This design comes from an exercise in tuning for small area and few clock cycles on the open sky130 flow, not from production work.
At most, simulation tests tie the RTL to the original design; equivalence was not proved.
The series may have gaps, and a smaller design here may also do less where the tests do not look.
Only the layout flow was run in runs 7, 10, 12 and 13; the RTL was not checked for function there.

==> flow/design.v <==
module LCD_CTRL(clk, reset, IROM_Q, cmd, cmd_valid, IROM_EN, IROM_A, IRB_RW, IRB_D, IRB_A, busy, done);
input            clk;
input            reset;
input      [7:0] IROM_Q;
input      [3:0] cmd;
input            cmd_valid;
output reg       IROM_EN;
output     [5:0] IROM_A;
output reg       IRB_RW;
output     [7:0] IRB_D;
output     [5:0] IRB_A;
output reg       busy;
output reg       done;
reg        [2:0] state, nx_state;
reg        [6:0] cnt;
reg              cnt_re, cnt_en;
reg        [3:0] ctrl1, ctrl2, ctrl3, ctrl4;
reg        [7:0] position [3:0];
reg        [8:0] buffer [63:0];
wire       [9:0] average;
integer          i;
assign           IROM_A = cnt[5:0];
assign           IRB_A  = cnt[5:0];
parameter  [2:0] ST_IN = 3'b000,
		         ST_RE = 3'b001,
		         ST_OP = 3'b010,
	             ST_WR = 3'b011,
		         ST_DO = 3'b100;
always@ (posedge clk or posedge reset) begin
	if (reset)
            state <= ST_IN;
	else
	    state <= nx_state;
end
always@ (*) begin
	nx_state  = state;
	case(state)
 	    ST_IN  : nx_state = ST_RE;
	    ST_RE  : nx_state = cnt[6]              ? ST_OP : ST_RE;
	    ST_OP  : nx_state = (cmd_valid & ~|cmd) ? ST_WR : ST_OP;
	    ST_WR  : nx_state = cnt[6]              ? ST_DO : ST_WR;
	    ST_DO  : begin end    
	endcase
end
always@ (*) begin
	busy      = 1'b1;
	done      = 1'b0;
	IROM_EN   = 1'b1;
	IRB_RW    = 1'b1;
	cnt_re    = 1'b0;
	cnt_en    = 1'b0;
	case(state)
		ST_IN : begin
			busy      = 1'b1;
			done      = 1'b0;
			IROM_EN   = 1'b1;
			IRB_RW    = 1'b1;
			cnt_re    = 1'b0;
			cnt_en    = 1'b0;
		end
		ST_RE : begin
			busy      = 1'b1;
			done      = 1'b0;
			IROM_EN   = 1'b0;
			IRB_RW    = 1'b1;
			cnt_re    = cnt[6];
			cnt_en    = 1'b1;
		end
		ST_OP : begin
			busy      = 1'b0;
			done      = 1'b0;
			IROM_EN   = 1'b1;
			IRB_RW    = 1'b1;
			cnt_re    = 1'b0;
			cnt_en    = 1'b0;
		end
		ST_WR : begin
			busy      = 1'b1;
			done      = 1'b0;
			IROM_EN   = 1'b1;
			IRB_RW    = 1'b0;
			cnt_re    = cnt[6];
			cnt_en    = 1'b1;
		end
		ST_DO : begin
			busy      = 1'b0;
			done      = 1'b1;
			IROM_EN   = 1'b1;
			IRB_RW    = 1'b1;
			cnt_re    = 1'b0;
			cnt_en    = 1'b0;
		end
	endcase
end
always@ (posedge clk or posedge reset) begin
	if (reset)
        cnt     <= 7'b0;
	else begin
	    if (cnt_re)
		    cnt <= 7'b0;
	    else if (cnt_en) 
		    cnt <= cnt + 7'b1;
	end
end
assign    IRB_D  = (state == ST_WR) ? buffer[cnt[5:0]] : 8'b00000000;
parameter [3:0] CTRL_SU   = 4'b1110,
                CTRL_SD   = 4'b0001,
                CTRL_SL   = 4'b0010,
                CTRL_SR   = 4'b0011,
                CTRL_AV   = 4'b0100,
                CTRL_DOWN = 4'b0101,
                CTRL_UP   = 4'b0110,
                CTRL_RIGHT= 4'b0111,
                CTRL_LEFT = 4'b1000,
                CTRL_RE   = 4'b1001,
                CTRL_EN   = 4'b1010,
                CTRL_DE   = 4'b1011,
                CTRL_TH   = 4'b1100,
                CTRL_INTH = 4'b1101;
always@ (*) begin
	ctrl1 = 4'b0000;
	ctrl2 = 4'b0000;
	ctrl3 = 4'b0000;
	ctrl4 = 4'b0000;
	if (state == ST_OP && cmd_valid) begin
		case (cmd) 
		4'b0001 : begin
			ctrl1 = CTRL_SU;
			ctrl2 = CTRL_SU;
			ctrl3 = CTRL_SU;
			ctrl4 = CTRL_SU;
		end
		4'b0010 : begin
			ctrl1 = CTRL_SD;
			ctrl2 = CTRL_SD;
			ctrl3 = CTRL_SD;
			ctrl4 = CTRL_SD;
		end
		4'b0011 : begin
			ctrl1 = CTRL_SL;
			ctrl2 = CTRL_SL;
			ctrl3 = CTRL_SL;
			ctrl4 = CTRL_SL;
		end
		4'b0100 : begin
			ctrl1 = CTRL_SR;
			ctrl2 = CTRL_SR;
			ctrl3 = CTRL_SR;
			ctrl4 = CTRL_SR;
		end
		4'b0101 : begin
			ctrl1 = CTRL_AV;
			ctrl2 = CTRL_AV;
			ctrl3 = CTRL_AV;
			ctrl4 = CTRL_AV;
		end
		4'b0110 : begin
		    ctrl1 = CTRL_DOWN;
			ctrl2 = CTRL_DOWN;
		    ctrl3 = CTRL_UP;
			ctrl4 = CTRL_UP;
		end
		4'b0111 : begin
		    ctrl1 = CTRL_RIGHT;
			ctrl2 = CTRL_LEFT;
		    ctrl3 = CTRL_RIGHT;
			ctrl4 = CTRL_LEFT;
		end
		4'b1000 : begin
			ctrl1 = CTRL_RE;
			ctrl2 = CTRL_RE;
			ctrl3 = CTRL_RE;
			ctrl4 = CTRL_RE;
		end
		4'b1001 : begin
			ctrl1 = CTRL_EN;
			ctrl2 = CTRL_EN;
			ctrl3 = CTRL_EN;
			ctrl4 = CTRL_EN;
		end
		4'b1010: begin
			ctrl1 = CTRL_DE;
			ctrl2 = CTRL_DE;
			ctrl3 = CTRL_DE;
			ctrl4 = CTRL_DE;
		end
		4'b1011: begin
			ctrl1 = CTRL_TH;
			ctrl2 = CTRL_TH;
			ctrl3 = CTRL_TH;
			ctrl4 = CTRL_TH;
		end
		4'b1100: begin
			ctrl1 = CTRL_INTH;
			ctrl2 = CTRL_INTH;
			ctrl3 = CTRL_INTH;
			ctrl4 = CTRL_INTH;
		end
		endcase
	end
end
always@ (posedge clk) begin 						
    if (reset) begin
        position[0] <= 27;
        position[1] <= 28;
        position[2] <= 35;
        position[3] <= 36;
    end
    else begin
        case (ctrl1)
            CTRL_SU   :  position[0] <= (position[0] >= 8) ? position[0] - 8 : position[0];
            CTRL_SD   :  position[0] <= (position[3] <= 55) ? position[0] + 8 : position[0];
            CTRL_SL   :  position[0] <= ((position[0] != 0) & (position[0] != 8) & (position[0] != 16) & (position[0] != 24) & (position[0] != 32) & (position[0] != 40) & (position[0] != 48) & (position[0] != 56)) ? position[0] - 1 : position[0];
            CTRL_SR   :  position[0] <= ((position[1] != 7) & (position[1] != 15) & (position[1] != 23) & (position[1] != 31) & (position[1] != 39) & (position[1] != 47) & (position[1] != 55)) ? position[0] + 1 : position[0];
            CTRL_RE   :  position[0] <= 27;
        endcase 
        case (ctrl2)
            CTRL_SU   :  position[1] <= (position[0] >= 8) ? position[1] - 8 : position[1];
            CTRL_SD   :  position[1] <= (position[3] <= 55) ? position[1] + 8 : position[1];
            CTRL_SL   :  position[1] <= ((position[0] != 0) & (position[0] != 8) & (position[0] != 16) & (position[0] != 24) & (position[0] != 32) & (position[0] != 40) & (position[0] != 48) & (position[0] != 56)) ? position[1] - 1 : position[1];
            CTRL_SR   :  position[1] <= ((position[1] != 7) & (position[1] != 15) & (position[1] != 23) & (position[1] != 31) & (position[1] != 39) & (position[1] != 47) & (position[1] != 55)) ? position[1] + 1 : position[1];
            CTRL_RE   :  position[1] <= 28;
        endcase 
        case (ctrl3)
            CTRL_SU   :  position[2] <= (position[0] >= 8) ? position[2] - 8 : position[2];
            CTRL_SD   :  position[2] <= (position[3] <= 55) ? position[2] + 8 : position[2];
            CTRL_SL   :  position[2] <= ((position[0] != 0) & (position[0] != 8) & (position[0] != 16) & (position[0] != 24) & (position[0] != 32) & (position[0] != 40) & (position[0] != 48) & (position[0] != 56)) ? position[2] - 1 : position[2];
            CTRL_SR   :  position[2] <= ((position[1] != 7) & (position[1] != 15) & (position[1] != 23) & (position[1] != 31) & (position[1] != 39) & (position[1] != 47) & (position[1] != 55)) ? position[2] + 1 : position[2];
            CTRL_RE   :  position[2] <= 35;
        endcase 
        case (ctrl4)
            CTRL_SU   :  position[3] <= (position[0] >= 8) ? position[3] - 8 : position[3];
            CTRL_SD   :  position[3] <= (position[3] <= 55) ? position[3] + 8 : position[3];
            CTRL_SL   :  position[3] <= ((position[0] != 0) & (position[0] != 8) & (position[0] != 16) & (position[0] != 24) & (position[0] != 32) & (position[0] != 40) & (position[0] != 48) & (position[0] != 56)) ? position[3] - 1 : position[3];
            CTRL_SR   :  position[3] <= ((position[1] != 7) & (position[1] != 15) & (position[1] != 23) & (position[1] != 31) & (position[1] != 39) & (position[1] != 47) & (position[1] != 55)) ? position[3] + 1 : position[3];
            CTRL_RE   :  position[3] <= 36;
        endcase 
    end
end
assign average = (buffer[position[0]] + buffer[position[1]] + buffer[position[2]] + buffer[position[3]]) >> 2;
always@ (posedge clk) begin 						
    if (reset) begin
        for (i = 0; i <= 63; i = i + 1)
            buffer[i] <= 9'b0;
    end
    else begin
        if (state == ST_RE && cnt != 7'b0)  begin
            buffer[cnt[5:0] - 6'd1] <= {1'b0, IROM_Q};
        end
        else if (state == ST_OP) begin
            case (ctrl1)
                CTRL_DOWN :  buffer[position[0]] <= buffer[position[2]];
                CTRL_RIGHT:  buffer[position[0]] <= buffer[position[1]];
                CTRL_AV   :  buffer[position[0]] <= average[8:0];
                CTRL_EN   :  buffer[position[0]] <= (buffer[position[0]] + 64 > 255) ? 255 : buffer[position[0]] + 64; 
                CTRL_DE   :  buffer[position[0]] <= (buffer[position[0]] - 64 > 255)   ? 9'b0: buffer[position[0]] - 64;
                CTRL_TH   :  buffer[position[0]] <= (buffer[position[0]] > 128)      ? 255 : 0;
                CTRL_INTH :  buffer[position[0]] <= (buffer[position[0]] < 128)      ? 255 : 0;
            endcase 
            case (ctrl2)
                CTRL_DOWN :  buffer[position[1]] <= buffer[position[3]];
                CTRL_LEFT :  buffer[position[1]] <= buffer[position[0]];
                CTRL_AV   :  buffer[position[1]] <= average[8:0];
                CTRL_EN   :  buffer[position[1]] <= (buffer[position[1]] + 64 > 255) ? 255 : buffer[position[1]] + 64; 
                CTRL_DE   :  buffer[position[1]] <= (buffer[position[1]] - 64 > 255)   ? 9'b0: buffer[position[1]] - 64;
                CTRL_TH   :  buffer[position[1]] <= (buffer[position[1]] > 128)      ? 255 : 0;
                CTRL_INTH :  buffer[position[1]] <= (buffer[position[1]] < 128)      ? 255 : 0;
            endcase 
            case (ctrl3)
                CTRL_UP   :  buffer[position[2]] <= buffer[position[0]];
                CTRL_RIGHT:  buffer[position[2]] <= buffer[position[3]];
                CTRL_AV   :  buffer[position[2]] <= average[8:0];
                CTRL_EN   :  buffer[position[2]] <= (buffer[position[2]] + 64 > 255) ? 255 : buffer[position[2]] + 64; 
                CTRL_DE   :  buffer[position[2]] <= (buffer[position[2]] - 64 > 255)   ? 9'b0: buffer[position[2]] - 64;
                CTRL_TH   :  buffer[position[2]] <= (buffer[position[2]] > 128)      ? 255 : 0;
                CTRL_INTH :  buffer[position[2]] <= (buffer[position[2]] < 128)      ? 255 : 0;
            endcase 
            case (ctrl4)
                CTRL_UP   :  buffer[position[3]] <= buffer[position[1]];
                CTRL_LEFT :  buffer[position[3]] <= buffer[position[2]];
                CTRL_AV   :  buffer[position[3]] <= average[8:0];
                CTRL_EN   :  buffer[position[3]] <= (buffer[position[3]] + 64 > 255) ? 255 : buffer[position[3]] + 64; 
                CTRL_DE   :  buffer[position[3]] <= (buffer[position[3]] - 64 > 255)   ? 9'b0: buffer[position[3]] - 64;
                CTRL_TH   :  buffer[position[3]] <= (buffer[position[3]] > 128)      ? 255 : 0;
                CTRL_INTH :  buffer[position[3]] <= (buffer[position[3]] < 128)      ? 255 : 0;
            endcase 
        end
    end
end
endmodule
==> flow/run.sh <==
#!/bin/bash
# synth_recipe.tcl (not shown) runs the flow's synth.tcl, then flattens the netlist and writes it again
# the make line also repeats each setting of config.mk as NAME=value (left out here)
make -C /OpenROAD-flow-scripts/flow DESIGN_CONFIG=/design/flow/config.mk WORK_HOME=/design/flow/orfs CLKGATE_MAP_FILE= SYNTH_SCRIPT=/design/flow/synth_recipe.tcl finish
==> flow/config.mk <==
export PLATFORM = sky130hd
export DESIGN_NAME = LCD_CTRL
export DESIGN_NICKNAME = LCD_CTRL
export VERILOG_FILES = /design/flow/design.v
export SDC_FILE = /design/flow/constraint.sdc
export NUM_CORES = 4
export LEC_CHECK = 0
export CAP_MARGIN = 20
export CORE_MARGIN = 2
export CORE_UTILIZATION = 30
export PLACE_DENSITY = 0.35
export SLEW_MARGIN = 20
==> flow/constraint.sdc <==
create_clock -name core_clock -period 10.0 [get_ports {clk}]
set_input_delay 2.0000 -clock core_clock [delete_from_list [all_inputs] [get_ports {clk}]]
set_output_delay 2.0000 -clock core_clock [all_outputs]
set_load 0.01 [all_outputs]
### Metal 1, run 1

(1 px per um) Supply wires on this layer in grey.
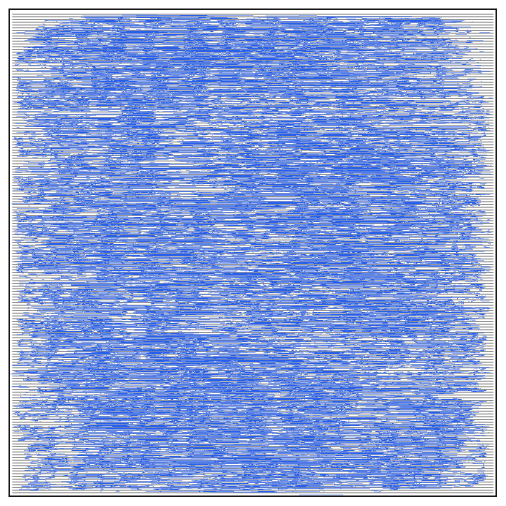
wire length on this layer: 242 mm
share of all routed wire: 38%
nets with wire on the layer: 6658
DRT Wirelength: 635 mm
M1 GR Usage: 65.2%
vias: 82.6k

### The metal 2 layer, run 1

(1 px per um)
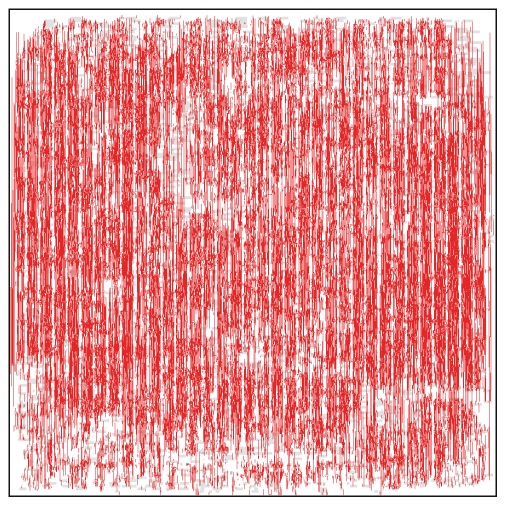
main direction: vertical
longest straight run: 288 um
share of all routed wire: 37%

==> summary.md, run 1 <==
| Metric | Value |
|---|---|
| Top-area cell type share of the netlist area | `24.9%` |
| WP buf/inv | `5` |
| Final worst-path cycle share | `roughly 95%` |
| Antenna viol nets, final | `0` |
| Largest net degree at the start of global routing | `67` |
| Seq/Total Area, Yosys | `between 20 and 30%` |
| Fin. Hold Viols | `0` |
| # H-tree levels | `3` |
| Leading cell kind | `multi-input combinational cells` |
| Antenna cells | `171` |
| CP endpoint kind | `flop` |
| Commonest cells after routing, fill and taps aside | `nand2_1, nor2_1, mux4_2` |
| 1st-pass router iterations | `13` |
| Startpoint Class | `flop` |
| Setup TNS Final | `0 ns` |
| Multiplexer share of the synthesized area | `25.4%` |
| Register area | `18700 sq um` |
| Filler Cell Count | `23.2k` |
| Syn Nets | `roughly 7k` |
| Die area | `approximately 240000 sq um` |
| 1st-iter DRT viols | `17.7k` |
| Cell taking the most area after synthesis | `edfxtp_1` |
| Final max-slew violation count | `0` |
| Largest family of logic cells by synthesized area | `multiplexers` |
| Slew @ Worst Pin | `1.35 ns` |
| CTS Buf Count | `90` |
| Unique masters post-synth | `126` |
| Status | `complete, no violations` |
| Initial antenna violation count | `145` |
| Resized cells post-CTS | `0` |
| Tap cells | `3026` |
| Nets | `6931` |
| Area of the multi-input gates | `47700 sq um` |
| Met2 Wirelength | `232 mm` |
| Clock skew | `0.0660 ns` |
Testbench counts for the RTL of run 1, summed over its fixed seeds: cycles 13,809.
### Signal wires on met3, run 1

(1 px per um)
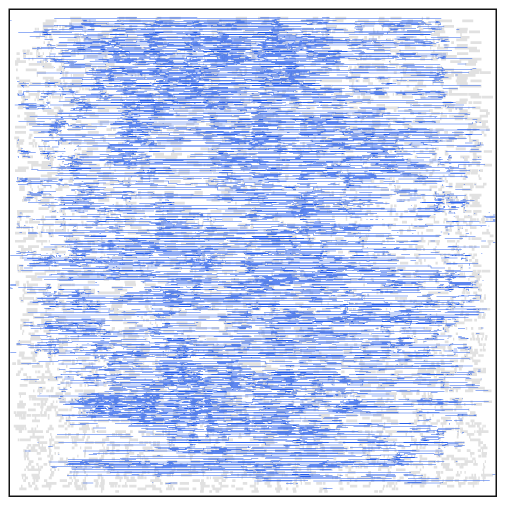
share of all routed wire: 18%
wire length on this layer: 114 mm
nets with wire on the layer: 1923
main direction: horizontal
longest straight run: 433 um
global-route met3 utilization: 33.7%

### Signal wires on met4, run 1

(1 px per um) Supply wires on this layer in grey.
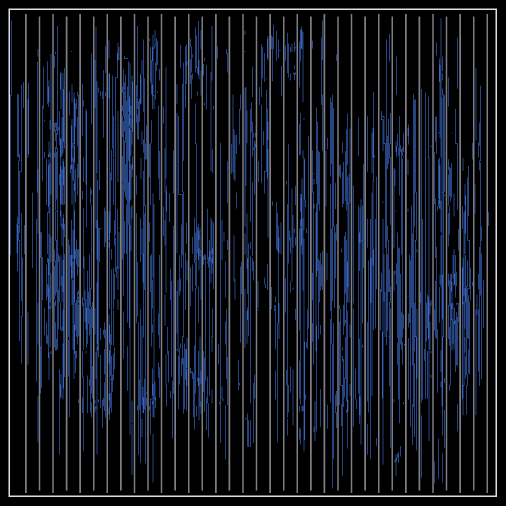
main direction: vertical
share of all routed wire: 7.2%

==> run 1: through the flow <==
| step | area (sq um) | worst slack, ns | utilization (%) |
|---|---|---|---|
| after floorplan | 69600 | 3.73 | - |
| after global placement | 75100 | 0.364 | 32.6 |
| after detailed placement | 75200 | 0.966 | 32.7 |
| after CTS | 78300 | 0.972 | 34.0 |
| after global routing | 78400 | 0.657 | 34.0 |
| final | 78800 | 0.527 | 34.2 |
==> run 1: path summary, 6_finish.rpt <==
path,end,startpoint,slack (ns),cells past startpoint
hold / removal,position[1][7],position[1][7],0.53,2
setup / recovery,buffer[1][7],flop,0.53,24
min in group asynchronous,state[0],reset,1.57,3
hold reg to reg,position[1][7],position[1][7],0.53,2
max in group asynchronous,cnt[1],reset,8.00,3
setup reg to reg,buffer[1][7],flop,0.53,24
### Placed standard cells, run 1

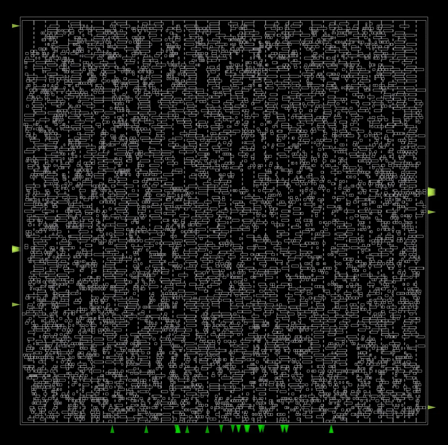

==> run 2: a larger rewrite; changed files in full <==
==> flow/design.v <==
module LCD_CTRL(clk, reset, IROM_Q, cmd, cmd_valid, IROM_EN, IROM_A, IRB_RW, IRB_D, IRB_A, busy, done);
input            clk;
input            reset;
input      [7:0] IROM_Q;
input      [3:0] cmd;
input            cmd_valid;
output           IROM_EN;
output     [5:0] IROM_A;
output           IRB_RW;
output     [7:0] IRB_D;
output     [5:0] IRB_A;
output           busy;
output           done;
reg  [2:0] wr;           
reg  [2:0] wc;           
reg  [5:0] lo, hi;       
reg        started;      
reg        side;         
reg        ld_v;         
reg        ld_lo;        
reg  [5:0] ld_a;
reg        wr_req;       
wire [7:0] pix   [0:63];
reg [63:0] dirty;
wire       all_req  = started & (lo == 6'd0) & (hi == 6'd63);
wire       load_end = all_req & ~ld_v;
wire [5:0] p        = {wr, wc};
wire [5:0] p9       = p + 6'd9;
wire       want_lo  = started & (p < lo);
wire       want_hi  = ~started | (p9 > hi);
wire       go_lo    = started & (lo != 6'd0) & (want_lo | (~want_hi & ((hi == 6'd63) | side)));
wire       issue    = ~all_req;
wire [5:0] req_a    = ~started ? 6'd27 : (go_lo ? lo - 6'd1 : hi + 6'd1);
wire [5:0] s_lo     = lo + {5'd0, ld_v &  ld_lo};
wire [5:0] s_hi     = hi - {5'd0, ld_v & ~ld_lo};
wire       ready    = started & (p >= s_lo) & (p9 <= s_hi);
assign IROM_EN = ~issue;
assign IROM_A  = req_a;
always @(posedge clk or posedge reset) begin
    if (reset) begin
        lo      <= 6'd0;
        hi      <= 6'd0;
        started <= 1'b0;
        side    <= 1'b0;
        ld_v    <= 1'b0;
        ld_lo   <= 1'b0;
        ld_a    <= 6'd0;
    end else begin
        ld_v <= issue;
        if (issue) begin
            ld_a    <= req_a;
            ld_lo   <= go_lo;
            started <= 1'b1;
            side    <= ~side;
            if (~started) begin
                lo <= 6'd27;
                hi <= 6'd27;
            end else if (go_lo)
                lo <= lo - 6'd1;
            else
                hi <= hi + 6'd1;
        end
    end
end
assign busy = ~done & (wr_req | ~ready);
wire take    = cmd_valid & ~busy;
wire is_data = (cmd == 4'd5) | (cmd == 4'd6) | (cmd == 4'd7) |
               (cmd == 4'd9) | (cmd == 4'd10) | (cmd == 4'd11) | (cmd == 4'd12);
wire cmd_we  = take & is_data;
always @(posedge clk or posedge reset) begin
    if (reset) begin
        wr     <= 3'd3;
        wc     <= 3'd3;
        wr_req <= 1'b0;
    end else if (take) begin
        case (cmd)
            4'd0: wr_req <= 1'b1;
            4'd1: if (wr != 3'd0) wr <= wr - 3'd1;
            4'd2: if (wr != 3'd6) wr <= wr + 3'd1;
            4'd3: if (wc != 3'd0) wc <= wc - 3'd1;
            4'd4: if (wc != 3'd6) wc <= wc + 3'd1;
            4'd8: begin wr <= 3'd3; wc <= 3'd3; end
            default: ;
        endcase
    end
end
wire       flushing = wr_req & load_end;
reg  [5:0] fa;           
integer    k;
always @(*) begin
    fa = 6'd0;
    for (k = 63; k >= 0; k = k - 1)
        if (dirty[k]) fa = k[5:0];
end
wire       any_dirty = |dirty;
wire       flush_we  = flushing & any_dirty;
assign done = flushing & ~any_dirty;
wire [1:0] rh0 = wr[2:1] + {1'b0, wr[0]};
wire [1:0] rh1 = wr[2:1];
wire [1:0] ch0 = wc[2:1] + {1'b0, wc[0]};
wire [1:0] ch1 = wc[2:1];
wire [5:0] wa [0:3];     
assign wa[0] = {rh0, 1'b0, ch0, 1'b0};
assign wa[1] = {rh0, 1'b0, ch1, 1'b1};
assign wa[2] = {rh1, 1'b1, ch0, 1'b0};
assign wa[3] = {rh1, 1'b1, ch1, 1'b1};
wire [5:0] ra [0:3];     
wire [7:0] bv [0:3];     
genvar b;
generate
    for (b = 0; b < 4; b = b + 1) begin : g_rd
        assign ra[b] = flushing ? {fa[5:4], b[1], fa[2:1], b[0]} : wa[b];
        assign bv[b] = pix[ra[b]];
    end
endgenerate
wire [9:0] sum = bv[0] + bv[1] + bv[2] + bv[3];
wire [7:0] avg = sum[9:2];
reg  [7:0] nv [0:3];     
integer    j;
always @(*) begin
    for (j = 0; j < 4; j = j + 1) begin
        case (cmd)
            4'd5:    nv[j] = avg;
            4'd6:    nv[j] = bv[j ^ 2];
            4'd7:    nv[j] = bv[j ^ 1];
            4'd9:    nv[j] = (bv[j][7:6] == 2'b11) ? 8'd255 : {bv[j][7:6] + 2'd1, bv[j][5:0]};
            4'd10:   nv[j] = (bv[j][7:6] == 2'b00) ? 8'd0   : {bv[j][7:6] - 2'd1, bv[j][5:0]};
            4'd11:   nv[j] = (bv[j] > 8'd128) ? 8'd255 : 8'd0;
            default: nv[j] = (bv[j] < 8'd128) ? 8'd255 : 8'd0;
        endcase
    end
end
genvar a;
generate
    for (a = 0; a < 64; a = a + 1) begin : g_pix
        wire [1:0] bk   = {a[3], a[0]};
        wire       c_hit = cmd_we & (wa[bk] == a);
        wire       l_hit = ld_v & (ld_a == a);
        reg  [7:0] q;
        always @(posedge clk) begin
            if (c_hit)
                q <= nv[bk];
            else if (l_hit)
                q <= IROM_Q;
        end
        assign pix[a] = q;
        always @(posedge clk or posedge reset) begin
            if (reset)
                dirty[a] <= 1'b0;
            else if (c_hit)
                dirty[a] <= 1'b1;
            else if (flush_we & (fa == a))
                dirty[a] <= 1'b0;
        end
    end
endgenerate
wire [1:0] fb = {fa[3], fa[0]};
assign IRB_RW = ~(ld_v | flush_we);
assign IRB_A  = ld_v ? ld_a : fa;
assign IRB_D  = ld_v ? IROM_Q : bv[fb];
endmodule
### Placed standard cells, run 2

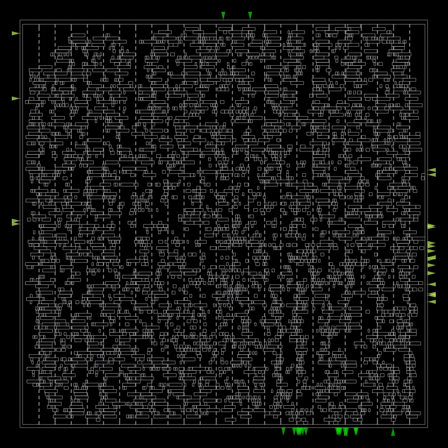
flip-flop and latch count: 605
Filler Cell Count: 12.0k
fin util: 35.0%
Post-Layout Cell Count: 5481
Seq area share: 42.8%

### Metal 1, run 2

(1.5 px per um) Supply wires on this layer in grey.
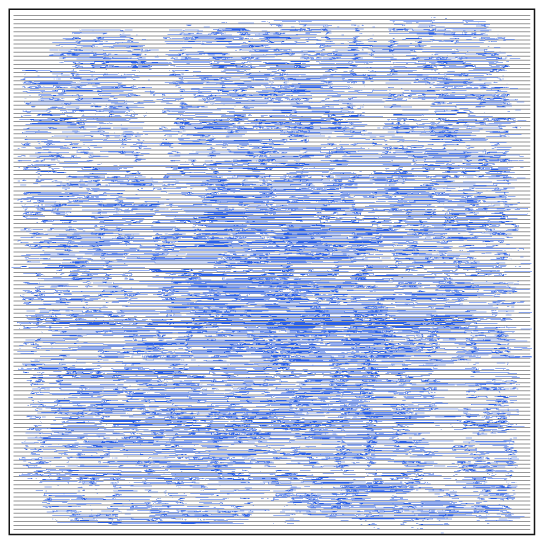
longest straight run: 103 um
nets with wire on the layer: 3808
wire length on this layer: 79.8 mm
main direction: horizontal
M1 GR Usage: 40.6%
vias: 32.6k
DRT Wirelength: 188 mm

==> run 2 against run 1 <==
  * Still clean on timing, DRC and antenna
  * Final area shrank 48%
  * Setup slack worse by 0.018 ns
  * Final cell count down 46%
  * Routed wire length fell by 70%
  * First-iteration DRC count shrank 79%
==> summary.md, run 2 <==
| Metric | Value |
|---|---|
| CTS Buf Count | `80` |
| Final worst-path cycle share | `94.9%` |
| Multiplexer share of the synthesized area | `between 4 and 5%` |
| Syn Nets | `3879` |
| Leading cell kind | `sequential cells` |
| R2R Path Start | `lo[1]` |
| Antenna cells | `0` |
| Top-area cell type share of the netlist area | `43.0%` |
| Worst Hold Path EP | `side` |
| Global-route met3 utilization | `5.71%` |
| Tap cells | `1536` |
| Cell taking the most area after synthesis | `edfxtp_1` |
| Register area | `17700 sq um` |
| Status | `complete, no violations` |
| Nets | `roughly 4.0k` |
| # H-tree levels | `3` |
| Largest family of logic cells by synthesized area | `compound AO/OA/AOI/OAI gates` |
| Final max-slew violation count | `0` |
| Resized cells post-CTS | `0` |
| Hold Path Cell Cnt | `1` |
| Slew @ Worst Pin | `1.24 ns` |
| Clock skew | `around 0.014 ns` |
| Fin. Hold Viols | `0` |
| Commonest cells after routing, fill and taps aside | `nor2_1, edfxtp_1, a21oi_1` |
| Worst R2R Setup Slack | `approximately 0.51 ns` |
| Antenna viol nets, final | `0` |
| Die area | `122000 sq um` |
| Setup TNS Final | `0 ns` |
Testbench counts for the RTL of run 2, summed over its fixed seeds: cycles 7,011.
### The metal 2 layer, run 2

(1.5 px per um)
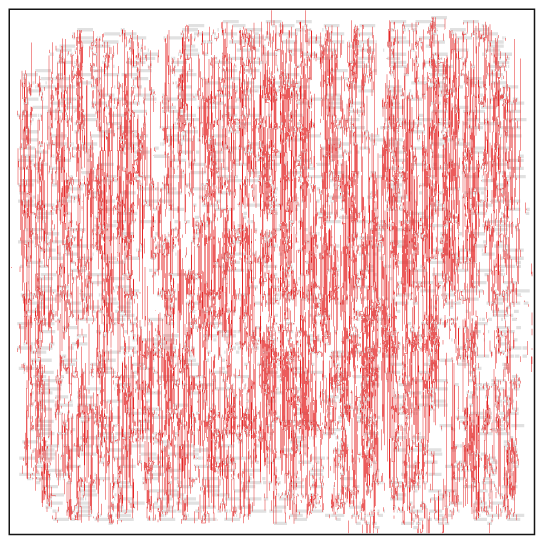
nets with wire on the layer: 3110
main direction: vertical

## run 2: cell count changes after synthesis, moves of 128 or more
cell      change
a21oi_1     +223
a221oi_1    -252
a221oi_2    -167
a222oi_1    -128
a22oi_1     -175
buf_2       -130
clkbuf_1    -153
mux2i_1     -294
mux4_2      -601
nand2_1     -337
## run 2: through the flow
| stage | hold WS (ns) | util, % | instance area (sq um) | setup WS, ns |
|---|---|---|---|---|
| after CTS | 0.528 | 35.0 | 41300 | 0.700 |
| after floorplan | 0.447 | - | 35700 | 2.58 |
| final | 0.529 | 35.0 | 41300 | 0.509 |
| after detailed placement | 0.517 | 32.9 | 38800 | 0.783 |
| after global placement | 0.519 | 32.9 | 38800 | 0.202 |
| after global routing | 0.534 | 35.0 | 41300 | 0.133 |
## run 2: worst max path at each step
stage               start        endpoint  slack [ns]  cells past startpoint
finish              lo[1]  g_pix[54].q[7]        0.51                     27
global route        lo[1]  g_pix[37].q[7]        0.13                     26
CTS                 lo[1]        IRB_D[5]        0.70                     17
detailed placement  lo[1]  g_pix[54].q[7]        0.78                     27
floorplan           lo[1]  g_pix[20].q[7]        2.58                     33
global placement    lo[1]  g_pix[54].q[7]        0.20                     27
### Signal wires on met3, run 2

(1.5 px per um)
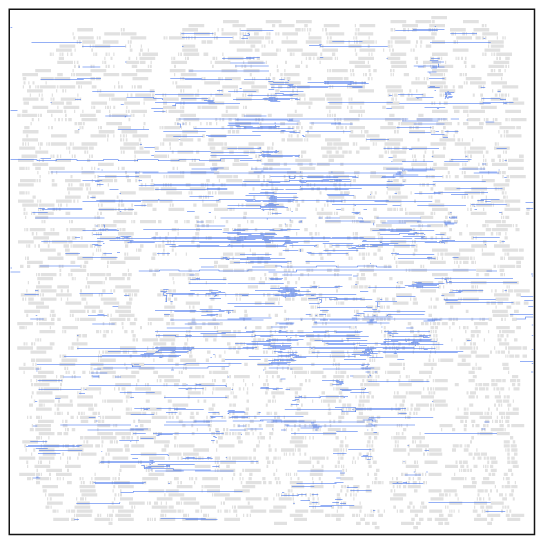

## Run 3: files that changed since run 2, shown whole
==> flow/design.v <==
module LCD_CTRL(clk, reset, IROM_Q, cmd, cmd_valid, IROM_EN, IROM_A, IRB_RW, IRB_D, IRB_A, busy, done);
input            clk;
input            reset;
input      [7:0] IROM_Q;
input      [3:0] cmd;
input            cmd_valid;
output           IROM_EN;
output     [5:0] IROM_A;
output           IRB_RW;
output     [7:0] IRB_D;
output     [5:0] IRB_A;
output           busy;
output           done;
reg  [2:0] wr;           
reg  [2:0] wc;           
reg  [2:0] r0, r1;       
reg  [2:0] c0, c1;
reg        sact;         
reg  [1:0] sdir;         
reg  [2:0] sk;           
reg        ld_v;         
reg  [5:0] ld_a;
reg        wr_req;       
reg [63:0] dirty;
wire [7:0] pix   [0:63];
wire       rows_e = (r1 < r0);               
wire       av_u   = (r0 != 3'd0);
wire       av_d   = (r1 != 3'd7);
wire       av_l   = (c0 != 3'd0) & ~rows_e;
wire       av_r   = (c1 != 3'd7) & ~rows_e;
wire       full   = ~av_u & ~av_d & ~av_l & ~av_r;
wire [2:0] wr1    = wr + 3'd1;
wire [2:0] wc1    = wc + 3'd1;
wire       in_r   = ~rows_e & (wr >= r0) & (wr1 <= r1);
wire       in_c   = (wc >= c0) & (wc1 <= c1);
reg  [1:0] nd;
always @(*) begin
    if (av_d & ~(wr1 <= r1))      nd = 2'd1;
    else if (av_u & (wr < r0))    nd = 2'd0;
    else if (av_l & (wc < c0))    nd = 2'd2;
    else if (av_r & ~(wc1 <= c1)) nd = 2'd3;
    else if (av_u & (~av_d | (wr - r0) <= (r1 - wr1)) & (~av_l | (wr - r0) <= (wc - c0)) & (~av_r | (wr - r0) <= (c1 - wc1)))
                                  nd = 2'd0;
    else if (av_d & (~av_l | (r1 - wr1) <= (wc - c0)) & (~av_r | (r1 - wr1) <= (c1 - wc1)))
                                  nd = 2'd1;
    else if (av_l & (~av_r | (wc - c0) <= (c1 - wc1)))
                                  nd = 2'd2;
    else                          nd = 2'd3;
end
wire       issue  = sact | ~full;
wire [1:0] d      = sact ? sdir : nd;
wire [2:0] k      = sact ? sk : 3'd0;
wire [2:0] slast  = d[1] ? (r1 - r0) : (c1 - c0);
wire       last   = (k == slast);
reg  [2:0] qr, qc;       
always @(*) begin
    case (d)
        2'd0:    begin qr = r0 - 3'd1; qc = c0 + k;    end
        2'd1:    begin qr = r1 + 3'd1; qc = c0 + k;    end
        2'd2:    begin qr = r0 + k;    qc = c0 - 3'd1; end
        default: begin qr = r0 + k;    qc = c1 + 3'd1; end
    endcase
end
assign IROM_EN = ~issue;
assign IROM_A  = {qr, qc};
always @(posedge clk or posedge reset) begin
    if (reset) begin
        r0   <= 3'd3;
        r1   <= 3'd2;
        c0   <= 3'd3;
        c1   <= 3'd4;
        sact <= 1'b0;
        sdir <= 2'd0;
        sk   <= 3'd0;
        ld_v <= 1'b0;
        ld_a <= 6'd0;
    end else begin
        ld_v <= issue;
        ld_a <= {qr, qc};
        if (issue) begin
            sact <= ~last;
            sdir <= d;
            sk   <= k + 3'd1;
            if (last) begin
                case (d)
                    2'd0:    r0 <= r0 - 3'd1;
                    2'd1:    r1 <= r1 + 3'd1;
                    2'd2:    c0 <= c0 - 3'd1;
                    default: c1 <= c1 + 3'd1;
                endcase
            end
        end
    end
end
wire       ld_in  = ((ld_a[5:3] == wr) | (ld_a[5:3] == wr1)) & ((ld_a[2:0] == wc) | (ld_a[2:0] == wc1));
wire       ready  = in_r & in_c & ~(ld_v & ld_in);
wire       load_end = full & ~sact & ~ld_v;
wire       flushing  = wr_req & load_end;
wire       any_dirty = |dirty;
assign done = flushing & ~any_dirty;
assign busy = ~done & (wr_req | ~ready);
wire take    = cmd_valid & ~busy;
wire is_data = (cmd == 4'd5) | (cmd == 4'd6) | (cmd == 4'd7) |
               (cmd == 4'd9) | (cmd == 4'd10) | (cmd == 4'd11) | (cmd == 4'd12);
wire cmd_we  = take & is_data;
always @(posedge clk or posedge reset) begin
    if (reset) begin
        wr     <= 3'd3;
        wc     <= 3'd3;
        wr_req <= 1'b0;
    end else if (take) begin
        case (cmd)
            4'd0: wr_req <= 1'b1;
            4'd1: if (wr != 3'd0) wr <= wr - 3'd1;
            4'd2: if (wr != 3'd6) wr <= wr + 3'd1;
            4'd3: if (wc != 3'd0) wc <= wc - 3'd1;
            4'd4: if (wc != 3'd6) wc <= wc + 3'd1;
            4'd8: begin wr <= 3'd3; wc <= 3'd3; end
            default: ;
        endcase
    end
end
reg  [5:0] fa;           
integer    n;
always @(*) begin
    fa = 6'd0;
    for (n = 63; n >= 0; n = n - 1)
        if (dirty[n]) fa = n[5:0];
end
wire       flush_we = flushing & any_dirty;
wire [1:0] rh0 = wr[2:1] + {1'b0, wr[0]};
wire [1:0] rh1 = wr[2:1];
wire [1:0] ch0 = wc[2:1] + {1'b0, wc[0]};
wire [1:0] ch1 = wc[2:1];
wire [5:0] wa [0:3];     
assign wa[0] = {rh0, 1'b0, ch0, 1'b0};
assign wa[1] = {rh0, 1'b0, ch1, 1'b1};
assign wa[2] = {rh1, 1'b1, ch0, 1'b0};
assign wa[3] = {rh1, 1'b1, ch1, 1'b1};
wire [5:0] ra [0:3];     
wire [7:0] bv [0:3];     
genvar b;
generate
    for (b = 0; b < 4; b = b + 1) begin : g_rd
        assign ra[b] = flushing ? {fa[5:4], b[1], fa[2:1], b[0]} : wa[b];
        assign bv[b] = pix[ra[b]];
    end
endgenerate
wire [9:0] sum = bv[0] + bv[1] + bv[2] + bv[3];
wire [7:0] avg = sum[9:2];
reg  [7:0] nv [0:3];     
integer    j;
always @(*) begin
    for (j = 0; j < 4; j = j + 1) begin
        case (cmd)
            4'd5:    nv[j] = avg;
            4'd6:    nv[j] = bv[j ^ 2];
            4'd7:    nv[j] = bv[j ^ 1];
            4'd9:    nv[j] = (bv[j][7:6] == 2'b11) ? 8'd255 : {bv[j][7:6] + 2'd1, bv[j][5:0]};
            4'd10:   nv[j] = (bv[j][7:6] == 2'b00) ? 8'd0   : {bv[j][7:6] - 2'd1, bv[j][5:0]};
            4'd11:   nv[j] = (bv[j] > 8'd128) ? 8'd255 : 8'd0;
            default: nv[j] = (bv[j] < 8'd128) ? 8'd255 : 8'd0;
        endcase
    end
end
genvar a;
generate
    for (a = 0; a < 64; a = a + 1) begin : g_pix
        wire [1:0] bk    = {a[3], a[0]};
        wire       c_hit = cmd_we & (wa[bk] == a);
        wire       l_hit = ld_v & (ld_a == a);
        wire       h_hit = ~(c_hit | l_hit);
        reg  [7:0] q;
        always @(posedge clk)
            q <= ({8{c_hit}} & nv[bk]) | ({8{l_hit}} & IROM_Q) | ({8{h_hit}} & q);
        assign pix[a] = q;
        always @(posedge clk)
            dirty[a] <= ~reset & (c_hit | (dirty[a] & ~(flush_we & (fa == a))));
    end
endgenerate
wire [1:0] fb = {fa[3], fa[0]};
assign IRB_RW = ~(ld_v | flush_we);
assign IRB_A  = ld_v ? ld_a : fa;
assign IRB_D  = ld_v ? IROM_Q : bv[fb];
endmodule
==> flow/config.mk <==
export PLATFORM = sky130hd
export DESIGN_NAME = LCD_CTRL
export DESIGN_NICKNAME = LCD_CTRL
export VERILOG_FILES = /design/flow/design.v
export SDC_FILE = /design/flow/constraint.sdc
export NUM_CORES = 4
export LEC_CHECK = 0
export CAP_MARGIN = 20
export CORE_MARGIN = 2
export CORE_UTILIZATION = 50
export PLACE_DENSITY = 0.6
export SLEW_MARGIN = 20
### Signal wires on met3, run 3

(2 px per um)
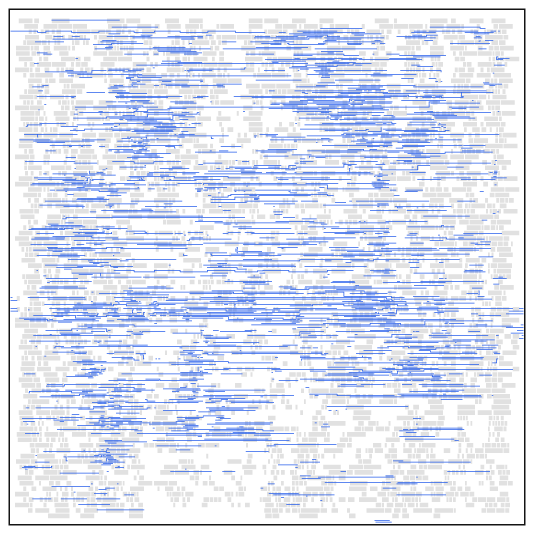
wire length on this layer: 19100 um
main direction: horizontal
longest straight run: 104 um
share of all routed wire: 13%

### Placed standard cells, run 3

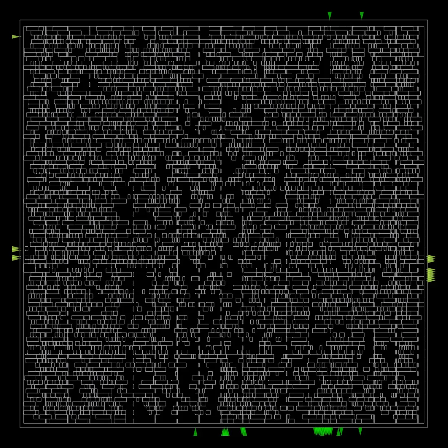
Filler Cell Count: 5808
fin util: 56.1%
flip-flop and latch count: 608

### Signal wires on met4, run 3

(2 px per um) Supply wires on this layer in grey.
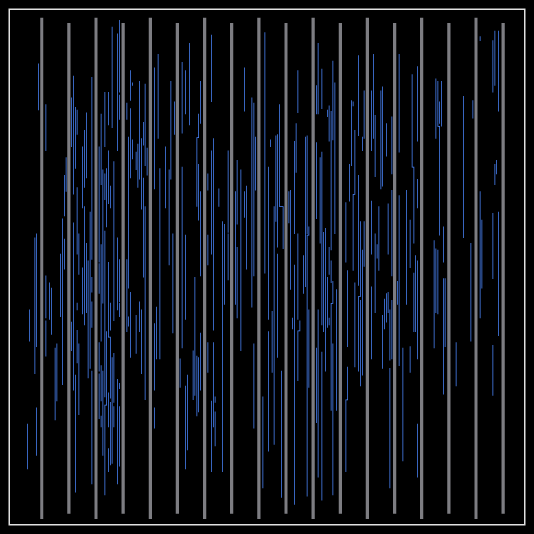
nets with wire on the layer: 177
share of all routed wire: 7.2%
main direction: vertical

==> run 3 against run 2 <==
  * First-iteration DRC count up 47%
  * Synthesized area down 10%
  * Routed wire length down 21%
  * Sequential share of layout area down 8.0 points
  * Die area down 46%
  * Final area down 14%
  * Largest cell class is now multi-input combinational cells
==> summary.md, run 3 <==
| Metric | Value |
|---|---|
| Status | `complete, no violations` |
| Seq/Total Area, Yosys | `38.6%` |
| Startpoint Class | `flop` |
| Nets | `3901` |
| Cell taking the most area after synthesis | `dfxtp_1` |
| Fin. Hold Viols | `0` |
| WP buf/inv | `3` |
| Vias | `34.3k` |
| Setup WS post-layout | `0.663 ns` |
| 1st-pass router iterations | `10` |
| Initial antenna violation count | `2` |
| Die area | `66100 sq um` |
| Pre-CTS WS | `between 1 and 1.5 ns` |
| Post-Layout Cell Count | `about 4.7k` |
| Commonest cells after routing, fill and taps aside | `dfxtp_1, o21ai_0, a22oi_1` |
| Placed Area | `33200 sq um` |
| Unique masters post-synth | `between 100 and 150` |
| CP endpoint kind | `output pin` |
| Hold Crit Start | `g_pix[54].q[3]` |
| Antenna viol nets, final | `0` |
| Design area | `35400 sq um` |
| Setup TNS Final | `0 ns` |
| Slew @ Worst Pin | `around 1.2 ns` |
| # H-tree levels | `3` |
| Largest net degree at the start of global routing | `66` |
Testbench counts for the RTL of run 3, summed over its fixed seeds: cycles 6,753.
run 3: final timing paths:
| path | to | cells past startpoint |
|---|---|---|
| min in group asynchronous | r1[2] | 4 |
| setup / recovery | IROM_A[4] | 20 |
| hold / removal | g_pix[54].q[3] | 2 |
| hold reg to reg | g_pix[54].q[3] | 2 |
| setup reg to reg | g_pix[46].q[6] | 22 |
| max in group asynchronous | wc[0] | 4 |
run 3: final cells by class:
class | instances | area, sq um
Antenna cell | 2 | 5.00
Clock buffer | 99 | 1960
Sequential cell | 608 | 12300
Tap cell | 846 | 1060
Timing Repair Buffer | 145 | 1160
Fill cell | 5808 | 27800
Clock inverter | 19 | 228
Inverter | 86 | 323
Multi-Input combinational cell | 2895 | 18400
run 3: metal layers:
metal | GRT usage (%) | vias up | wire length (um)
li1 | - | 14471 | -
met1 | 56.8 | 16423 | 56400
met2 | 62.4 | 2720 | 61300
met3 | 11.2 | 640 | 19100
met4 | 26.3 | 2 | 10600
met5 | 0 | - | 14
run 3: cells by family after synthesis:
family	synth area share (%)
buf+inv	4.44
compound gates	35.0
flops	38.6
mux	3.35
fa+ha+maj	3.77
simple gates	13.8
xor+xnor	1.01
### Metal 1, run 3

(2 px per um) Supply wires on this layer in grey.
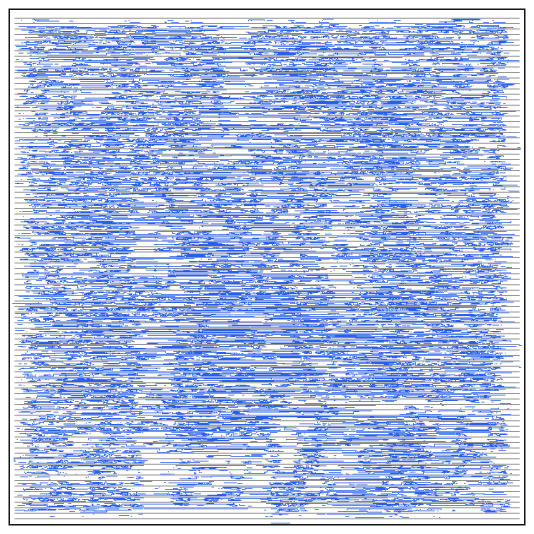

==> run 4, diff against run 3 <==
--- a/flow/design.v
+++ b/flow/design.v
@@ -62,6 +62,6 @@
     endcase
 end
-assign IROM_EN = ~issue;
-assign IROM_A  = {qr, qc};
+assign IROM_EN = ~(issue | reset);
+assign IROM_A  = reset ? 6'd27 : {qr, qc};
 always @(posedge clk or posedge reset) begin
     if (reset) begin
@@ -70,9 +70,9 @@
         c0   <= 3'd3;
         c1   <= 3'd4;
-        sact <= 1'b0;
-        sdir <= 2'd0;
-        sk   <= 3'd0;
-        ld_v <= 1'b0;
-        ld_a <= 6'd0;
+        sact <= 1'b1;
+        sdir <= 2'd1;
+        sk   <= 3'd1;
+        ld_v <= 1'b1;
+        ld_a <= 6'd27;
     end else begin
         ld_v <= issue;
@@ -99,9 +99,23 @@
 wire       any_dirty = |dirty;
 assign done = flushing & ~any_dirty;
-assign busy = ~done & (wr_req | ~ready);
-wire take    = cmd_valid & ~busy;
-wire is_data = (cmd == 4'd5) | (cmd == 4'd6) | (cmd == 4'd7) |
-               (cmd == 4'd9) | (cmd == 4'd10) | (cmd == 4'd11) | (cmd == 4'd12);
-wire cmd_we  = take & is_data;
+reg        pv;           
+reg  [3:0] pc;
+assign busy = ~done & (wr_req | pv);
+wire       take    = cmd_valid & ~busy;
+wire [3:0] ec      = pv ? pc : cmd;      
+wire       is_data = (ec == 4'd5) | (ec == 4'd6) | (ec == 4'd7) |
+                     (ec == 4'd9) | (ec == 4'd10) | (ec == 4'd11) | (ec == 4'd12);
+wire       exec    = (pv | take) & (~is_data | ready);
+wire       cmd_we  = exec & is_data;
+always @(posedge clk or posedge reset) begin
+    if (reset) begin
+        pv <= 1'b0;
+        pc <= 4'd0;
+    end else begin
+        pv <= (pv | take) & ~exec;
+        if (take)
+            pc <= cmd;
+    end
+end
 always @(posedge clk or posedge reset) begin
     if (reset) begin
@@ -109,6 +123,6 @@
         wc     <= 3'd3;
         wr_req <= 1'b0;
-    end else if (take) begin
-        case (cmd)
+    end else if (exec) begin
+        case (ec)
             4'd0: wr_req <= 1'b1;
             4'd1: if (wr != 3'd0) wr <= wr - 3'd1;
@@ -153,5 +167,5 @@
 always @(*) begin
     for (j = 0; j < 4; j = j + 1) begin
-        case (cmd)
+        case (ec)
             4'd5:    nv[j] = avg;
             4'd6:    nv[j] = bv[j ^ 2];
@@ -164,9 +178,11 @@
     end
 end
+wire [1:0] fb = {fa[3], fa[0]};
 genvar a;
 generate
     for (a = 0; a < 64; a = a + 1) begin : g_pix
         wire [1:0] bk    = {a[3], a[0]};
-        wire       c_hit = cmd_we & (wa[bk] == a);
+        wire       sel   = (ra[bk] == a);
+        wire       c_hit = cmd_we & sel;
         wire       l_hit = ld_v & (ld_a == a);
         wire       h_hit = ~(c_hit | l_hit);
@@ -176,9 +192,8 @@
         assign pix[a] = q;
         always @(posedge clk)
-            dirty[a] <= ~reset & (c_hit | (dirty[a] & ~(flush_we & (fa == a))));
+            dirty[a] <= ~reset & (c_hit | (dirty[a] & ~(flush_we & sel & (fb == bk))));
     end
 endgenerate
-wire [1:0] fb = {fa[3], fa[0]};
-assign IRB_RW = ~(ld_v | flush_we);
+assign IRB_RW = ~((ld_v & ~reset) | flush_we);
 assign IRB_A  = ld_v ? ld_a : fa;
 assign IRB_D  = ld_v ? IROM_Q : bv[fb];
--- a/flow/config.mk
+++ b/flow/config.mk
@@ -8,5 +8,7 @@
 export CAP_MARGIN = 20
 export CORE_MARGIN = 2
-export CORE_UTILIZATION = 50
-export PLACE_DENSITY = 0.6
+export CORE_UTILIZATION = 45
+export CTS_CLUSTER_DIAMETER = 80
+export CTS_CLUSTER_SIZE = 15
+export PLACE_DENSITY = 0.55
 export SLEW_MARGIN = 20
### Metal 1, run 4

(2 px per um) Supply wires on this layer in grey.
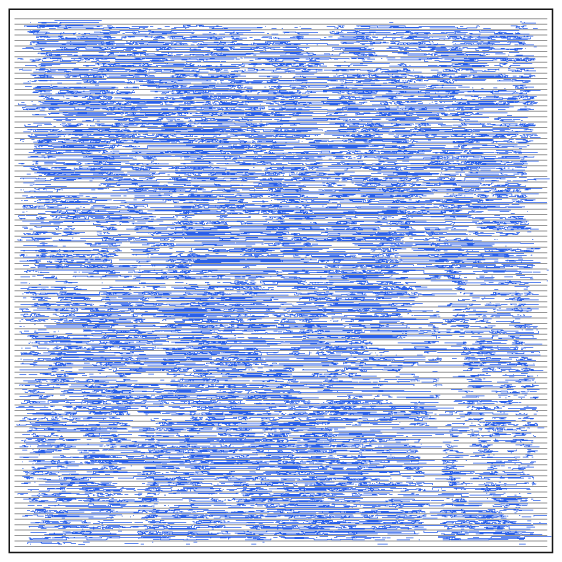
main direction: horizontal
wire length on this layer: 61.4 mm
vias: 33.9k
M1 GR Usage: 55.0%

### Signal wires on met3, run 4

(1.5 px per um)
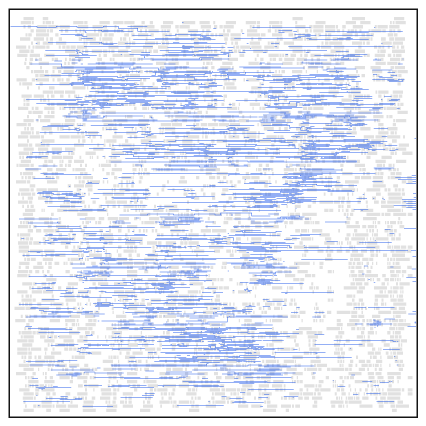
wire length on this layer: 18900 um
nets with wire on the layer: 615
share of all routed wire: 12%
main direction: horizontal

==> run 4 against run 3 <==
  * Final cell count fell by 1.9%
  * Worst hold slack gained 0.0050 ns
  * Global-route usage down 1.4 points
  * Core utilization down 6.2 points
  * Via count shrank 1.1%
  * Routed wire length up 7.1%
  * Synthesized cell count down 3.9%
  * Synthesized area increased by 0.16%
  * First-iteration DRC count is 0.65% higher
==> summary.md, run 4 <==
| Metric | Value |
|---|---|
| Status | `complete, no violations` |
| Clkbuf count | `51` |
| Cell taking the most area after synthesis | `dfxtp_1` |
| # H-tree levels | `2` |
| Post-synthesis adder-cell area fraction | `under 10%` |
| Post-Layout Cell Count | `4610` |
| R2R Path Start | `r1[1]` |
| Multi-input gates | `around 2.7k` |
| Hold Path Cell Cnt | `2` |
| Tap cells | `940` |
| Commonest cells after routing, fill and taps aside | `dfxtp_1, o21ai_0, a22oi_1` |
| Top sig layer | `met5` |
| Largest family of logic cells by synthesized area | `compound AO/OA/AOI/OAI gates` |
| Gr busiest metal | `met2` |
| Initial antenna violation count | `5` |
| Antenna cells | `1` |
| Startpoint Class | `flop` |
| Worst Hold Path EP | `g_pix[26].q[3]` |
| Hold Crit Start | `g_pix[26].q[3]` |
| DRT met1 WL | `61.4 mm` |
| Setup WS post-layout | `0.662 ns` |
| Setup TNS Final | `0 ns` |
| Worst r2r dst | `g_pix[11].q[7]` |
| Resized cells post-CTS | `0` |
| Slew @ Worst Pin | `1.25 ns` |
| Worst-case reg-to-reg path depth | `29` |
| Worst setup startpoint | `r1[1]` |
| Pre-CTS WS | `0.894 ns` |
| Worst R2R Setup Slack | `0.66 ns` |
| Post-synthesis xor/xnor area fraction | `1.04%` |
| Filler Cell Count | `6756` |
| Clock-cell share | `3.75%` |
| Flip-flop and latch count | `613` |
| Register area | `12500 sq um` |
Testbench counts for the RTL of run 4, summed over its fixed seeds: cycles 6,545.
### The metal 2 layer, run 4

(1.5 px per um)
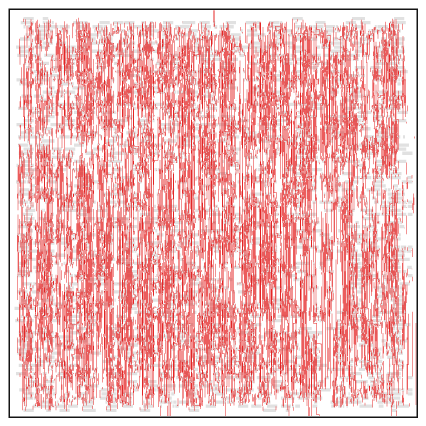
share of all routed wire: 43%
longest straight run: 103 um
nets with wire on the layer: 3139
main direction: vertical
wire length on this layer: 67.5 mm
M2 GR Usage: 62.3%
DRT Wirelength: 158 mm

==> run 4: changes by cell type in the layout (fill, tap and decap cells not counted), sizes merged, moves of 29 or more <==
cell,delta
nand3,-54
a221o,+30
nand2,-136
a222oi,+29
mux2,+38
buf,+29
mux2i,-35
clkbuf,-48
==> run 4: through the flow <==
stage | hold WS (ns) | cell area (sq um)
after global routing | 0.497 | 35000
after detailed placement | 0.455 | 33700
after floorplan | 0.440 | 32100
final | 0.481 | 35000
after CTS | 0.476 | 35000
after global placement | 0.454 | 33700
==> run 4: worst reg2reg max path, delay by kind of cell (launching register included) <==
family          cells  cell delay (ns)
compound gates     15             4.84
fa+ha+maj           5             1.98
buf+inv             3             0.61
flops               1             0.59
simple gates        6             1.22
### Signal wires on met4, run 4

(2 px per um) Supply wires on this layer in grey.
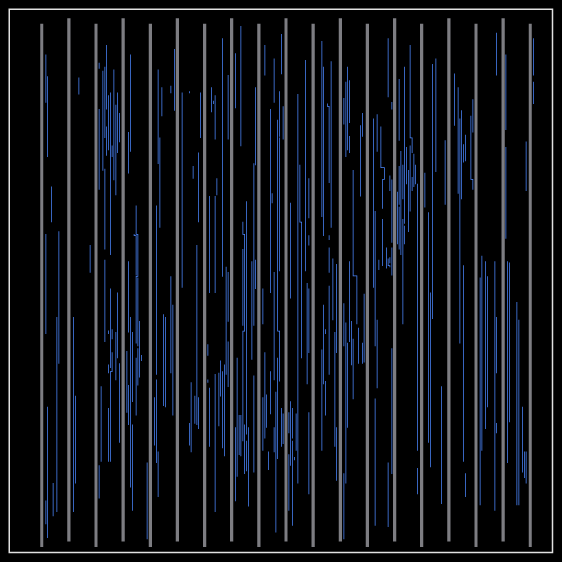

==> run 5, diff against run 4 <==
--- a/flow/config.mk
+++ b/flow/config.mk
@@ -9,6 +9,6 @@
 export CORE_MARGIN = 2
 export CORE_UTILIZATION = 45
-export CTS_CLUSTER_DIAMETER = 80
-export CTS_CLUSTER_SIZE = 15
+export CTS_CLUSTER_DIAMETER = 100
+export CTS_CLUSTER_SIZE = 20
 export PLACE_DENSITY = 0.55
 export SLEW_MARGIN = 20
### Signal wires on met4, run 5

(2 px per um) Supply wires on this layer in grey.
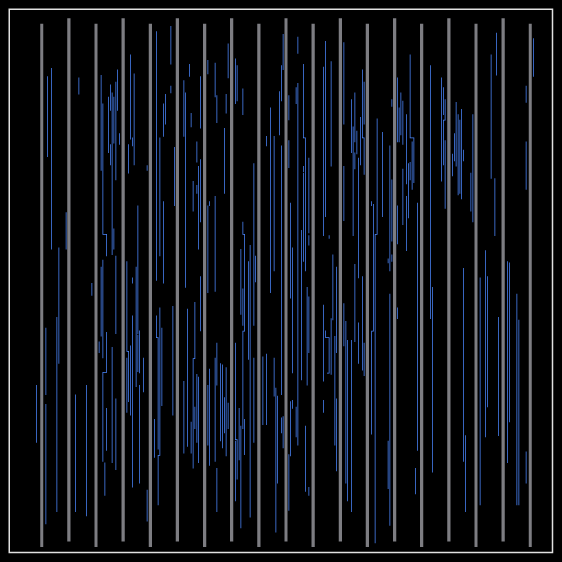
wire length on this layer: 9550 um
nets with wire on the layer: 155
longest straight run: 181 um
share of all routed wire: 6.1%
main direction: vertical

### The metal 2 layer, run 5

(1.5 px per um)
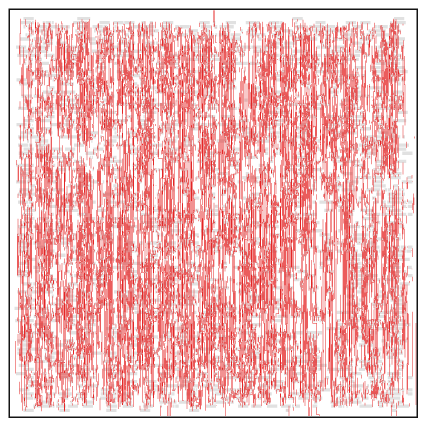
wire length on this layer: 68.1 mm
main direction: vertical
nets with wire on the layer: 3127
longest straight run: 112 um

==> run 5 against run 4 <==
  * Routed wire length shrank 0.25%
  * Synthesized cell count is the same
  * Die area is the same
  * Clock skew shrank 0.014 ns
  * Critical path type unchanged
==> summary.md, run 5 <==
| Metric | Value |
|---|---|
| Syn Nets | `3782` |
| Hold Slack | `0.480 ns` |
| Clock skew | `0.0562 ns` |
| Commonest cells after routing, fill and taps aside | `dfxtp_1, o21ai_0, a22oi_1` |
| DRT Wirelength | `157 mm` |
| Worst r2r dst | `g_pix[11].q[7]` |
| Fin. Hold Viols | `0` |
| WP buf/inv | `3` |
| Startpoint Class | `flop` |
| Setup WS post-layout | `roughly 0.6 ns` |
| Clock Tree Root | `clkbuf_16` |
| Worst setup startpoint | `r1[1]` |
| 1st-iter DRT viols | `~5.4k` |
| Initial antenna violation count | `6` |
| Top-area cell type share of the netlist area | `36.0%` |
| Worst-case reg-to-reg path depth | `29` |
| WP depth | `29` |
| DP HPWL | `roughly 110 mm` |
| Seq/Total Area, Yosys | `approximately two fifths` |
| Final worst-path cycle share | `93.9%` |
| Post-synthesis simple-gate area fraction | `11.1%` |
| Fin util | `roughly half` |
| Post-synthesis xor/xnor area fraction | `1.04%` |
| Die area | `73400 sq um` |
| Slew @ Worst Pin | `1.19 ns` |
| Synth Warn # | `2` |
| Pre-CTS WS | `0.894 ns` |
| Antenna viol nets, final | `0` |
| Largest family of logic cells by synthesized area | `compound AO/OA/AOI/OAI gates` |
| Design area | `34800 sq um` |
| Hold Crit Start | `g_pix[48].q[1]` |
| Vias | `between 30k and 40k` |
| Via density | `7.40` |
| Unique masters post-synth | `approximately 100` |
| 1st-pass router iterations | `9` |
| Status | `complete, no violations` |
| CTS Buf Count | `38` |
| Area contributors post-synth | `dfxtp_1, a22oi_1, o21ai_0` |
| CP endpoint | `g_pix[11].q[7]` |
| Worst Hold Path EP | `g_pix[48].q[1]` |
| Hold Path Cell Cnt | `2` |
| Core region area | `70300 sq um` |
| CP endpoint kind | `flop` |
| Largest net degree at the start of global routing | `between 60 and 70` |
| Worst R2R Setup Slack | `between 0.6 and 0.7 ns` |
| Final max-slew violation count | `0` |
| Cell taking the most area after synthesis | `dfxtp_1` |
| Multiplexer share of the synthesized area | `under 10%` |
| # H-tree levels | `2` |
| R2R Path Start | `r1[1]` |
| Setup TNS Final | `0 ns` |
| CTS Buffer Depth | `3` |
### Placed standard cells, run 5

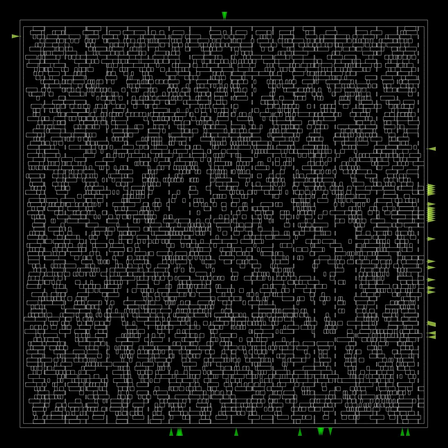
Post-Layout Cell Count: 4600
Seq area share: 35.9%

==> run 5: cell counts after synthesis <==
Identical to the previous run, type by type.
==> run 5: cell type report <==
cell class | count | area [sq um]
well taps | 940 | 1180
flip-flops and latches | 613 | 12500
diodes | 4 | 10.0
inverters | 80 | 300
repair buffers | 174 | 1380
clock buffers | 41 | 1000
clock inverters | 6 | 86.3
fillers | 6748 | 35500
multi-input cells | 2742 | 18400
==> run 5: metal layers <==
layer | vias up | global-route usage, % | part of all wire [%]
met2 | 2546 | 62.7 | 43
met1 | 16742 | 55.1 | 39
met5 | - | 0 | 0.043
met4 | 10 | 21.8 | 6.1
met3 | 536 | 8.72 | 12
li1 | 14195 | - | -
==> run 5: tightest hold or removal path, stage by stage (launching register included) <==
cell and delay [ns]:
dfxtp_1 0.33, a22oi_1 0.06, o21ai_0 0.06
### Metal 1, run 5

(2 px per um) Supply wires on this layer in grey.
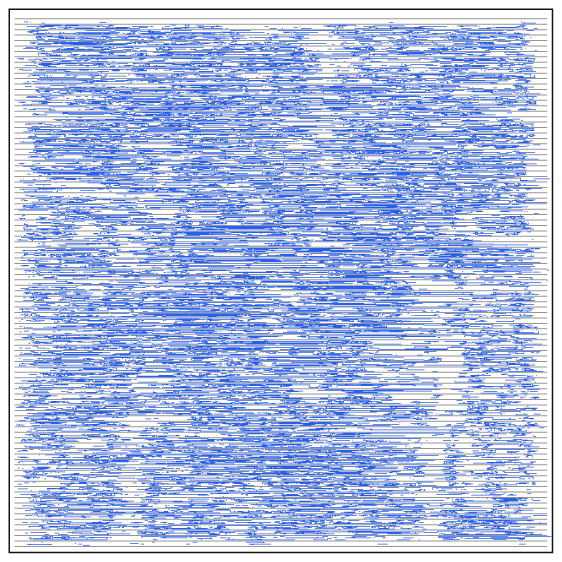

==> run 6, diff against run 5 <==
--- a/flow/design.v
+++ b/flow/design.v
@@ -64,5 +64,5 @@
 assign IROM_EN = ~(issue | reset);
 assign IROM_A  = reset ? 6'd27 : {qr, qc};
-always @(posedge clk or posedge reset) begin
+always @(posedge clk) begin
     if (reset) begin
         r0   <= 3'd3;
@@ -108,5 +108,5 @@
 wire       exec    = (pv | take) & (~is_data | ready);
 wire       cmd_we  = exec & is_data;
-always @(posedge clk or posedge reset) begin
+always @(posedge clk) begin
     if (reset) begin
         pv <= 1'b0;
@@ -118,5 +118,5 @@
     end
 end
-always @(posedge clk or posedge reset) begin
+always @(posedge clk) begin
     if (reset) begin
         wr     <= 3'd3;
### Metal 1, run 6

(2 px per um) Supply wires on this layer in grey.
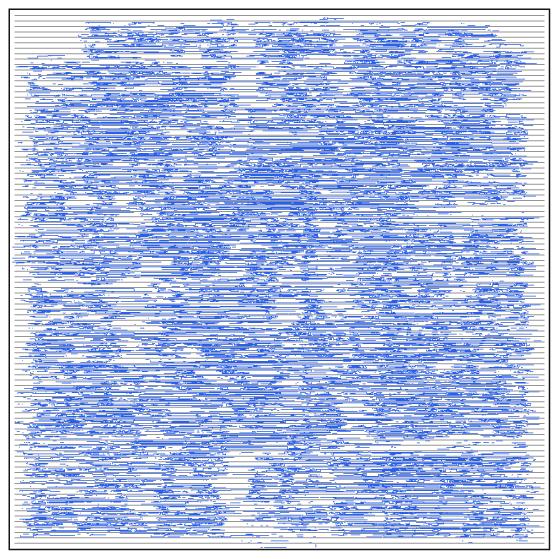
nets with wire on the layer: 3598
main direction: horizontal
share of all routed wire: 41%
M1 GR Usage: 52.0%
vias: 32.6k
DRT Wirelength: 145 mm

### Placed standard cells, run 6

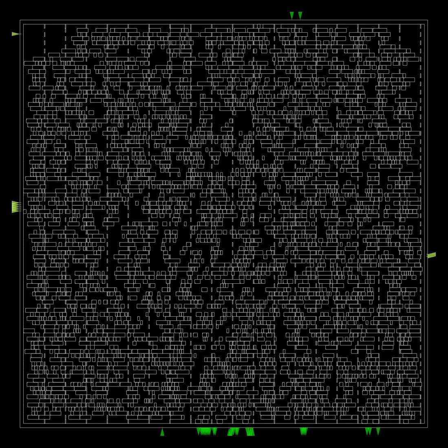
Post-Layout Cell Count: 4583
flip-flop and latch count: 613
core region area: 69900 sq um

==> run 6 against run 5 <==
  * Clock skew is 0.031 ns lower
  * Non-clock buffer count is 28 lower
  * Final area decreased by 1.9%
  * Highest routed layer unchanged
==> summary.md, run 6 <==
| Metric | Value |
|---|---|
| Pre-CTS WS | `around 1.3 ns` |
| Largest net degree at the start of global routing | `65` |
| Resized cells post-CTS | `0` |
| Multi-input gates | `between 2k and 3k` |
| Register area | `12300 sq um` |
| Antenna cells | `0` |
| Slew @ Worst Pin | `1.22 ns` |
| Filler Cell Count | `6870` |
| Area contributors post-synth | `dfxtp_1, a22oi_1, o21ai_0` |
| Seq area share | `35.9%` |
| Tap cells | `between 900 and 1k` |
| WP buf/inv | `6` |
| Antenna viol nets, final | `0` |
| Synth Warn # | `2` |
| M2 GR Usage | `between 50% and 60%` |
| Seq/Total Area, Yosys | `38.7%` |
| CTS Buf Count | `39` |
| Gr busiest metal | `met2` |
| Fin util | `48.8%` |
| CP endpoint kind | `flop` |
| Startpoint Class | `flop` |
| CTS Buffer Depth | `3` |
| Global-route met3 utilization | `7.45%` |
| Area of the multi-input gates | `18100 sq um` |
| Die area | `slightly above 70000 sq um` |
| # H-tree levels | `2` |
| Via density | `7.12` |
| Top sig layer | `met5` |
| DRT met1 WL | `59.3 mm` |
| Fin. Hold Viols | `0` |
| Status | `complete, no violations` |
Testbench counts for the RTL of run 6, summed over its fixed seeds: cycles 6,545.
### Signal wires on met4, run 6

(2 px per um) Supply wires on this layer in grey.
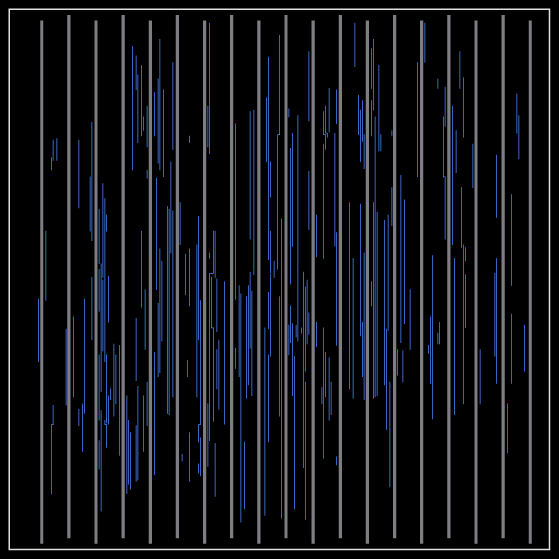
nets with wire on the layer: 140
longest straight run: 150 um
wire length on this layer: 8070 um

==> run 6: changes by cell type after synthesis, moves of 28 or more <==
cell	change
a221o_1	-31
dfxtp_1	+37
nand2_1	+28
nand3_1	-53
o21ai_0	-62
o21ai_1	+117
==> run 6: kinds of logic after synthesis <==
kind of cell / after synthesis / synth area share (%)
fa+ha+maj: 83 / 3.85
simple gates: 724 / 11.1
mux: 110 / 3.68
buf+inv: 338 / 4.62
xor+xnor: 39 / 1.08
compound gates: 1793 / 37.0
flops: 613 / 38.7
==> run 6: path summary, 6_finish.rpt <==
| path | depth (start not counted) | start | slack, ns | end |
|---|---|---|---|---|
| max | 29 | r0[2] | 0.87 | g_pix[46].q[7] |
| min | 2 | sk[1] | 0.47 | sk[1] |
| max reg2reg | 29 | r0[2] | 0.87 | g_pix[46].q[7] |
| min reg2reg | 2 | sk[1] | 0.47 | sk[1] |
### The metal 2 layer, run 6

(2 px per um)
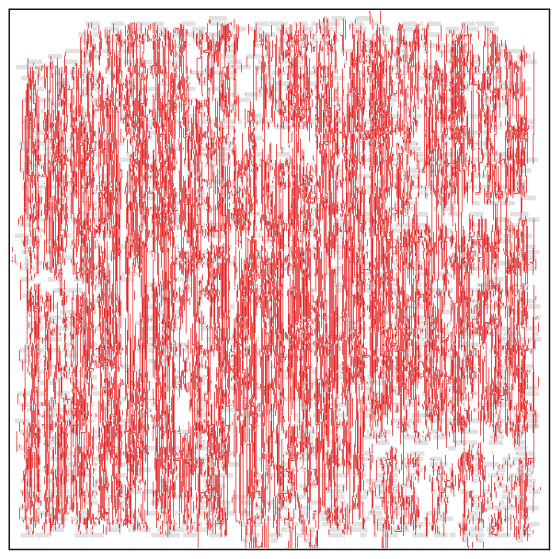

==> run 7, diff against run 6 <==
--- a/flow/design.v
+++ b/flow/design.v
@@ -95,6 +95,5 @@
 wire       ld_in  = ((ld_a[5:3] == wr) | (ld_a[5:3] == wr1)) & ((ld_a[2:0] == wc) | (ld_a[2:0] == wc1));
 wire       ready  = in_r & in_c & ~(ld_v & ld_in);
-wire       load_end = full & ~sact & ~ld_v;
-wire       flushing  = wr_req & load_end;
+reg        flushing;
 wire       any_dirty = |dirty;
 assign done = flushing & ~any_dirty;
@@ -123,6 +122,8 @@
         wc     <= 3'd3;
         wr_req <= 1'b0;
-    end else if (exec) begin
-        case (ec)
+        flushing <= 1'b0;
+    end else begin
+        flushing <= (wr_req | (exec & (ec == 4'd0))) & ~issue;
+        if (exec) case (ec)
             4'd0: wr_req <= 1'b1;
             4'd1: if (wr != 3'd0) wr <= wr - 3'd1;
--- a/flow/config.mk
+++ b/flow/config.mk
@@ -9,6 +9,6 @@
 export CORE_MARGIN = 2
 export CORE_UTILIZATION = 45
-export CTS_CLUSTER_DIAMETER = 100
-export CTS_CLUSTER_SIZE = 20
+export CTS_CLUSTER_DIAMETER = 110
+export CTS_CLUSTER_SIZE = 24
 export PLACE_DENSITY = 0.55
 export SLEW_MARGIN = 20
### The metal 2 layer, run 7

(1.5 px per um)
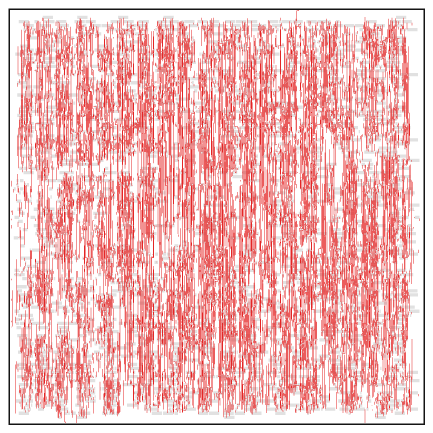
share of all routed wire: 42%
wire length on this layer: 66.2 mm
main direction: vertical

### Placed standard cells, run 7

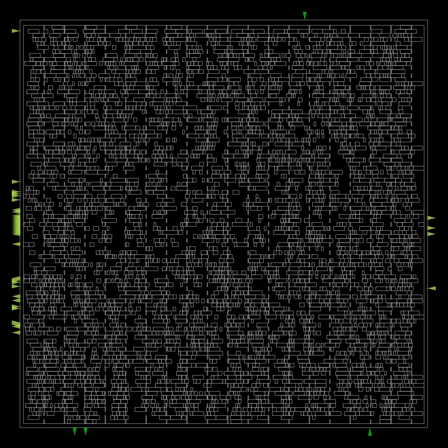
flip-flop and latch count: 614
Post-Layout Cell Count: 4872

### Signal wires on met3, run 7

(1.5 px per um)
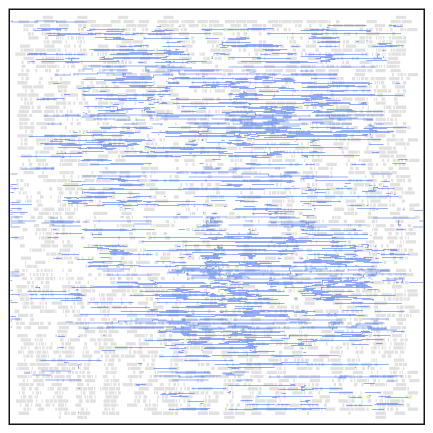
share of all routed wire: 12%
wire length on this layer: 19600 um
vias: 34.5k
DRT Wirelength: 159 mm
global-route met3 utilization: 10.7%

==> run 7 against run 6 <==
  * Global-route usage is 2.2 points higher
  * Final cell count is 6.3% higher
  * Core utilization is 0.20 points lower
  * Critical endpoint is now IRB_D[7]
  * Sequential cell count is 1 higher
  * Final area is 3.9% higher
  * Sequential share of layout area is 1.3 points lower
  * First-iteration DRC count is 0.39% higher
  * Count of clock-buffer cells in the layout is 8 lower
  * Worst hold slack worse by 0.013 ns
  * Via count is 5.9% higher
==> summary.md, run 7 <==
| Metric | Value |
|---|---|
| Worst setup startpoint | `dirty[0]` |
| Unique masters post-synth | `~110` |
| M1 GR Usage | `55.6%` |
| Resized cells post-CTS | `0` |
| CTS Buffer Depth | `3` |
| Antenna cells | `0` |
| Gr busiest metal | `met2` |
| Fraction of area in multi-input gates | `55.1%` |
| Tap cells | `roughly 960` |
| Area contributors post-synth | `dfxtp_1, a22oi_1, o21ai_0` |
| Clock-cell share | `between 2 and 2.5%` |
| R2R Path Start | `dirty[40]` |
| Syn Nets | `4071` |
| Final max-slew violation count | `0` |
| # IOs | `39` |
| Status | `complete, no violations` |
| Seq area share | `34.6%` |
| Core region area | `73000 sq um` |
| Synth Warn # | `2` |
| 1st-iter DRT viols | `~5.1k` |
| CTS Buf Count | `31` |
| WP buf/inv | `4` |
| Fin. Hold Viols | `0` |
| Non-clock inverters | `88` |
| Fin util | `between 40% and 50%` |
| Clock skew | `0.0276 ns` |
| Die area | `between 70000 and 80000 sq um` |
| Antenna viol nets, final | `0` |
| Final worst-path cycle share | `89.4%` |
| Clock Tree Root | `clkbuf_16` |
| Largest net degree at the start of global routing | `73` |
| Top-area cell type share of the netlist area | `37.0%` |
| Filler Cell Count | `7202` |
| Area of the multi-input gates | `19500 sq um` |
| Leading cell kind | `multi-input combinational cells` |
| Seq/Total Area, Yosys | `37.0%` |
| Via density | `just over 7` |
| 1st-pass router iterations | `7` |
| Multi-input gates | `3014` |
| Startpoint Class | `flop` |
| # H-tree levels | `1` |
| Clkbuf count | `33` |
| Number of non-clock buffers in the layout | `156` |
| Hold Crit Start | `sk[1]` |
-- run 7: cells by family (layout without fill, tap and decap cells) --
family                   Yosys count  count (layout)  synth area share [%]
AO/OA/AOI/OAI                   1712            1712                  35.6
XOR/XNOR                          37              37                 0.976
adder cells (fa/ha/maj)           83              83                  3.67
buffers and inverters            345             285                  4.59
flip-flops                       614             614                  37.0
multiplexers                      76              76                  2.46
AND/OR/NAND/NOR                 1106            1106                  15.7
-- run 7: path summary, 6_finish.rpt --
check              endpoint  slack, ns  depth (start not counted)
max                IRB_D[7]       1.06                         15
min                   sk[1]       0.46                          2
max reg2reg  g_pix[63].q[5]       1.24                         25
min reg2reg           sk[1]       0.46                          2
-- run 7: through the flow --
stage	hold WS [ns]	setup slack [ns]	instance area (sq um)
2_1_floorplan	0.432	3.29	33200
3_3_place_gp	0.443	1.58	34600
3_5_place_dp	0.447	1.56	34600
4_1_cts	0.461	1.38	35500
5_1_grt	0.490	0.977	35500
6_report	0.460	1.06	35500
-- run 7: layer usage --
layer	vias up	share of wire, %
li1	14820	-
met1	16975	41
met2	2290	42
met3	448	12
met4	2	4.9
met5	-	0.0069
### Metal 1, run 7

(2 px per um) Supply wires on this layer in grey.
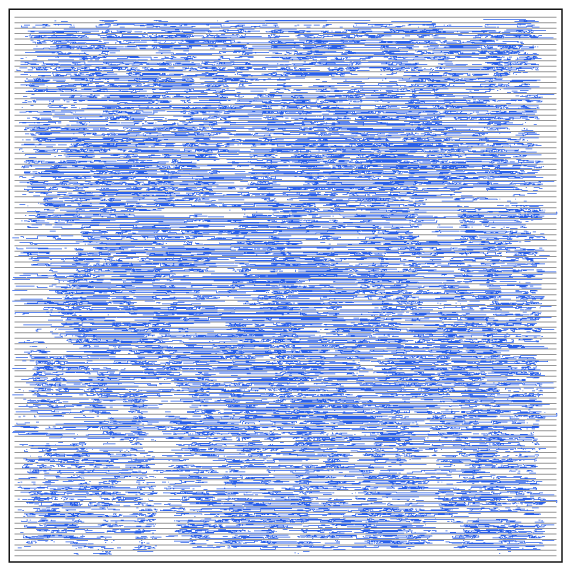

==> run 8, diff against run 7 <==
--- a/flow/design.v
+++ b/flow/design.v
@@ -64,5 +64,5 @@
 assign IROM_EN = ~(issue | reset);
 assign IROM_A  = reset ? 6'd27 : {qr, qc};
-always @(posedge clk) begin
+always @(posedge clk or posedge reset) begin
     if (reset) begin
         r0   <= 3'd3;
@@ -95,5 +95,6 @@
 wire       ld_in  = ((ld_a[5:3] == wr) | (ld_a[5:3] == wr1)) & ((ld_a[2:0] == wc) | (ld_a[2:0] == wc1));
 wire       ready  = in_r & in_c & ~(ld_v & ld_in);
-reg        flushing;
+wire       load_end = full & ~sact & ~ld_v;
+wire       flushing  = wr_req & load_end;
 wire       any_dirty = |dirty;
 assign done = flushing & ~any_dirty;
@@ -107,5 +108,5 @@
 wire       exec    = (pv | take) & (~is_data | ready);
 wire       cmd_we  = exec & is_data;
-always @(posedge clk) begin
+always @(posedge clk or posedge reset) begin
     if (reset) begin
         pv <= 1'b0;
@@ -117,13 +118,11 @@
     end
 end
-always @(posedge clk) begin
+always @(posedge clk or posedge reset) begin
     if (reset) begin
         wr     <= 3'd3;
         wc     <= 3'd3;
         wr_req <= 1'b0;
-        flushing <= 1'b0;
-    end else begin
-        flushing <= (wr_req | (exec & (ec == 4'd0))) & ~issue;
-        if (exec) case (ec)
+    end else if (exec) begin
+        case (ec)
             4'd0: wr_req <= 1'b1;
             4'd1: if (wr != 3'd0) wr <= wr - 3'd1;
--- a/flow/config.mk
+++ b/flow/config.mk
@@ -6,9 +6,9 @@
 export NUM_CORES = 4
 export LEC_CHECK = 0
-export CAP_MARGIN = 20
+export CAP_MARGIN = 10
 export CORE_MARGIN = 2
-export CORE_UTILIZATION = 45
+export CORE_UTILIZATION = 50
 export CTS_CLUSTER_DIAMETER = 110
 export CTS_CLUSTER_SIZE = 24
-export PLACE_DENSITY = 0.55
-export SLEW_MARGIN = 20
+export PLACE_DENSITY = 0.6
+export SLEW_MARGIN = 10
### Metal 1, run 8

(2 px per um) Supply wires on this layer in grey.
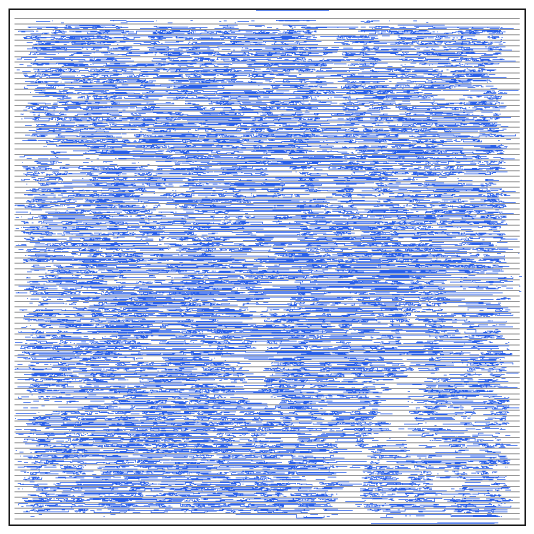
wire length on this layer: 57.8 mm
main direction: horizontal
nets with wire on the layer: 3563

### The metal 2 layer, run 8

(2 px per um)
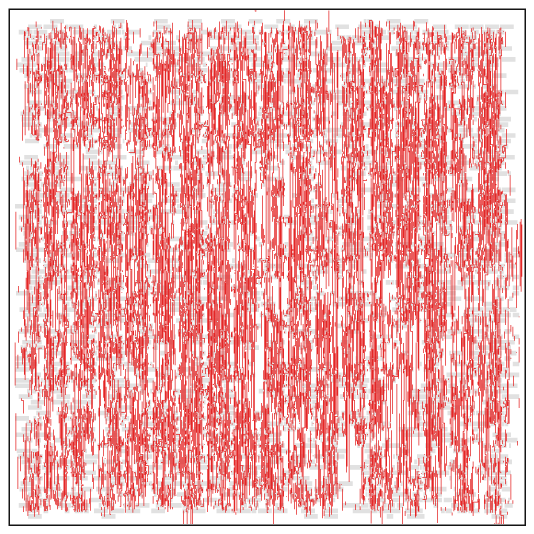
share of all routed wire: 41%
nets with wire on the layer: 3085

==> run 8 against run 7 <==
  * Die area down 13%
  * Routed wire length down 6.3%
  * Count of clock-buffer cells in the layout down 1
  * First-iteration DRC count up 15%
  * Register-to-register slack worse by 0.09 ns
  * Synthesized cell count down 7.3%
  * Core utilization up 5.6 points
  * Largest cell class unchanged
==> summary.md, run 8 <==
| Metric | Value |
|---|---|
| Status | `complete, no violations` |
| Worst r2r dst | `g_pix[43].q[7]` |
| R2R Path Start | `r1[1]` |
| Antenna viol nets, final | `0` |
| Slew @ Worst Pin | `1.21 ns` |
| Metal3 WL | `19.9 mm` |
| Commonest cells after routing, fill and taps aside | `dfxtp_1, o21ai_0, a22oi_1` |
| Unique masters post-synth | `around 100` |
| Cell taking the most area after synthesis | `dfxtp_1` |
| CP endpoint | `IRB_D[7]` |
| Startpoint Class | `flop` |
| Seq/Total Area, Yosys | `38.9%` |
| Worst-case reg-to-reg path depth | `31` |
| Setup TNS Final | `0 ns` |
| Top sig layer | `met4` |
| Top-area cell type share of the netlist area | `36.0%` |
| Largest net degree at the start of global routing | `69` |
| Worst setup startpoint | `dirty[17]` |
| Vias | `33.5k` |
| M1 GR Usage | `59.1%` |
| Met2 Wirelength | `61.6 mm` |
| Pre-CTS WS | `about 1.4 ns` |
| 1st-iter DRT viols | `5894` |
| # H-tree levels | `1` |
Testbench counts for the RTL of run 8, summed over its fixed seeds: cycles 6,545.
### Placed standard cells, run 8

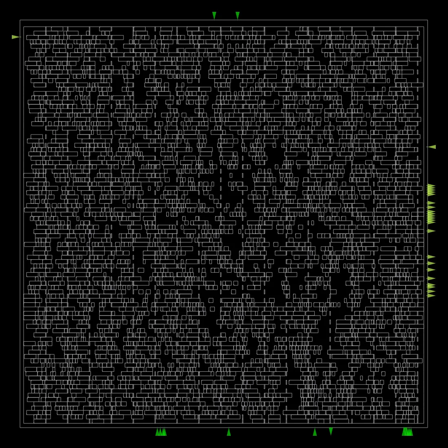
core region area: 63200 sq um
Seq area share: 36.4%
tap cells: 846
flip-flop and latch count: 613
Post-Layout Cell Count: 4470

==> run 8: cell types whose count changed in the layout (fill, tap and decap cells not counted), moves of 38 or more <==
cell / previous run / this run
a21oi_1: 164 / 218
and3_1: 63 / 12
nor2_1: 260 / 177
o21ai_0: 460 / 539
a22o_1: 71 / 23
nand2_1: 462 / 257
o21ai_1: 95 / 55
a22oi_1: 475 / 521
dfxtp_1: 614 / 576
a21o_1: 86 / 30
==> run 8: cell families (layout without fill, tap and decap cells) <==
| group | count (synthesis) | after routing | synth area share, % |
|---|---|---|---|
| xor+xnor | 38 | 38 | 1.04 |
| simple gates | 742 | 742 | 11.1 |
| buf+inv | 329 | 269 | 4.32 |
| flops | 613 | 613 | 38.9 |
| mux | 107 | 107 | 3.61 |
| compound gates | 1772 | 1772 | 37.2 |
| fa+ha+maj | 83 | 83 | 3.80 |
==> run 8: layout make-up <==
| class | instances | area (sq um) |
|---|---|---|
| Fill cell | 5796 | 28900 |
| Clock inverter | 6 | 72.6 |
| Sequential cell | 613 | 12500 |
| Clock buffer | 32 | 768 |
| Tap cell | 846 | 1060 |
| Multi-Input combinational cell | 2742 | 18400 |
| Inverter | 80 | 300 |
| Timing Repair Buffer | 151 | 1220 |
### Signal wires on met3, run 8

(2 px per um)
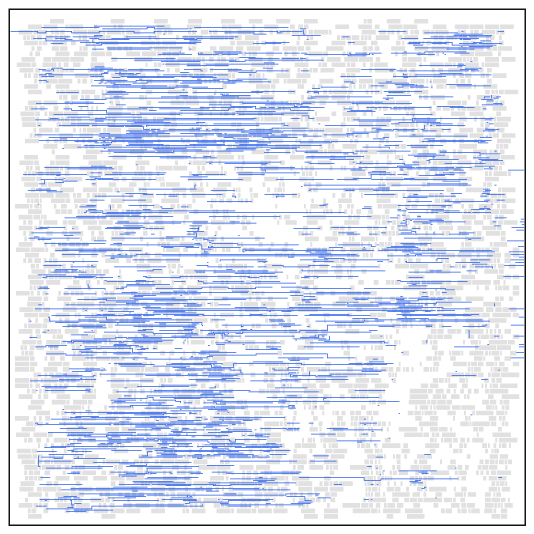

==> run 9, diff against run 8 <==
--- a/flow/design.v
+++ b/flow/design.v
@@ -64,5 +64,5 @@
 assign IROM_EN = ~(issue | reset);
 assign IROM_A  = reset ? 6'd27 : {qr, qc};
-always @(posedge clk or posedge reset) begin
+always @(posedge clk) begin
     if (reset) begin
         r0   <= 3'd3;
@@ -108,5 +108,5 @@
 wire       exec    = (pv | take) & (~is_data | ready);
 wire       cmd_we  = exec & is_data;
-always @(posedge clk or posedge reset) begin
+always @(posedge clk) begin
     if (reset) begin
         pv <= 1'b0;
@@ -118,5 +118,5 @@
     end
 end
-always @(posedge clk or posedge reset) begin
+always @(posedge clk) begin
     if (reset) begin
         wr     <= 3'd3;
### Signal wires on met3, run 9

(2 px per um)
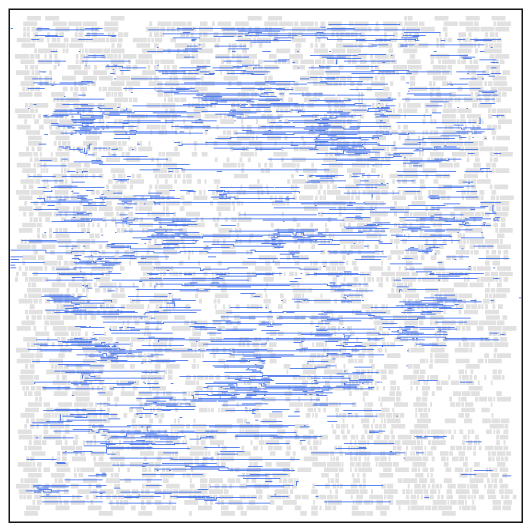
main direction: horizontal
share of all routed wire: 12%
wire length on this layer: 17000 um
global-route met3 utilization: 9.84%
DRT Wirelength: 143 mm
vias: 32.9k

### The metal 2 layer, run 9

(2 px per um)
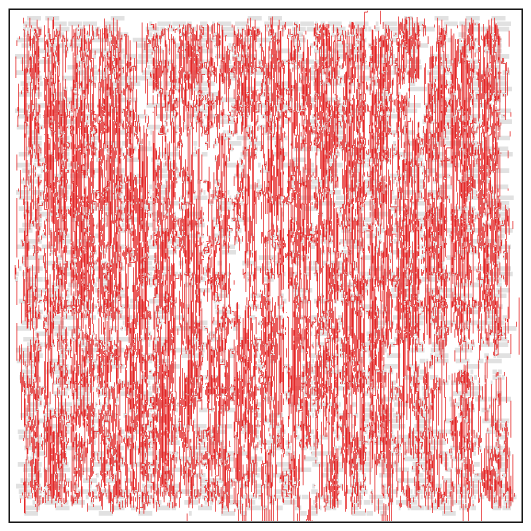
share of all routed wire: 43%
nets with wire on the layer: 3071
wire length on this layer: 61.4 mm

### Metal 1, run 9

(2 px per um) Supply wires on this layer in grey.
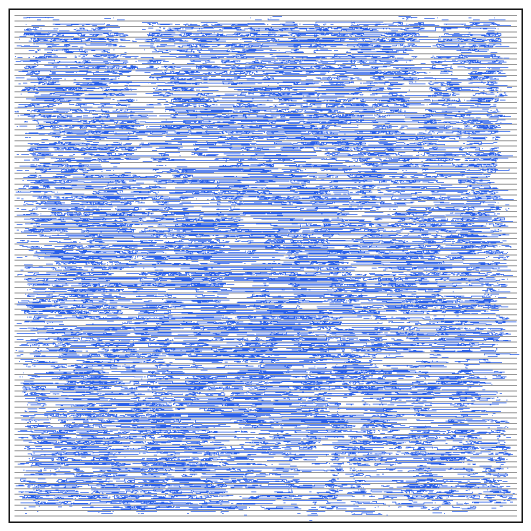
wire length on this layer: 55.4 mm
share of all routed wire: 39%
main direction: horizontal
nets with wire on the layer: 3589
M1 GR Usage: 55.5%

==> run 9 against run 8 <==
  * Register-to-register slack is essentially flat
  * Critical path depth rose by 2
  * Core utilization decreased by 0.60 points
  * Maximum frequency fell by 2.2%
  * Global-route usage shrank 1.2 points
  * Sequential cell count unchanged
  * Critical path type unchanged
  * Routed wire length decreased by 3.4%
  * Count of clock-buffer cells in the layout up 1
  * Final area shrank 1.6%
  * Critical endpoint is now IRB_D[0]
  * Still clean on timing, DRC and antenna
==> summary.md, run 9 <==
| Metric | Value |
|---|---|
| Synth Warn # | `2` |
| Top-area cell type share of the netlist area | `roughly 39%` |
| Worst Hold Path EP | `sk[1]` |
| Flip-flop and latch count | `613` |
| Startpoint Class | `flop` |
| Met2 Wirelength | `61.4 mm` |
| DP HPWL | `101 mm` |
| Largest family of logic cells by synthesized area | `compound AO/OA/AOI/OAI gates` |
| R2R Path Start | `r0[2]` |
| # H-tree levels | `1` |
| Number of non-clock buffers in the layout | `140` |
| Resized cells post-CTS | `0` |
| Syn Nets | `roughly 3.8k` |
| Non-clk buf share | `3.39%` |
| Worst-case reg-to-reg path depth | `26` |
| Multiplexer share of the synthesized area | `3.68%` |
| Die area | `65400 sq um` |
| Register area | `12300 sq um` |
| Clkbuf count | `33` |
| Area of the multi-input gates | `approximately 18000 sq um` |
| M2 GR Usage | `63.1%` |
| Nets | `3717` |
| Leading cell kind | `multi-input combinational cells` |
| Worst R2R Setup Slack | `approximately 1.2 ns` |
| Initial antenna violation count | `8` |
| Post-synthesis adder-cell area fraction | `3.85%` |
| Unique masters post-synth | `105` |
| Worst r2r dst | `g_pix[61].q[5]` |
| Core region area | `62900 sq um` |
| CTS Buf Count | `30` |
| Setup TNS Final | `0 ns` |
| 1st-iter DRT viols | `5133` |
| Seq area share | `36.4%` |
| Status | `complete, no violations` |
| Metal3 WL | `about 17 mm` |
Testbench counts for the RTL of run 9, summed over its fixed seeds: cycles 6,545.
==> run 9: per-stage QoR <==
| step | std cells | utilization, % | instance area [sq um] | setup WS (ns) |
|---|---|---|---|---|
| 2_1_floorplan | 3700 | - | 31700 | 3.09 |
| 5_1_grt | 4471 | 53.6 | 33700 | 0.749 |
| 3_3_place_gp | 4433 | 52.3 | 32900 | 1.53 |
| 4_1_cts | 4471 | 53.6 | 33700 | 1.08 |
| 6_report | 4472 | 53.6 | 33700 | 0.892 |
| 3_5_place_dp | 4433 | 52.3 | 32900 | 1.49 |
==> run 9: critical path: stages, from the launching register on <==
cell and delay (ns):
dfxtp_1 0.45, inv_1 0.13, ha_1 0.38, and3b_1 0.21, o21ai_1 0.63, a21oi_1 0.43, a21oi_4 0.23, buf_4 0.41
nor2_4 0.30, buf_4 0.30, a222oi_1 0.79, o22a_1 0.24, nand4_1 0.58, o21ai_0 0.37, a21oi_1 0.06, a21oi_1 0.23
o21ai_0 0.18, clkdlybuf4s50_1 0.51
### Placed standard cells, run 9

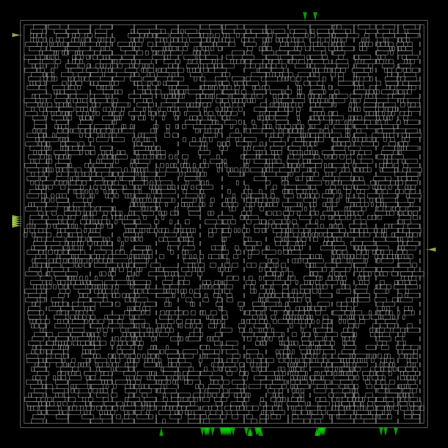

==> run 10, diff against run 9 <==
--- a/flow/design.v
+++ b/flow/design.v
@@ -101,5 +101,5 @@
 reg        pv;           
 reg  [3:0] pc;
-assign busy = ~done & (wr_req | pv);
+assign busy = wr_req | pv;
 wire       take    = cmd_valid & ~busy;
 wire [3:0] ec      = pv ? pc : cmd;      
### Placed standard cells, run 10

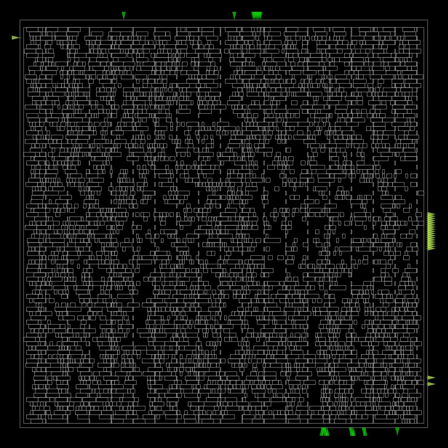
Filler Cell Count: 5828
fin util: 55.0%
Post-Layout Cell Count: 4584
core region area: 63300 sq um
Seq area share: 35.3%

### Signal wires on met4, run 10

(2 px per um) Supply wires on this layer in grey.
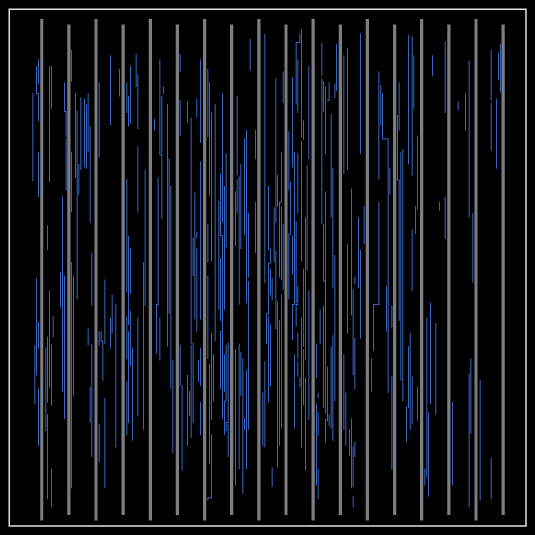
wire length on this layer: 10600 um
main direction: vertical
nets with wire on the layer: 172
longest straight run: 127 um
vias: 34.1k
DRT Wirelength: 149 mm

### Signal wires on met3, run 10

(2 px per um)
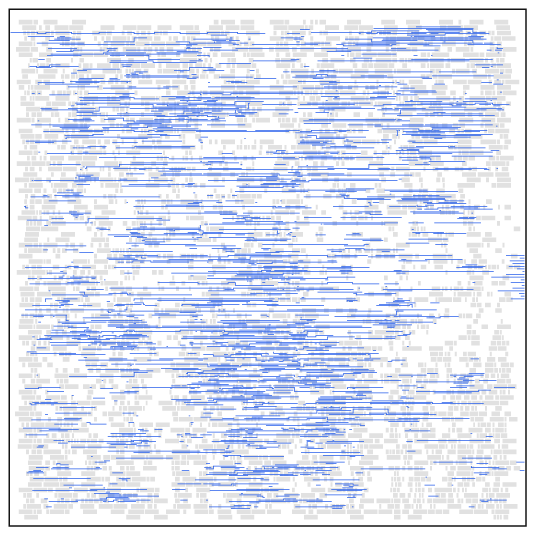
main direction: horizontal
wire length on this layer: 19700 um
global-route met3 utilization: 11.7%

==> run 10 against run 9 <==
  * Core utilization up 1.3 points
  * Sequential share of layout area decreased by 1.1 points
  * Non-clock buffer count grew 21
  * Critical endpoint is now g_pix[24].q[7]
  * Critical path type is now reg2reg
  * Routed wire length up 3.7%
  * Maximum frequency shrank 0.79%
  * Register-to-register slack got worse by 0.34 ns
  * Final cell count grew 2.5%
  * First-iteration DRC count increased by 8.0%
  * Worst hold slack better by 0.0037 ns
==> summary.md, run 10 <==
| Metric | Value |
|---|---|
| CP endpoint kind | `flop` |
| Register area | `roughly 12000 sq um` |
| Top-area cell type share of the netlist area | `38.1%` |
| Largest net degree at the start of global routing | `78` |
| Design area | `between 30000 and 40000 sq um` |
| Clock-cell share | `2.86%` |
| Nets | `around 3.8k` |
| Post-synthesis xor/xnor area fraction | `1.12%` |
| Hold Slack | `0.467 ns` |
| Clock skew | `0.0499 ns` |
| Tap cells | `between 800 and 900` |
| Post-synthesis adder-cell area fraction | `3.79%` |
| Leading cell kind | `multi-input combinational cells` |
| Slew @ Worst Pin | `~1.3 ns` |
| Vias in the first global route | `approximately 32k` |
| Clock Tree Root | `clkbuf_16` |
| PortBufs | `38` |
| Flip-flop and latch count | `613` |
| Setup TNS Final | `0 ns` |
| Status | `complete, no violations` |
| Antenna cells | `0` |
| Area contributors post-synth | `dfxtp_1, a22oi_1, o21ai_0` |
| Multi-input gates | `approximately 2.8k` |
| Final max-slew violation count | `0` |
| # H-tree levels | `2` |
| Cell taking the most area after synthesis | `dfxtp_1` |
| Dpl cells | `4538` |
| Final worst-path cycle share | `91.8%` |
| Fin. Hold Viols | `0` |
| # IOs | `39` |
| Placed Area | `33800 sq um` |
| Synth Warn # | `2` |
| Seq/Total Area, Yosys | `38.1%` |
| R2R Path Start | `r0[2]` |
| CP max stage delay | `approximately 0.74 ns` |
| Commonest cells after routing, fill and taps aside | `dfxtp_1, o21ai_0, a22oi_1` |
| Largest family of logic cells by synthesized area | `compound AO/OA/AOI/OAI gates` |
| Clkbuf count | `36` |
| Hold Crit Start | `sk[1]` |
| Initial antenna violation count | `4` |
| Non-clk buf share | `3.74%` |
| Crit path max-delay cell type | `and3b_1` |
| Via density | `7.43` |
| Worst setup startpoint | `r0[2]` |
| Syn Nets | `around 3.9k` |
| CP top delay family | `compound AO/OA/AOI/OAI gates` |
| 1st-iter DRT viols | `5544` |
| WP buf/inv | `5` |
| Compound-gate portion of the synthesized area | `35.0%` |
run 10: cell families (layout without fill, tap and decap cells):
group,after synthesis,in the layout
and+or+nand+nor,861,861
muxes,126,126
AOI/OAI and AO/OA,1705,1705
adders and majority gates,83,83
DFF,613,613
buffers and inverters,346,309
xor gates and xnor gates,41,41
run 10: routing by layer:
| layer | vias to the layer above | GRT usage, % | share of wire (%) |
|---|---|---|---|
| met1 | 16497 | 56.3 | 38 |
| met2 | 2663 | 64.2 | 42 |
| met3 | 611 | 11.7 | 13 |
| li1 | 14284 | - | - |
| met4 | 6 | 25.8 | 7.1 |
| met5 | - | 0 | 0.029 |
run 10: path summary, 6_finish.rpt:
check / end / slack, ns / depth (start not counted)
worst max-delay path: g_pix[24].q[7] / 0.82 / 29
worst max register to register: g_pix[24].q[7] / 0.82 / 29
worst min-delay path: sk[1] / 0.47 / 2
worst min register to register: sk[1] / 0.47 / 2
### The metal 2 layer, run 10

(2 px per um)
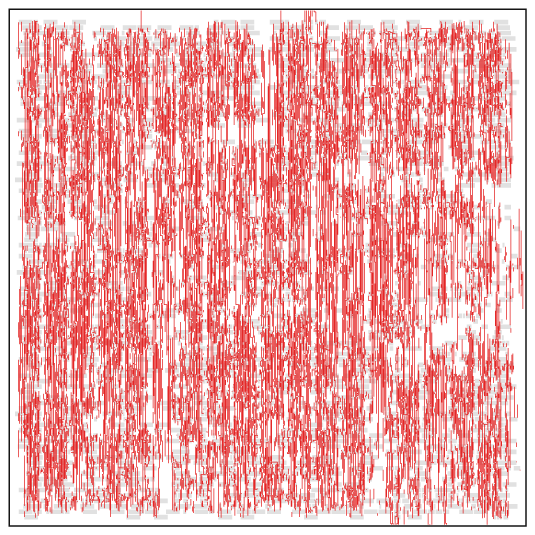

==> run 11, diff against run 10 <==
--- a/flow/design.v
+++ b/flow/design.v
@@ -101,5 +101,5 @@
 reg        pv;           
 reg  [3:0] pc;
-assign busy = wr_req | pv;
+assign busy = ~done & (wr_req | pv);
 wire       take    = cmd_valid & ~busy;
 wire [3:0] ec      = pv ? pc : cmd;      
--- a/flow/config.mk
+++ b/flow/config.mk
@@ -8,7 +8,7 @@
 export CAP_MARGIN = 10
 export CORE_MARGIN = 2
-export CORE_UTILIZATION = 50
-export CTS_CLUSTER_DIAMETER = 110
-export CTS_CLUSTER_SIZE = 24
-export PLACE_DENSITY = 0.6
+export CORE_UTILIZATION = 55
+export CTS_CLUSTER_DIAMETER = 115
+export CTS_CLUSTER_SIZE = 26
+export PLACE_DENSITY = 0.65
 export SLEW_MARGIN = 10
### The metal 2 layer, run 11

(2 px per um)
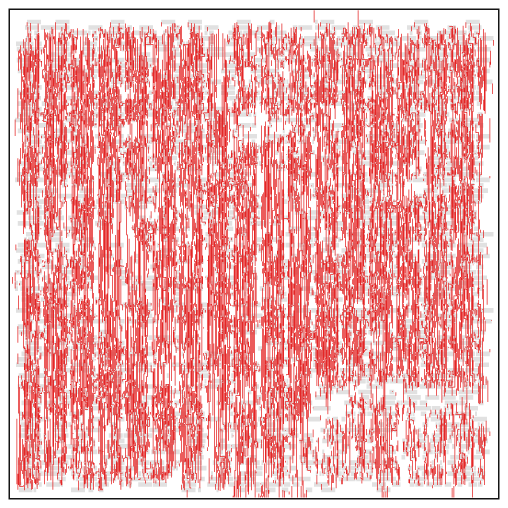
main direction: vertical
wire length on this layer: 58.1 mm

### Signal wires on met4, run 11

(2 px per um) Supply wires on this layer in grey.
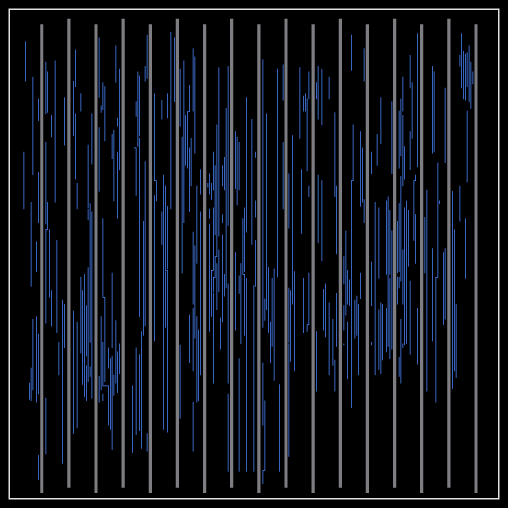
nets with wire on the layer: 167
main direction: vertical
longest straight run: 134 um

### Metal 1, run 11

(2 px per um) Supply wires on this layer in grey.
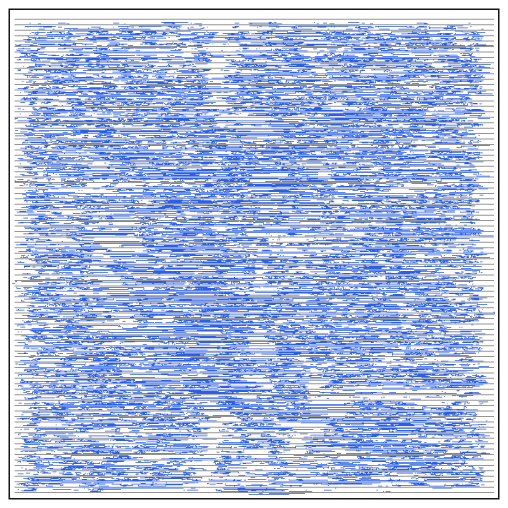
share of all routed wire: 37%
longest straight run: 83.7 um
wire length on this layer: 51.6 mm
main direction: horizontal
nets with wire on the layer: 3604
DRT Wirelength: 139 mm
M1 GR Usage: 58.3%
vias: 33.0k

==> run 11 against run 10 <==
  * Still clean on timing, DRC and antenna
  * Clock skew shrank 0.021 ns
  * Die area down 10%
  * Routed wire length fell by 6.9%
  * Core utilization up 4.1 points
  * Synthesized cell count is 2.0% lower
  * Largest cell class unchanged
==> summary.md, run 11 <==
| Metric | Value |
|---|---|
| Status | `complete, no violations` |
| Metal3 WL | `18.9 mm` |
| Leading cell kind | `multi-input combinational cells` |
| Seq area share | `36.7%` |
| Clock Tree Root | `clkbuf_16` |
| Flip-flop and latch count | `a little over 600` |
| Met2 Wirelength | `58.1 mm` |
| Seq/Total Area, Yosys | `38.7%` |
| Startpoint Class | `flop` |
| Syn Nets | `~3.8k` |
| # IOs | `39` |
| PortBufs | `38` |
| Multi-input gates | `2749` |
| Top sig layer | `met5` |
| Post-synthesis simple-gate area fraction | `11.1%` |
| Cell taking the most area after synthesis | `dfxtp_1` |
| Post-synthesis adder-cell area fraction | `approximately 3.8%` |
| Initial antenna violation count | `6` |
| Fin. Hold Viols | `0` |
| M2 GR Usage | `about 66%` |
| Slew @ Worst Pin | `1.20 ns` |
| Hold Crit Start | `sk[1]` |
| Dpl cells | `4343` |
| Worst-case reg-to-reg path depth | `24` |
| Final max-slew violation count | `0` |
| Synth Warn # | `2` |
| 1st-pass router iterations | `10` |
| Commonest cells after routing, fill and taps aside | `dfxtp_1, a22oi_1, o21ai_0` |
| Register area | `12300 sq um` |
| Number of non-clock buffers in the layout | `141` |
Testbench counts for the RTL of run 11, summed over its fixed seeds: cycles 6,545.
run 11: cell count changes after synthesis, sizes merged, moves of 40 or more:
cell,change
a22oi,+82
a222oi,+46
buf,+43
o21ai,+85
a21o,-41
mux2,+40
nor2,-70
run 11: critical path, cell delays in order (launching register included):
cell and delay, ns:
dfxtp_1 0.43, inv_1 0.13, ha_1 0.38, a21oi_1 0.39, a21boi_1 0.34, o21ai_1 0.43
a21boi_4 0.74, buf_4 0.60, mux2i_1 0.18, o21ai_0 0.30, nand2_1 0.15, a41oi_1 0.69
fa_1 0.57, fa_1 0.54, fa_1 0.43, a21o_1 0.19, a21oi_1 0.24, o21bai_1 0.11
a21oi_1 0.26, xnor2_1 0.09, nand2_1 0.07, inv_1 0.11, a221o_1 0.31, a2111oi_4 0.89
o21ai_0 0.28
### Placed standard cells, run 11

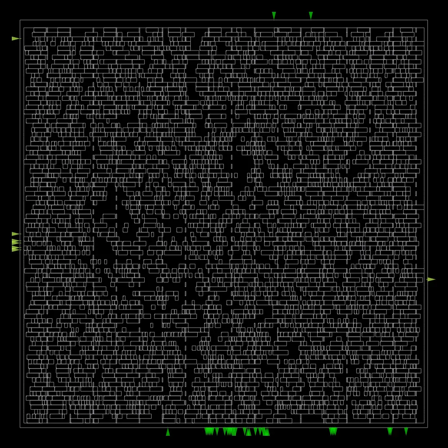

==> run 12, diff against run 11 <==
--- a/flow/design.v
+++ b/flow/design.v
@@ -18,5 +18,5 @@
 reg        sact;         
 reg  [1:0] sdir;         
-reg  [2:0] sk;           
+reg  [2:0] ilo, ihi;     
 reg        ld_v;         
 reg  [5:0] ld_a;
@@ -50,14 +50,20 @@
 wire       issue  = sact | ~full;
 wire [1:0] d      = sact ? sdir : nd;
-wire [2:0] k      = sact ? sk : 3'd0;
-wire [2:0] slast  = d[1] ? (r1 - r0) : (c1 - c0);
-wire       last   = (k == slast);
+wire [2:0] lb     = d[1] ? r0 : c0;      
+wire [2:0] hb     = d[1] ? r1 : c1;
+wire [2:0] wp     = d[1] ? wr : wc;      
+wire [2:0] st     = (wp < lb) ? lb : ((wp > hb) ? hb : wp);
+wire       up_hi  = (ihi != hb);
+wire [2:0] k      = ~sact ? st : (up_hi ? ihi + 3'd1 : ilo - 3'd1);
+wire [2:0] nlo    = (~sact | ~up_hi) ? k : ilo;
+wire [2:0] nhi    = (~sact |  up_hi) ? k : ihi;
+wire       last   = (nlo == lb) & (nhi == hb);
 reg  [2:0] qr, qc;       
 always @(*) begin
     case (d)
-        2'd0:    begin qr = r0 - 3'd1; qc = c0 + k;    end
-        2'd1:    begin qr = r1 + 3'd1; qc = c0 + k;    end
-        2'd2:    begin qr = r0 + k;    qc = c0 - 3'd1; end
-        default: begin qr = r0 + k;    qc = c1 + 3'd1; end
+        2'd0:    begin qr = r0 - 3'd1; qc = k;         end
+        2'd1:    begin qr = r1 + 3'd1; qc = k;         end
+        2'd2:    begin qr = k;         qc = c0 - 3'd1; end
+        default: begin qr = k;         qc = c1 + 3'd1; end
     endcase
 end
@@ -72,5 +78,6 @@
         sact <= 1'b1;
         sdir <= 2'd1;
-        sk   <= 3'd1;
+        ilo  <= 3'd3;
+        ihi  <= 3'd3;
         ld_v <= 1'b1;
         ld_a <= 6'd27;
@@ -81,5 +88,6 @@
             sact <= ~last;
             sdir <= d;
-            sk   <= k + 3'd1;
+            ilo  <= nlo;
+            ihi  <= nhi;
             if (last) begin
                 case (d)
@@ -93,6 +101,17 @@
     end
 end
+reg  [2:0] er0, er1, ec0, ec1;
+always @(*) begin
+    er0 = r0; er1 = r1; ec0 = c0; ec1 = c1;
+    case (sdir)
+        2'd0:    begin er0 = r0 - 3'd1; ec0 = ilo; ec1 = ihi; end
+        2'd1:    begin er1 = r1 + 3'd1; ec0 = ilo; ec1 = ihi; end
+        2'd2:    begin ec0 = c0 - 3'd1; er0 = ilo; er1 = ihi; end
+        default: begin ec1 = c1 + 3'd1; er0 = ilo; er1 = ihi; end
+    endcase
+end
+wire       in_s   = sact & (wr >= er0) & (wr1 <= er1) & (wc >= ec0) & (wc1 <= ec1);
 wire       ld_in  = ((ld_a[5:3] == wr) | (ld_a[5:3] == wr1)) & ((ld_a[2:0] == wc) | (ld_a[2:0] == wc1));
-wire       ready  = in_r & in_c & ~(ld_v & ld_in);
+wire       ready  = ((in_r & in_c) | in_s) & ~(ld_v & ld_in);
 wire       load_end = full & ~sact & ~ld_v;
 wire       flushing  = wr_req & load_end;
--- a/flow/config.mk
+++ b/flow/config.mk
@@ -8,7 +8,7 @@
 export CAP_MARGIN = 10
 export CORE_MARGIN = 2
-export CORE_UTILIZATION = 55
-export CTS_CLUSTER_DIAMETER = 115
-export CTS_CLUSTER_SIZE = 26
-export PLACE_DENSITY = 0.65
+export CORE_UTILIZATION = 50
+export CTS_CLUSTER_DIAMETER = 110
+export CTS_CLUSTER_SIZE = 24
+export PLACE_DENSITY = 0.6
 export SLEW_MARGIN = 10
### Placed standard cells, run 12

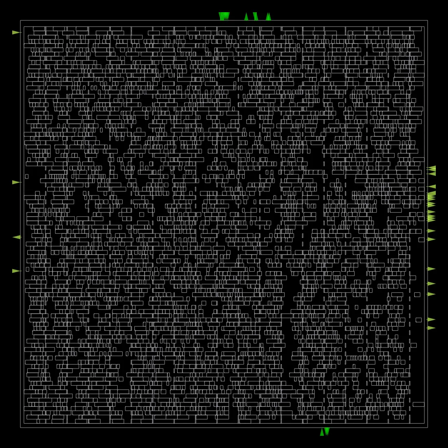
fin util: 54.2%
tap cells: 864
Cell Rows: 94
core region area: 66000 sq um

### Signal wires on met3, run 12

(2 px per um)
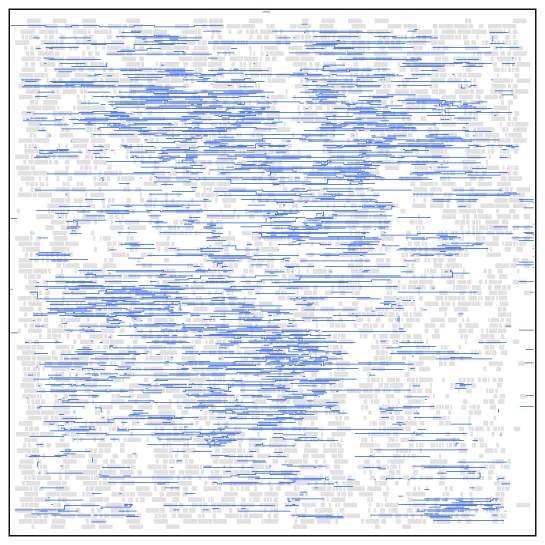
main direction: horizontal
nets with wire on the layer: 646
wire length on this layer: 20.0 mm
vias: 35.5k
DRT Wirelength: 151 mm
global-route met3 utilization: 10.9%

### Metal 1, run 12

(2 px per um) Supply wires on this layer in grey.
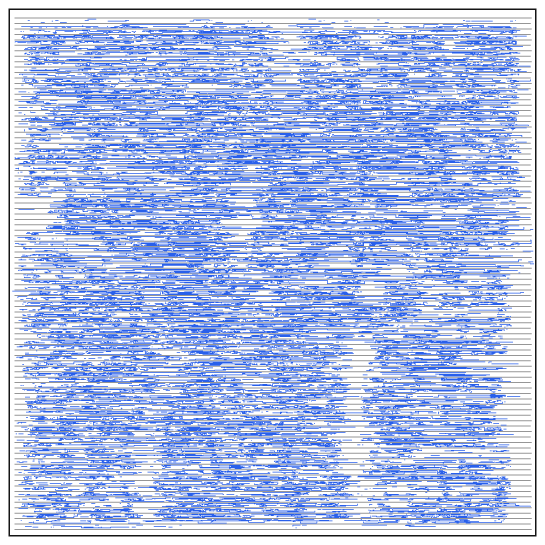
main direction: horizontal
wire length on this layer: 57.5 mm
share of all routed wire: 38%
nets with wire on the layer: 3883
longest straight run: 91.1 um
M1 GR Usage: 55.1%

==> run 12 against run 11 <==
  * First-iteration DRC count increased by 3.3%
  * Still clean on timing, DRC and antenna
  * Setup slack got worse by 0.46 ns
  * Maximum frequency decreased by 4.8%
  * Sequential share of layout area decreased by 2.2 points
  * Final cell count increased by 9.8%
  * Global-route usage decreased by 2.8 points
  * Non-clock buffer count increased by 51
  * Synthesized cell count increased by 7.8%
  * Register-to-register slack improved by 0.19 ns
  * Sequential cell count increased by 3
==> summary.md, run 12 <==
| Metric | Value |
|---|---|
| DP HPWL | `between 100 and 150 mm` |
| Clock skew | `0.0322 ns` |
| # IOs | `39` |
| CP max stage delay | `roughly 0.58 ns` |
| Nets | `4046` |
| CTS Buf Count | `31` |
| Post-Layout Cell Count | `4807` |
| Hold Slack | `0.487 ns` |
| Compound-gate portion of the synthesized area | `between 30% and 40%` |
| Largest net degree at the start of global routing | `slightly above 80` |
| Setup WS post-layout | `~0.42 ns` |
| Gr busiest metal | `met2` |
| Seq/Total Area, Yosys | `36.9%` |
| Pre-CTS WS | `between 0.8 and 0.9 ns` |
| Post-synthesis xor/xnor area fraction | `under 10%` |
| CP top delay family | `compound AO/OA/AOI/OAI gates` |
| Area contributors post-synth | `dfxtp_1, a22oi_1, o21ai_0` |
| Final max-slew violation count | `0` |
| Status | `complete, no violations` |
| Clock Tree Root | `clkbuf_16` |
| M2 GR Usage | `a little over three fifths` |
| Unique masters post-synth | `99` |
| Via density | `7.39` |
| Resized cells post-CTS | `0` |
| Dpl cells | `4768` |
| Worst path most repeated cell | `ha_1` |
| CP endpoint kind | `output pin` |
| Crit path max-delay cell type | `clkdlybuf4s50_1` |
## run 12: cell types whose count changed after synthesis, sizes merged, moves of 26 or more
cell	before	now
nand3	39	107
mux2	48	21
o31ai	12	39
a222oi	51	13
a31oi	21	47
nand2	286	384
## run 12: layer usage
metal | vias to the layer above | part of all wire (%) | wire length, um
li1 | 15122 | - | -
met1 | 17066 | 38 | 57500
met2 | 2687 | 42 | 63800
met3 | 645 | 13 | 20000
met4 | 2 | 6.7 | 10200
met5 | - | 0.0053 | 8
## run 12: final cells by class
class                           instances  area [sq um]
Clock buffer                           34           787
Clock inverter                          5          81.3
Fill cell                            6156         30200
Inverter                               79           297
Multi-Input combinational cell       3017         19700
Sequential cell                       616         12300
Tap cell                              864          1080
Timing Repair Buffer                  192          1530
## run 12: path summary, 6_finish.rpt
kind / from / end / slack, ns / cells after the start
setup / recovery: wc[0] / IROM_A[5] / 0.42 / 26
hold / removal: g_pix[17].q[3] / g_pix[17].q[3] / 0.49 / 2
setup reg to reg: r1[2] / g_pix[12].q[7] / 1.06 / 25
hold reg to reg: g_pix[17].q[3] / g_pix[17].q[3] / 0.49 / 2
### The metal 2 layer, run 12

(2 px per um)
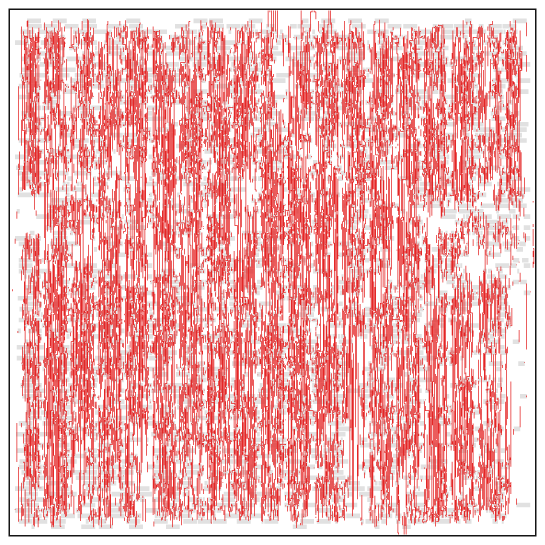

==> run 13, diff against run 12 <==
--- a/flow/design.v
+++ b/flow/design.v
@@ -70,5 +70,5 @@
 assign IROM_EN = ~(issue | reset);
 assign IROM_A  = reset ? 6'd27 : {qr, qc};
-always @(posedge clk) begin
+always @(posedge clk or posedge reset) begin
     if (reset) begin
         r0   <= 3'd3;
@@ -118,30 +118,16 @@
 wire       any_dirty = |dirty;
 assign done = flushing & ~any_dirty;
-reg        pv;           
-reg  [3:0] pc;
-assign busy = ~done & (wr_req | pv);
-wire       take    = cmd_valid & ~busy;
-wire [3:0] ec      = pv ? pc : cmd;      
-wire       is_data = (ec == 4'd5) | (ec == 4'd6) | (ec == 4'd7) |
-                     (ec == 4'd9) | (ec == 4'd10) | (ec == 4'd11) | (ec == 4'd12);
-wire       exec    = (pv | take) & (~is_data | ready);
-wire       cmd_we  = exec & is_data;
-always @(posedge clk) begin
-    if (reset) begin
-        pv <= 1'b0;
-        pc <= 4'd0;
-    end else begin
-        pv <= (pv | take) & ~exec;
-        if (take)
-            pc <= cmd;
-    end
-end
-always @(posedge clk) begin
+assign busy = ~done & (wr_req | ~ready);
+wire take    = cmd_valid & ~busy;
+wire is_data = (cmd == 4'd5) | (cmd == 4'd6) | (cmd == 4'd7) |
+               (cmd == 4'd9) | (cmd == 4'd10) | (cmd == 4'd11) | (cmd == 4'd12);
+wire cmd_we  = take & is_data;
+always @(posedge clk or posedge reset) begin
     if (reset) begin
         wr     <= 3'd3;
         wc     <= 3'd3;
         wr_req <= 1'b0;
-    end else if (exec) begin
-        case (ec)
+    end else if (take) begin
+        case (cmd)
             4'd0: wr_req <= 1'b1;
             4'd1: if (wr != 3'd0) wr <= wr - 3'd1;
@@ -186,5 +172,5 @@
 always @(*) begin
     for (j = 0; j < 4; j = j + 1) begin
-        case (ec)
+        case (cmd)
             4'd5:    nv[j] = avg;
             4'd6:    nv[j] = bv[j ^ 2];
@@ -197,11 +183,9 @@
     end
 end
-wire [1:0] fb = {fa[3], fa[0]};
 genvar a;
 generate
     for (a = 0; a < 64; a = a + 1) begin : g_pix
         wire [1:0] bk    = {a[3], a[0]};
-        wire       sel   = (ra[bk] == a);
-        wire       c_hit = cmd_we & sel;
+        wire       c_hit = cmd_we & (wa[bk] == a);
         wire       l_hit = ld_v & (ld_a == a);
         wire       h_hit = ~(c_hit | l_hit);
@@ -211,8 +195,9 @@
         assign pix[a] = q;
         always @(posedge clk)
-            dirty[a] <= ~reset & (c_hit | (dirty[a] & ~(flush_we & sel & (fb == bk))));
+            dirty[a] <= ~reset & (c_hit | (dirty[a] & ~(flush_we & (fa == a))));
     end
 endgenerate
-assign IRB_RW = ~((ld_v & ~reset) | flush_we);
+wire [1:0] fb = {fa[3], fa[0]};
+assign IRB_RW = ~(ld_v | flush_we);
 assign IRB_A  = ld_v ? ld_a : fa;
 assign IRB_D  = ld_v ? IROM_Q : bv[fb];
--- a/flow/config.mk
+++ b/flow/config.mk
@@ -6,9 +6,8 @@
 export NUM_CORES = 4
 export LEC_CHECK = 0
-export CAP_MARGIN = 10
+export CAP_MARGIN = 20
 export CORE_MARGIN = 2
 export CORE_UTILIZATION = 50
-export CTS_CLUSTER_DIAMETER = 110
-export CTS_CLUSTER_SIZE = 24
+export CTS_BUF_LIST = sky130_fd_sc_hd__clkbuf_4
 export PLACE_DENSITY = 0.6
-export SLEW_MARGIN = 10
+export SLEW_MARGIN = 20
### The metal 2 layer, run 13

(2 px per um)
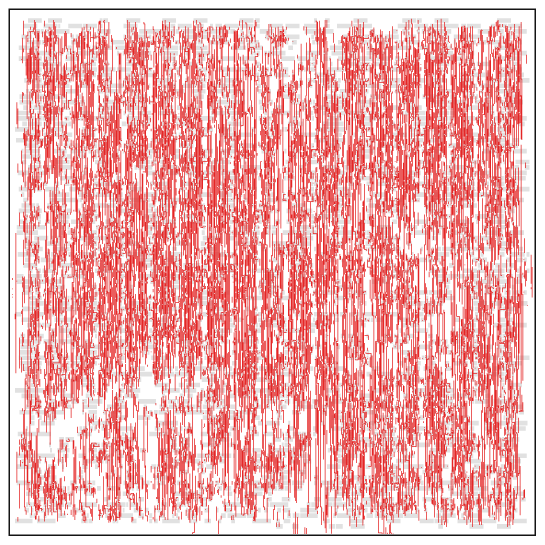
nets with wire on the layer: 3511
wire length on this layer: 64.1 mm
longest straight run: 119 um
share of all routed wire: 41%
main direction: vertical

### Placed standard cells, run 13

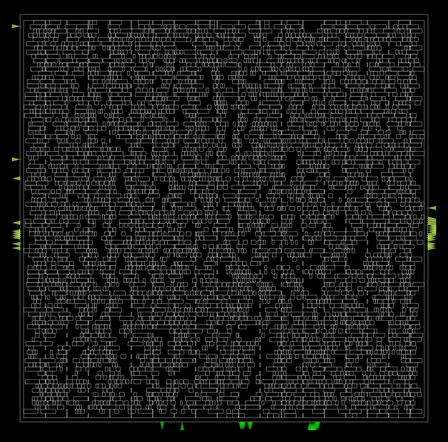
Post-Layout Cell Count: 5102
core region area: 65900 sq um
fin util: 56.5%
flip-flop and latch count: 611

### Signal wires on met4, run 13

(2 px per um) Supply wires on this layer in grey.
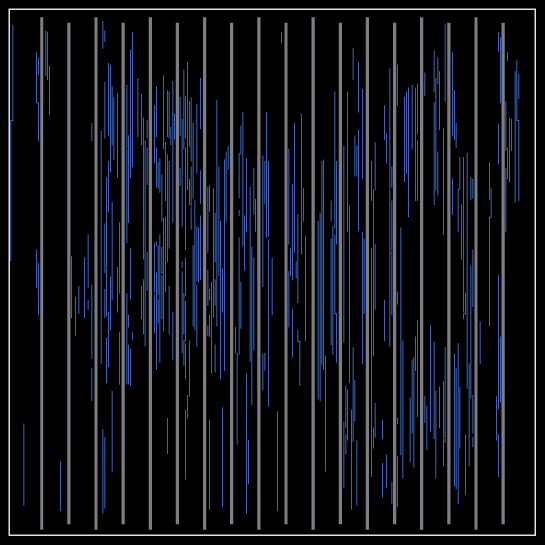
wire length on this layer: 10800 um
share of all routed wire: 6.9%
longest straight run: 118 um
main direction: vertical
nets with wire on the layer: 194

==> run 13 against run 12 <==
  * Sequential share of layout area down 1.1 points
  * First-iteration DRC count up 10%
  * Count of clock-buffer cells in the layout grew 206
  * Sequential cell count fell by 5
  * Critical endpoint is now IROM_A[3]
  * Highest routed layer unchanged
==> summary.md, run 13 <==
| Metric | Value |
|---|---|
| Compound-gate portion of the synthesized area | `approximately a third` |
| Area contributors post-synth | `dfxtp_1, a22oi_1, o21ai_0` |
| CP top delay family | `compound AO/OA/AOI/OAI gates` |
| # H-tree levels | `4` |
| CP endpoint kind | `output pin` |
| DRT Wirelength | `~160 mm` |
| Number of non-clock buffers in the layout | `178` |
| Post-synthesis xor/xnor area fraction | `1.10%` |
| Final max-slew violation count | `0` |
| Hold Slack | `0.477 ns` |
| DRT met1 WL | `60.8 mm` |
| 1st-iter DRT viols | `between 5k and 6k` |
| WP depth | `24` |
| Final worst-path cycle share | `just under 100%` |
| CTS Buffer Depth | `3` |
| Multiplexer share of the synthesized area | `under 10%` |
| Unique masters post-synth | `99` |
| Antenna viol nets, final | `0` |
| Cell Rows | `between 90 and 100` |
| 1st-pass router iterations | `7` |
| WP buf/inv | `4` |
| Top-area cell type share of the netlist area | `34.6%` |
| Global-route met3 utilization | `13.7%` |
| Commonest cells after routing, fill and taps aside | `dfxtp_1, o21ai_0, a22oi_1` |
| Pre-CTS WS | `1.10 ns` |
| Synth Warn # | `2` |
| Gr busiest metal | `met2` |
| Worst R2R Setup Slack | `roughly 0.77 ns` |
| Initial antenna violation count | `4` |
| Crit path max-delay cell type | `dfstp_2` |
| Vias | `36.9k` |
| R2R Path Start | `r1[1]` |
| Worst-case reg-to-reg path depth | `25` |
| DP HPWL | `108 mm` |
| Area of the multi-input gates | `19800 sq um` |
| Non-clock inverters | `95` |
| Metal3 WL | `21.9 mm` |
| Clock skew | `0.102 ns` |
| Hold Path Cell Cnt | `2` |
| Seq area share | `33.4%` |
| CP max stage delay | `0.62 ns` |
| Die area | `approximately 70000 sq um` |
| Filler Cell Count | `6218` |
| Startpoint Class | `flop` |
| Worst path cell trace | `clkinvlp_4 > ha_1 > fa_1 > inv_1 > ha_1 > nor2b_1 > o21ai_0 > a211oi_1 > a311o_1 > a211oi_1 > buf_4 > nor3_1 > a21oi_2 > ha_1 > a21o_1 > a21oi_2 > a31oi_2 > nand2_1 > o21ai_0 > mux4_2 > o21ai_1 > a21oi_1 > or2_2 > clkdlybuf4s50_1` |
| Multi-input gates | `just over 3k` |
| Worst Hold Path EP | `g_pix[51].q[3]` |
| Worst path most repeated cell | `ha_1` |
| Status | `complete, no violations` |
| Slew @ Worst Pin | `1.25 ns` |
| CTS Buf Count | `164` |
| Largest net degree at the start of global routing | `86` |
| Worst r2r dst | `g_pix[5].q[7]` |
| Clkbuf count | `240` |
| Fin. Hold Viols | `0` |
==> run 13: per-stage QoR <==
step / area, sq um / cells
global placement: 35000 / 4804
finish: 37200 / 5102
floorplan: 33400 / 4006
CTS: 37200 / 5096
detailed placement: 35000 / 4805
global route: 37200 / 5101
==> run 13: how the worst max path moves through the flow <==
| stage | from | slack [ns] | end |
|---|---|---|---|
| 3_5_place_dp | wr[0] | 1.10 | IROM_A[3] |
| 6_report | wr[0] | 0.29 | IROM_A[3] |
| 2_1_floorplan | wr[1] | 1.58 | IROM_A[0] |
| 5_1_grt | wr[0] | 0.03 | IROM_A[3] |
| 3_3_place_gp | wr[0] | 1.21 | IROM_A[3] |
| 4_1_cts | wc[0] | 0.04 | IROM_A[3] |
==> run 13: what timing repair did <==
action                     in CTS  in global routing
pin swaps                       0                  0
resized for setup               7                  7
setup buffers                   0                  2
setup endpoints to repair       2                  5

==> static timing again, ports no longer ideal <==
No port has a modelled driver above. Below, the same layouts with a new extraction and two added sets of constraints.
Step 1 sets driving cells, clkbuf_16 on the clock port and buf_2 on the other inputs (assumed; they add their load-dependent delay and slew).
Step 2 moves the port delays by t, midway between the first and last clock arrival at a register: inputs arrive t later, outputs are due t later. That takes back most of the time a late clock gives input paths.
Three values: no drivers, after step 1, after step 2; two values: the first two.
| run | t (ns) | setup slack, ns | clock arrival spread, ns | worst data-port slew with drivers (ns) | cell pins on the clock port's net |
|---|---|---|---|---|---|
| run 1 | 0.883 | 0.527 / 0.527 / 0.527 | 0.066 / 0.066 | 0.08 | 1 |
| run 2 | 0.728 | 0.509 / 0.509 / 0.509 | 0.014 / 0.015 | 0.04 | 1 |
| run 3 | 0.688 | 0.663 / 0.591 / 0.834 | 0.031 / 0.031 | 0.05 | 1 |
| run 4 | 0.707 | 0.662 / 0.662 / 0.662 | 0.070 / 0.070 | 0.06 | 1 |
| run 5 | 0.669 | 0.611 / 0.611 / 0.611 | 0.057 / 0.057 | 0.06 | 1 |
| run 6 | 0.664 | 0.866 / 0.866 / 0.866 | 0.025 / 0.024 | 0.04 | 1 |
| run 7 | 0.732 | 1.057 / 0.985 / 1.241 | 0.028 / 0.027 | 0.03 | 1 |
| run 8 | 0.729 | 1.094 / 1.026 / 1.146 | 0.039 / 0.038 | 0.07 | 1 |
| run 9 | 0.708 | 0.892 / 0.832 / 1.163 | 0.031 / 0.031 | 0.05 | 1 |
| run 10 | 0.681 | 0.819 / 0.819 / 0.819 | 0.050 / 0.050 | 0.04 | 1 |
| run 11 | 0.680 | 0.875 / 0.875 / 0.875 | 0.028 / 0.029 | 0.04 | 1 |
| run 12 | 0.719 | 0.418 / 0.353 / 1.062 | 0.033 / 0.032 | 0.04 | 1 |
| run 13 | 1.099 | 0.291 / 0.230 / 0.767 | 0.102 / 0.102 | 0.06 | 1 |
After both steps every run listed still meets setup and hold.
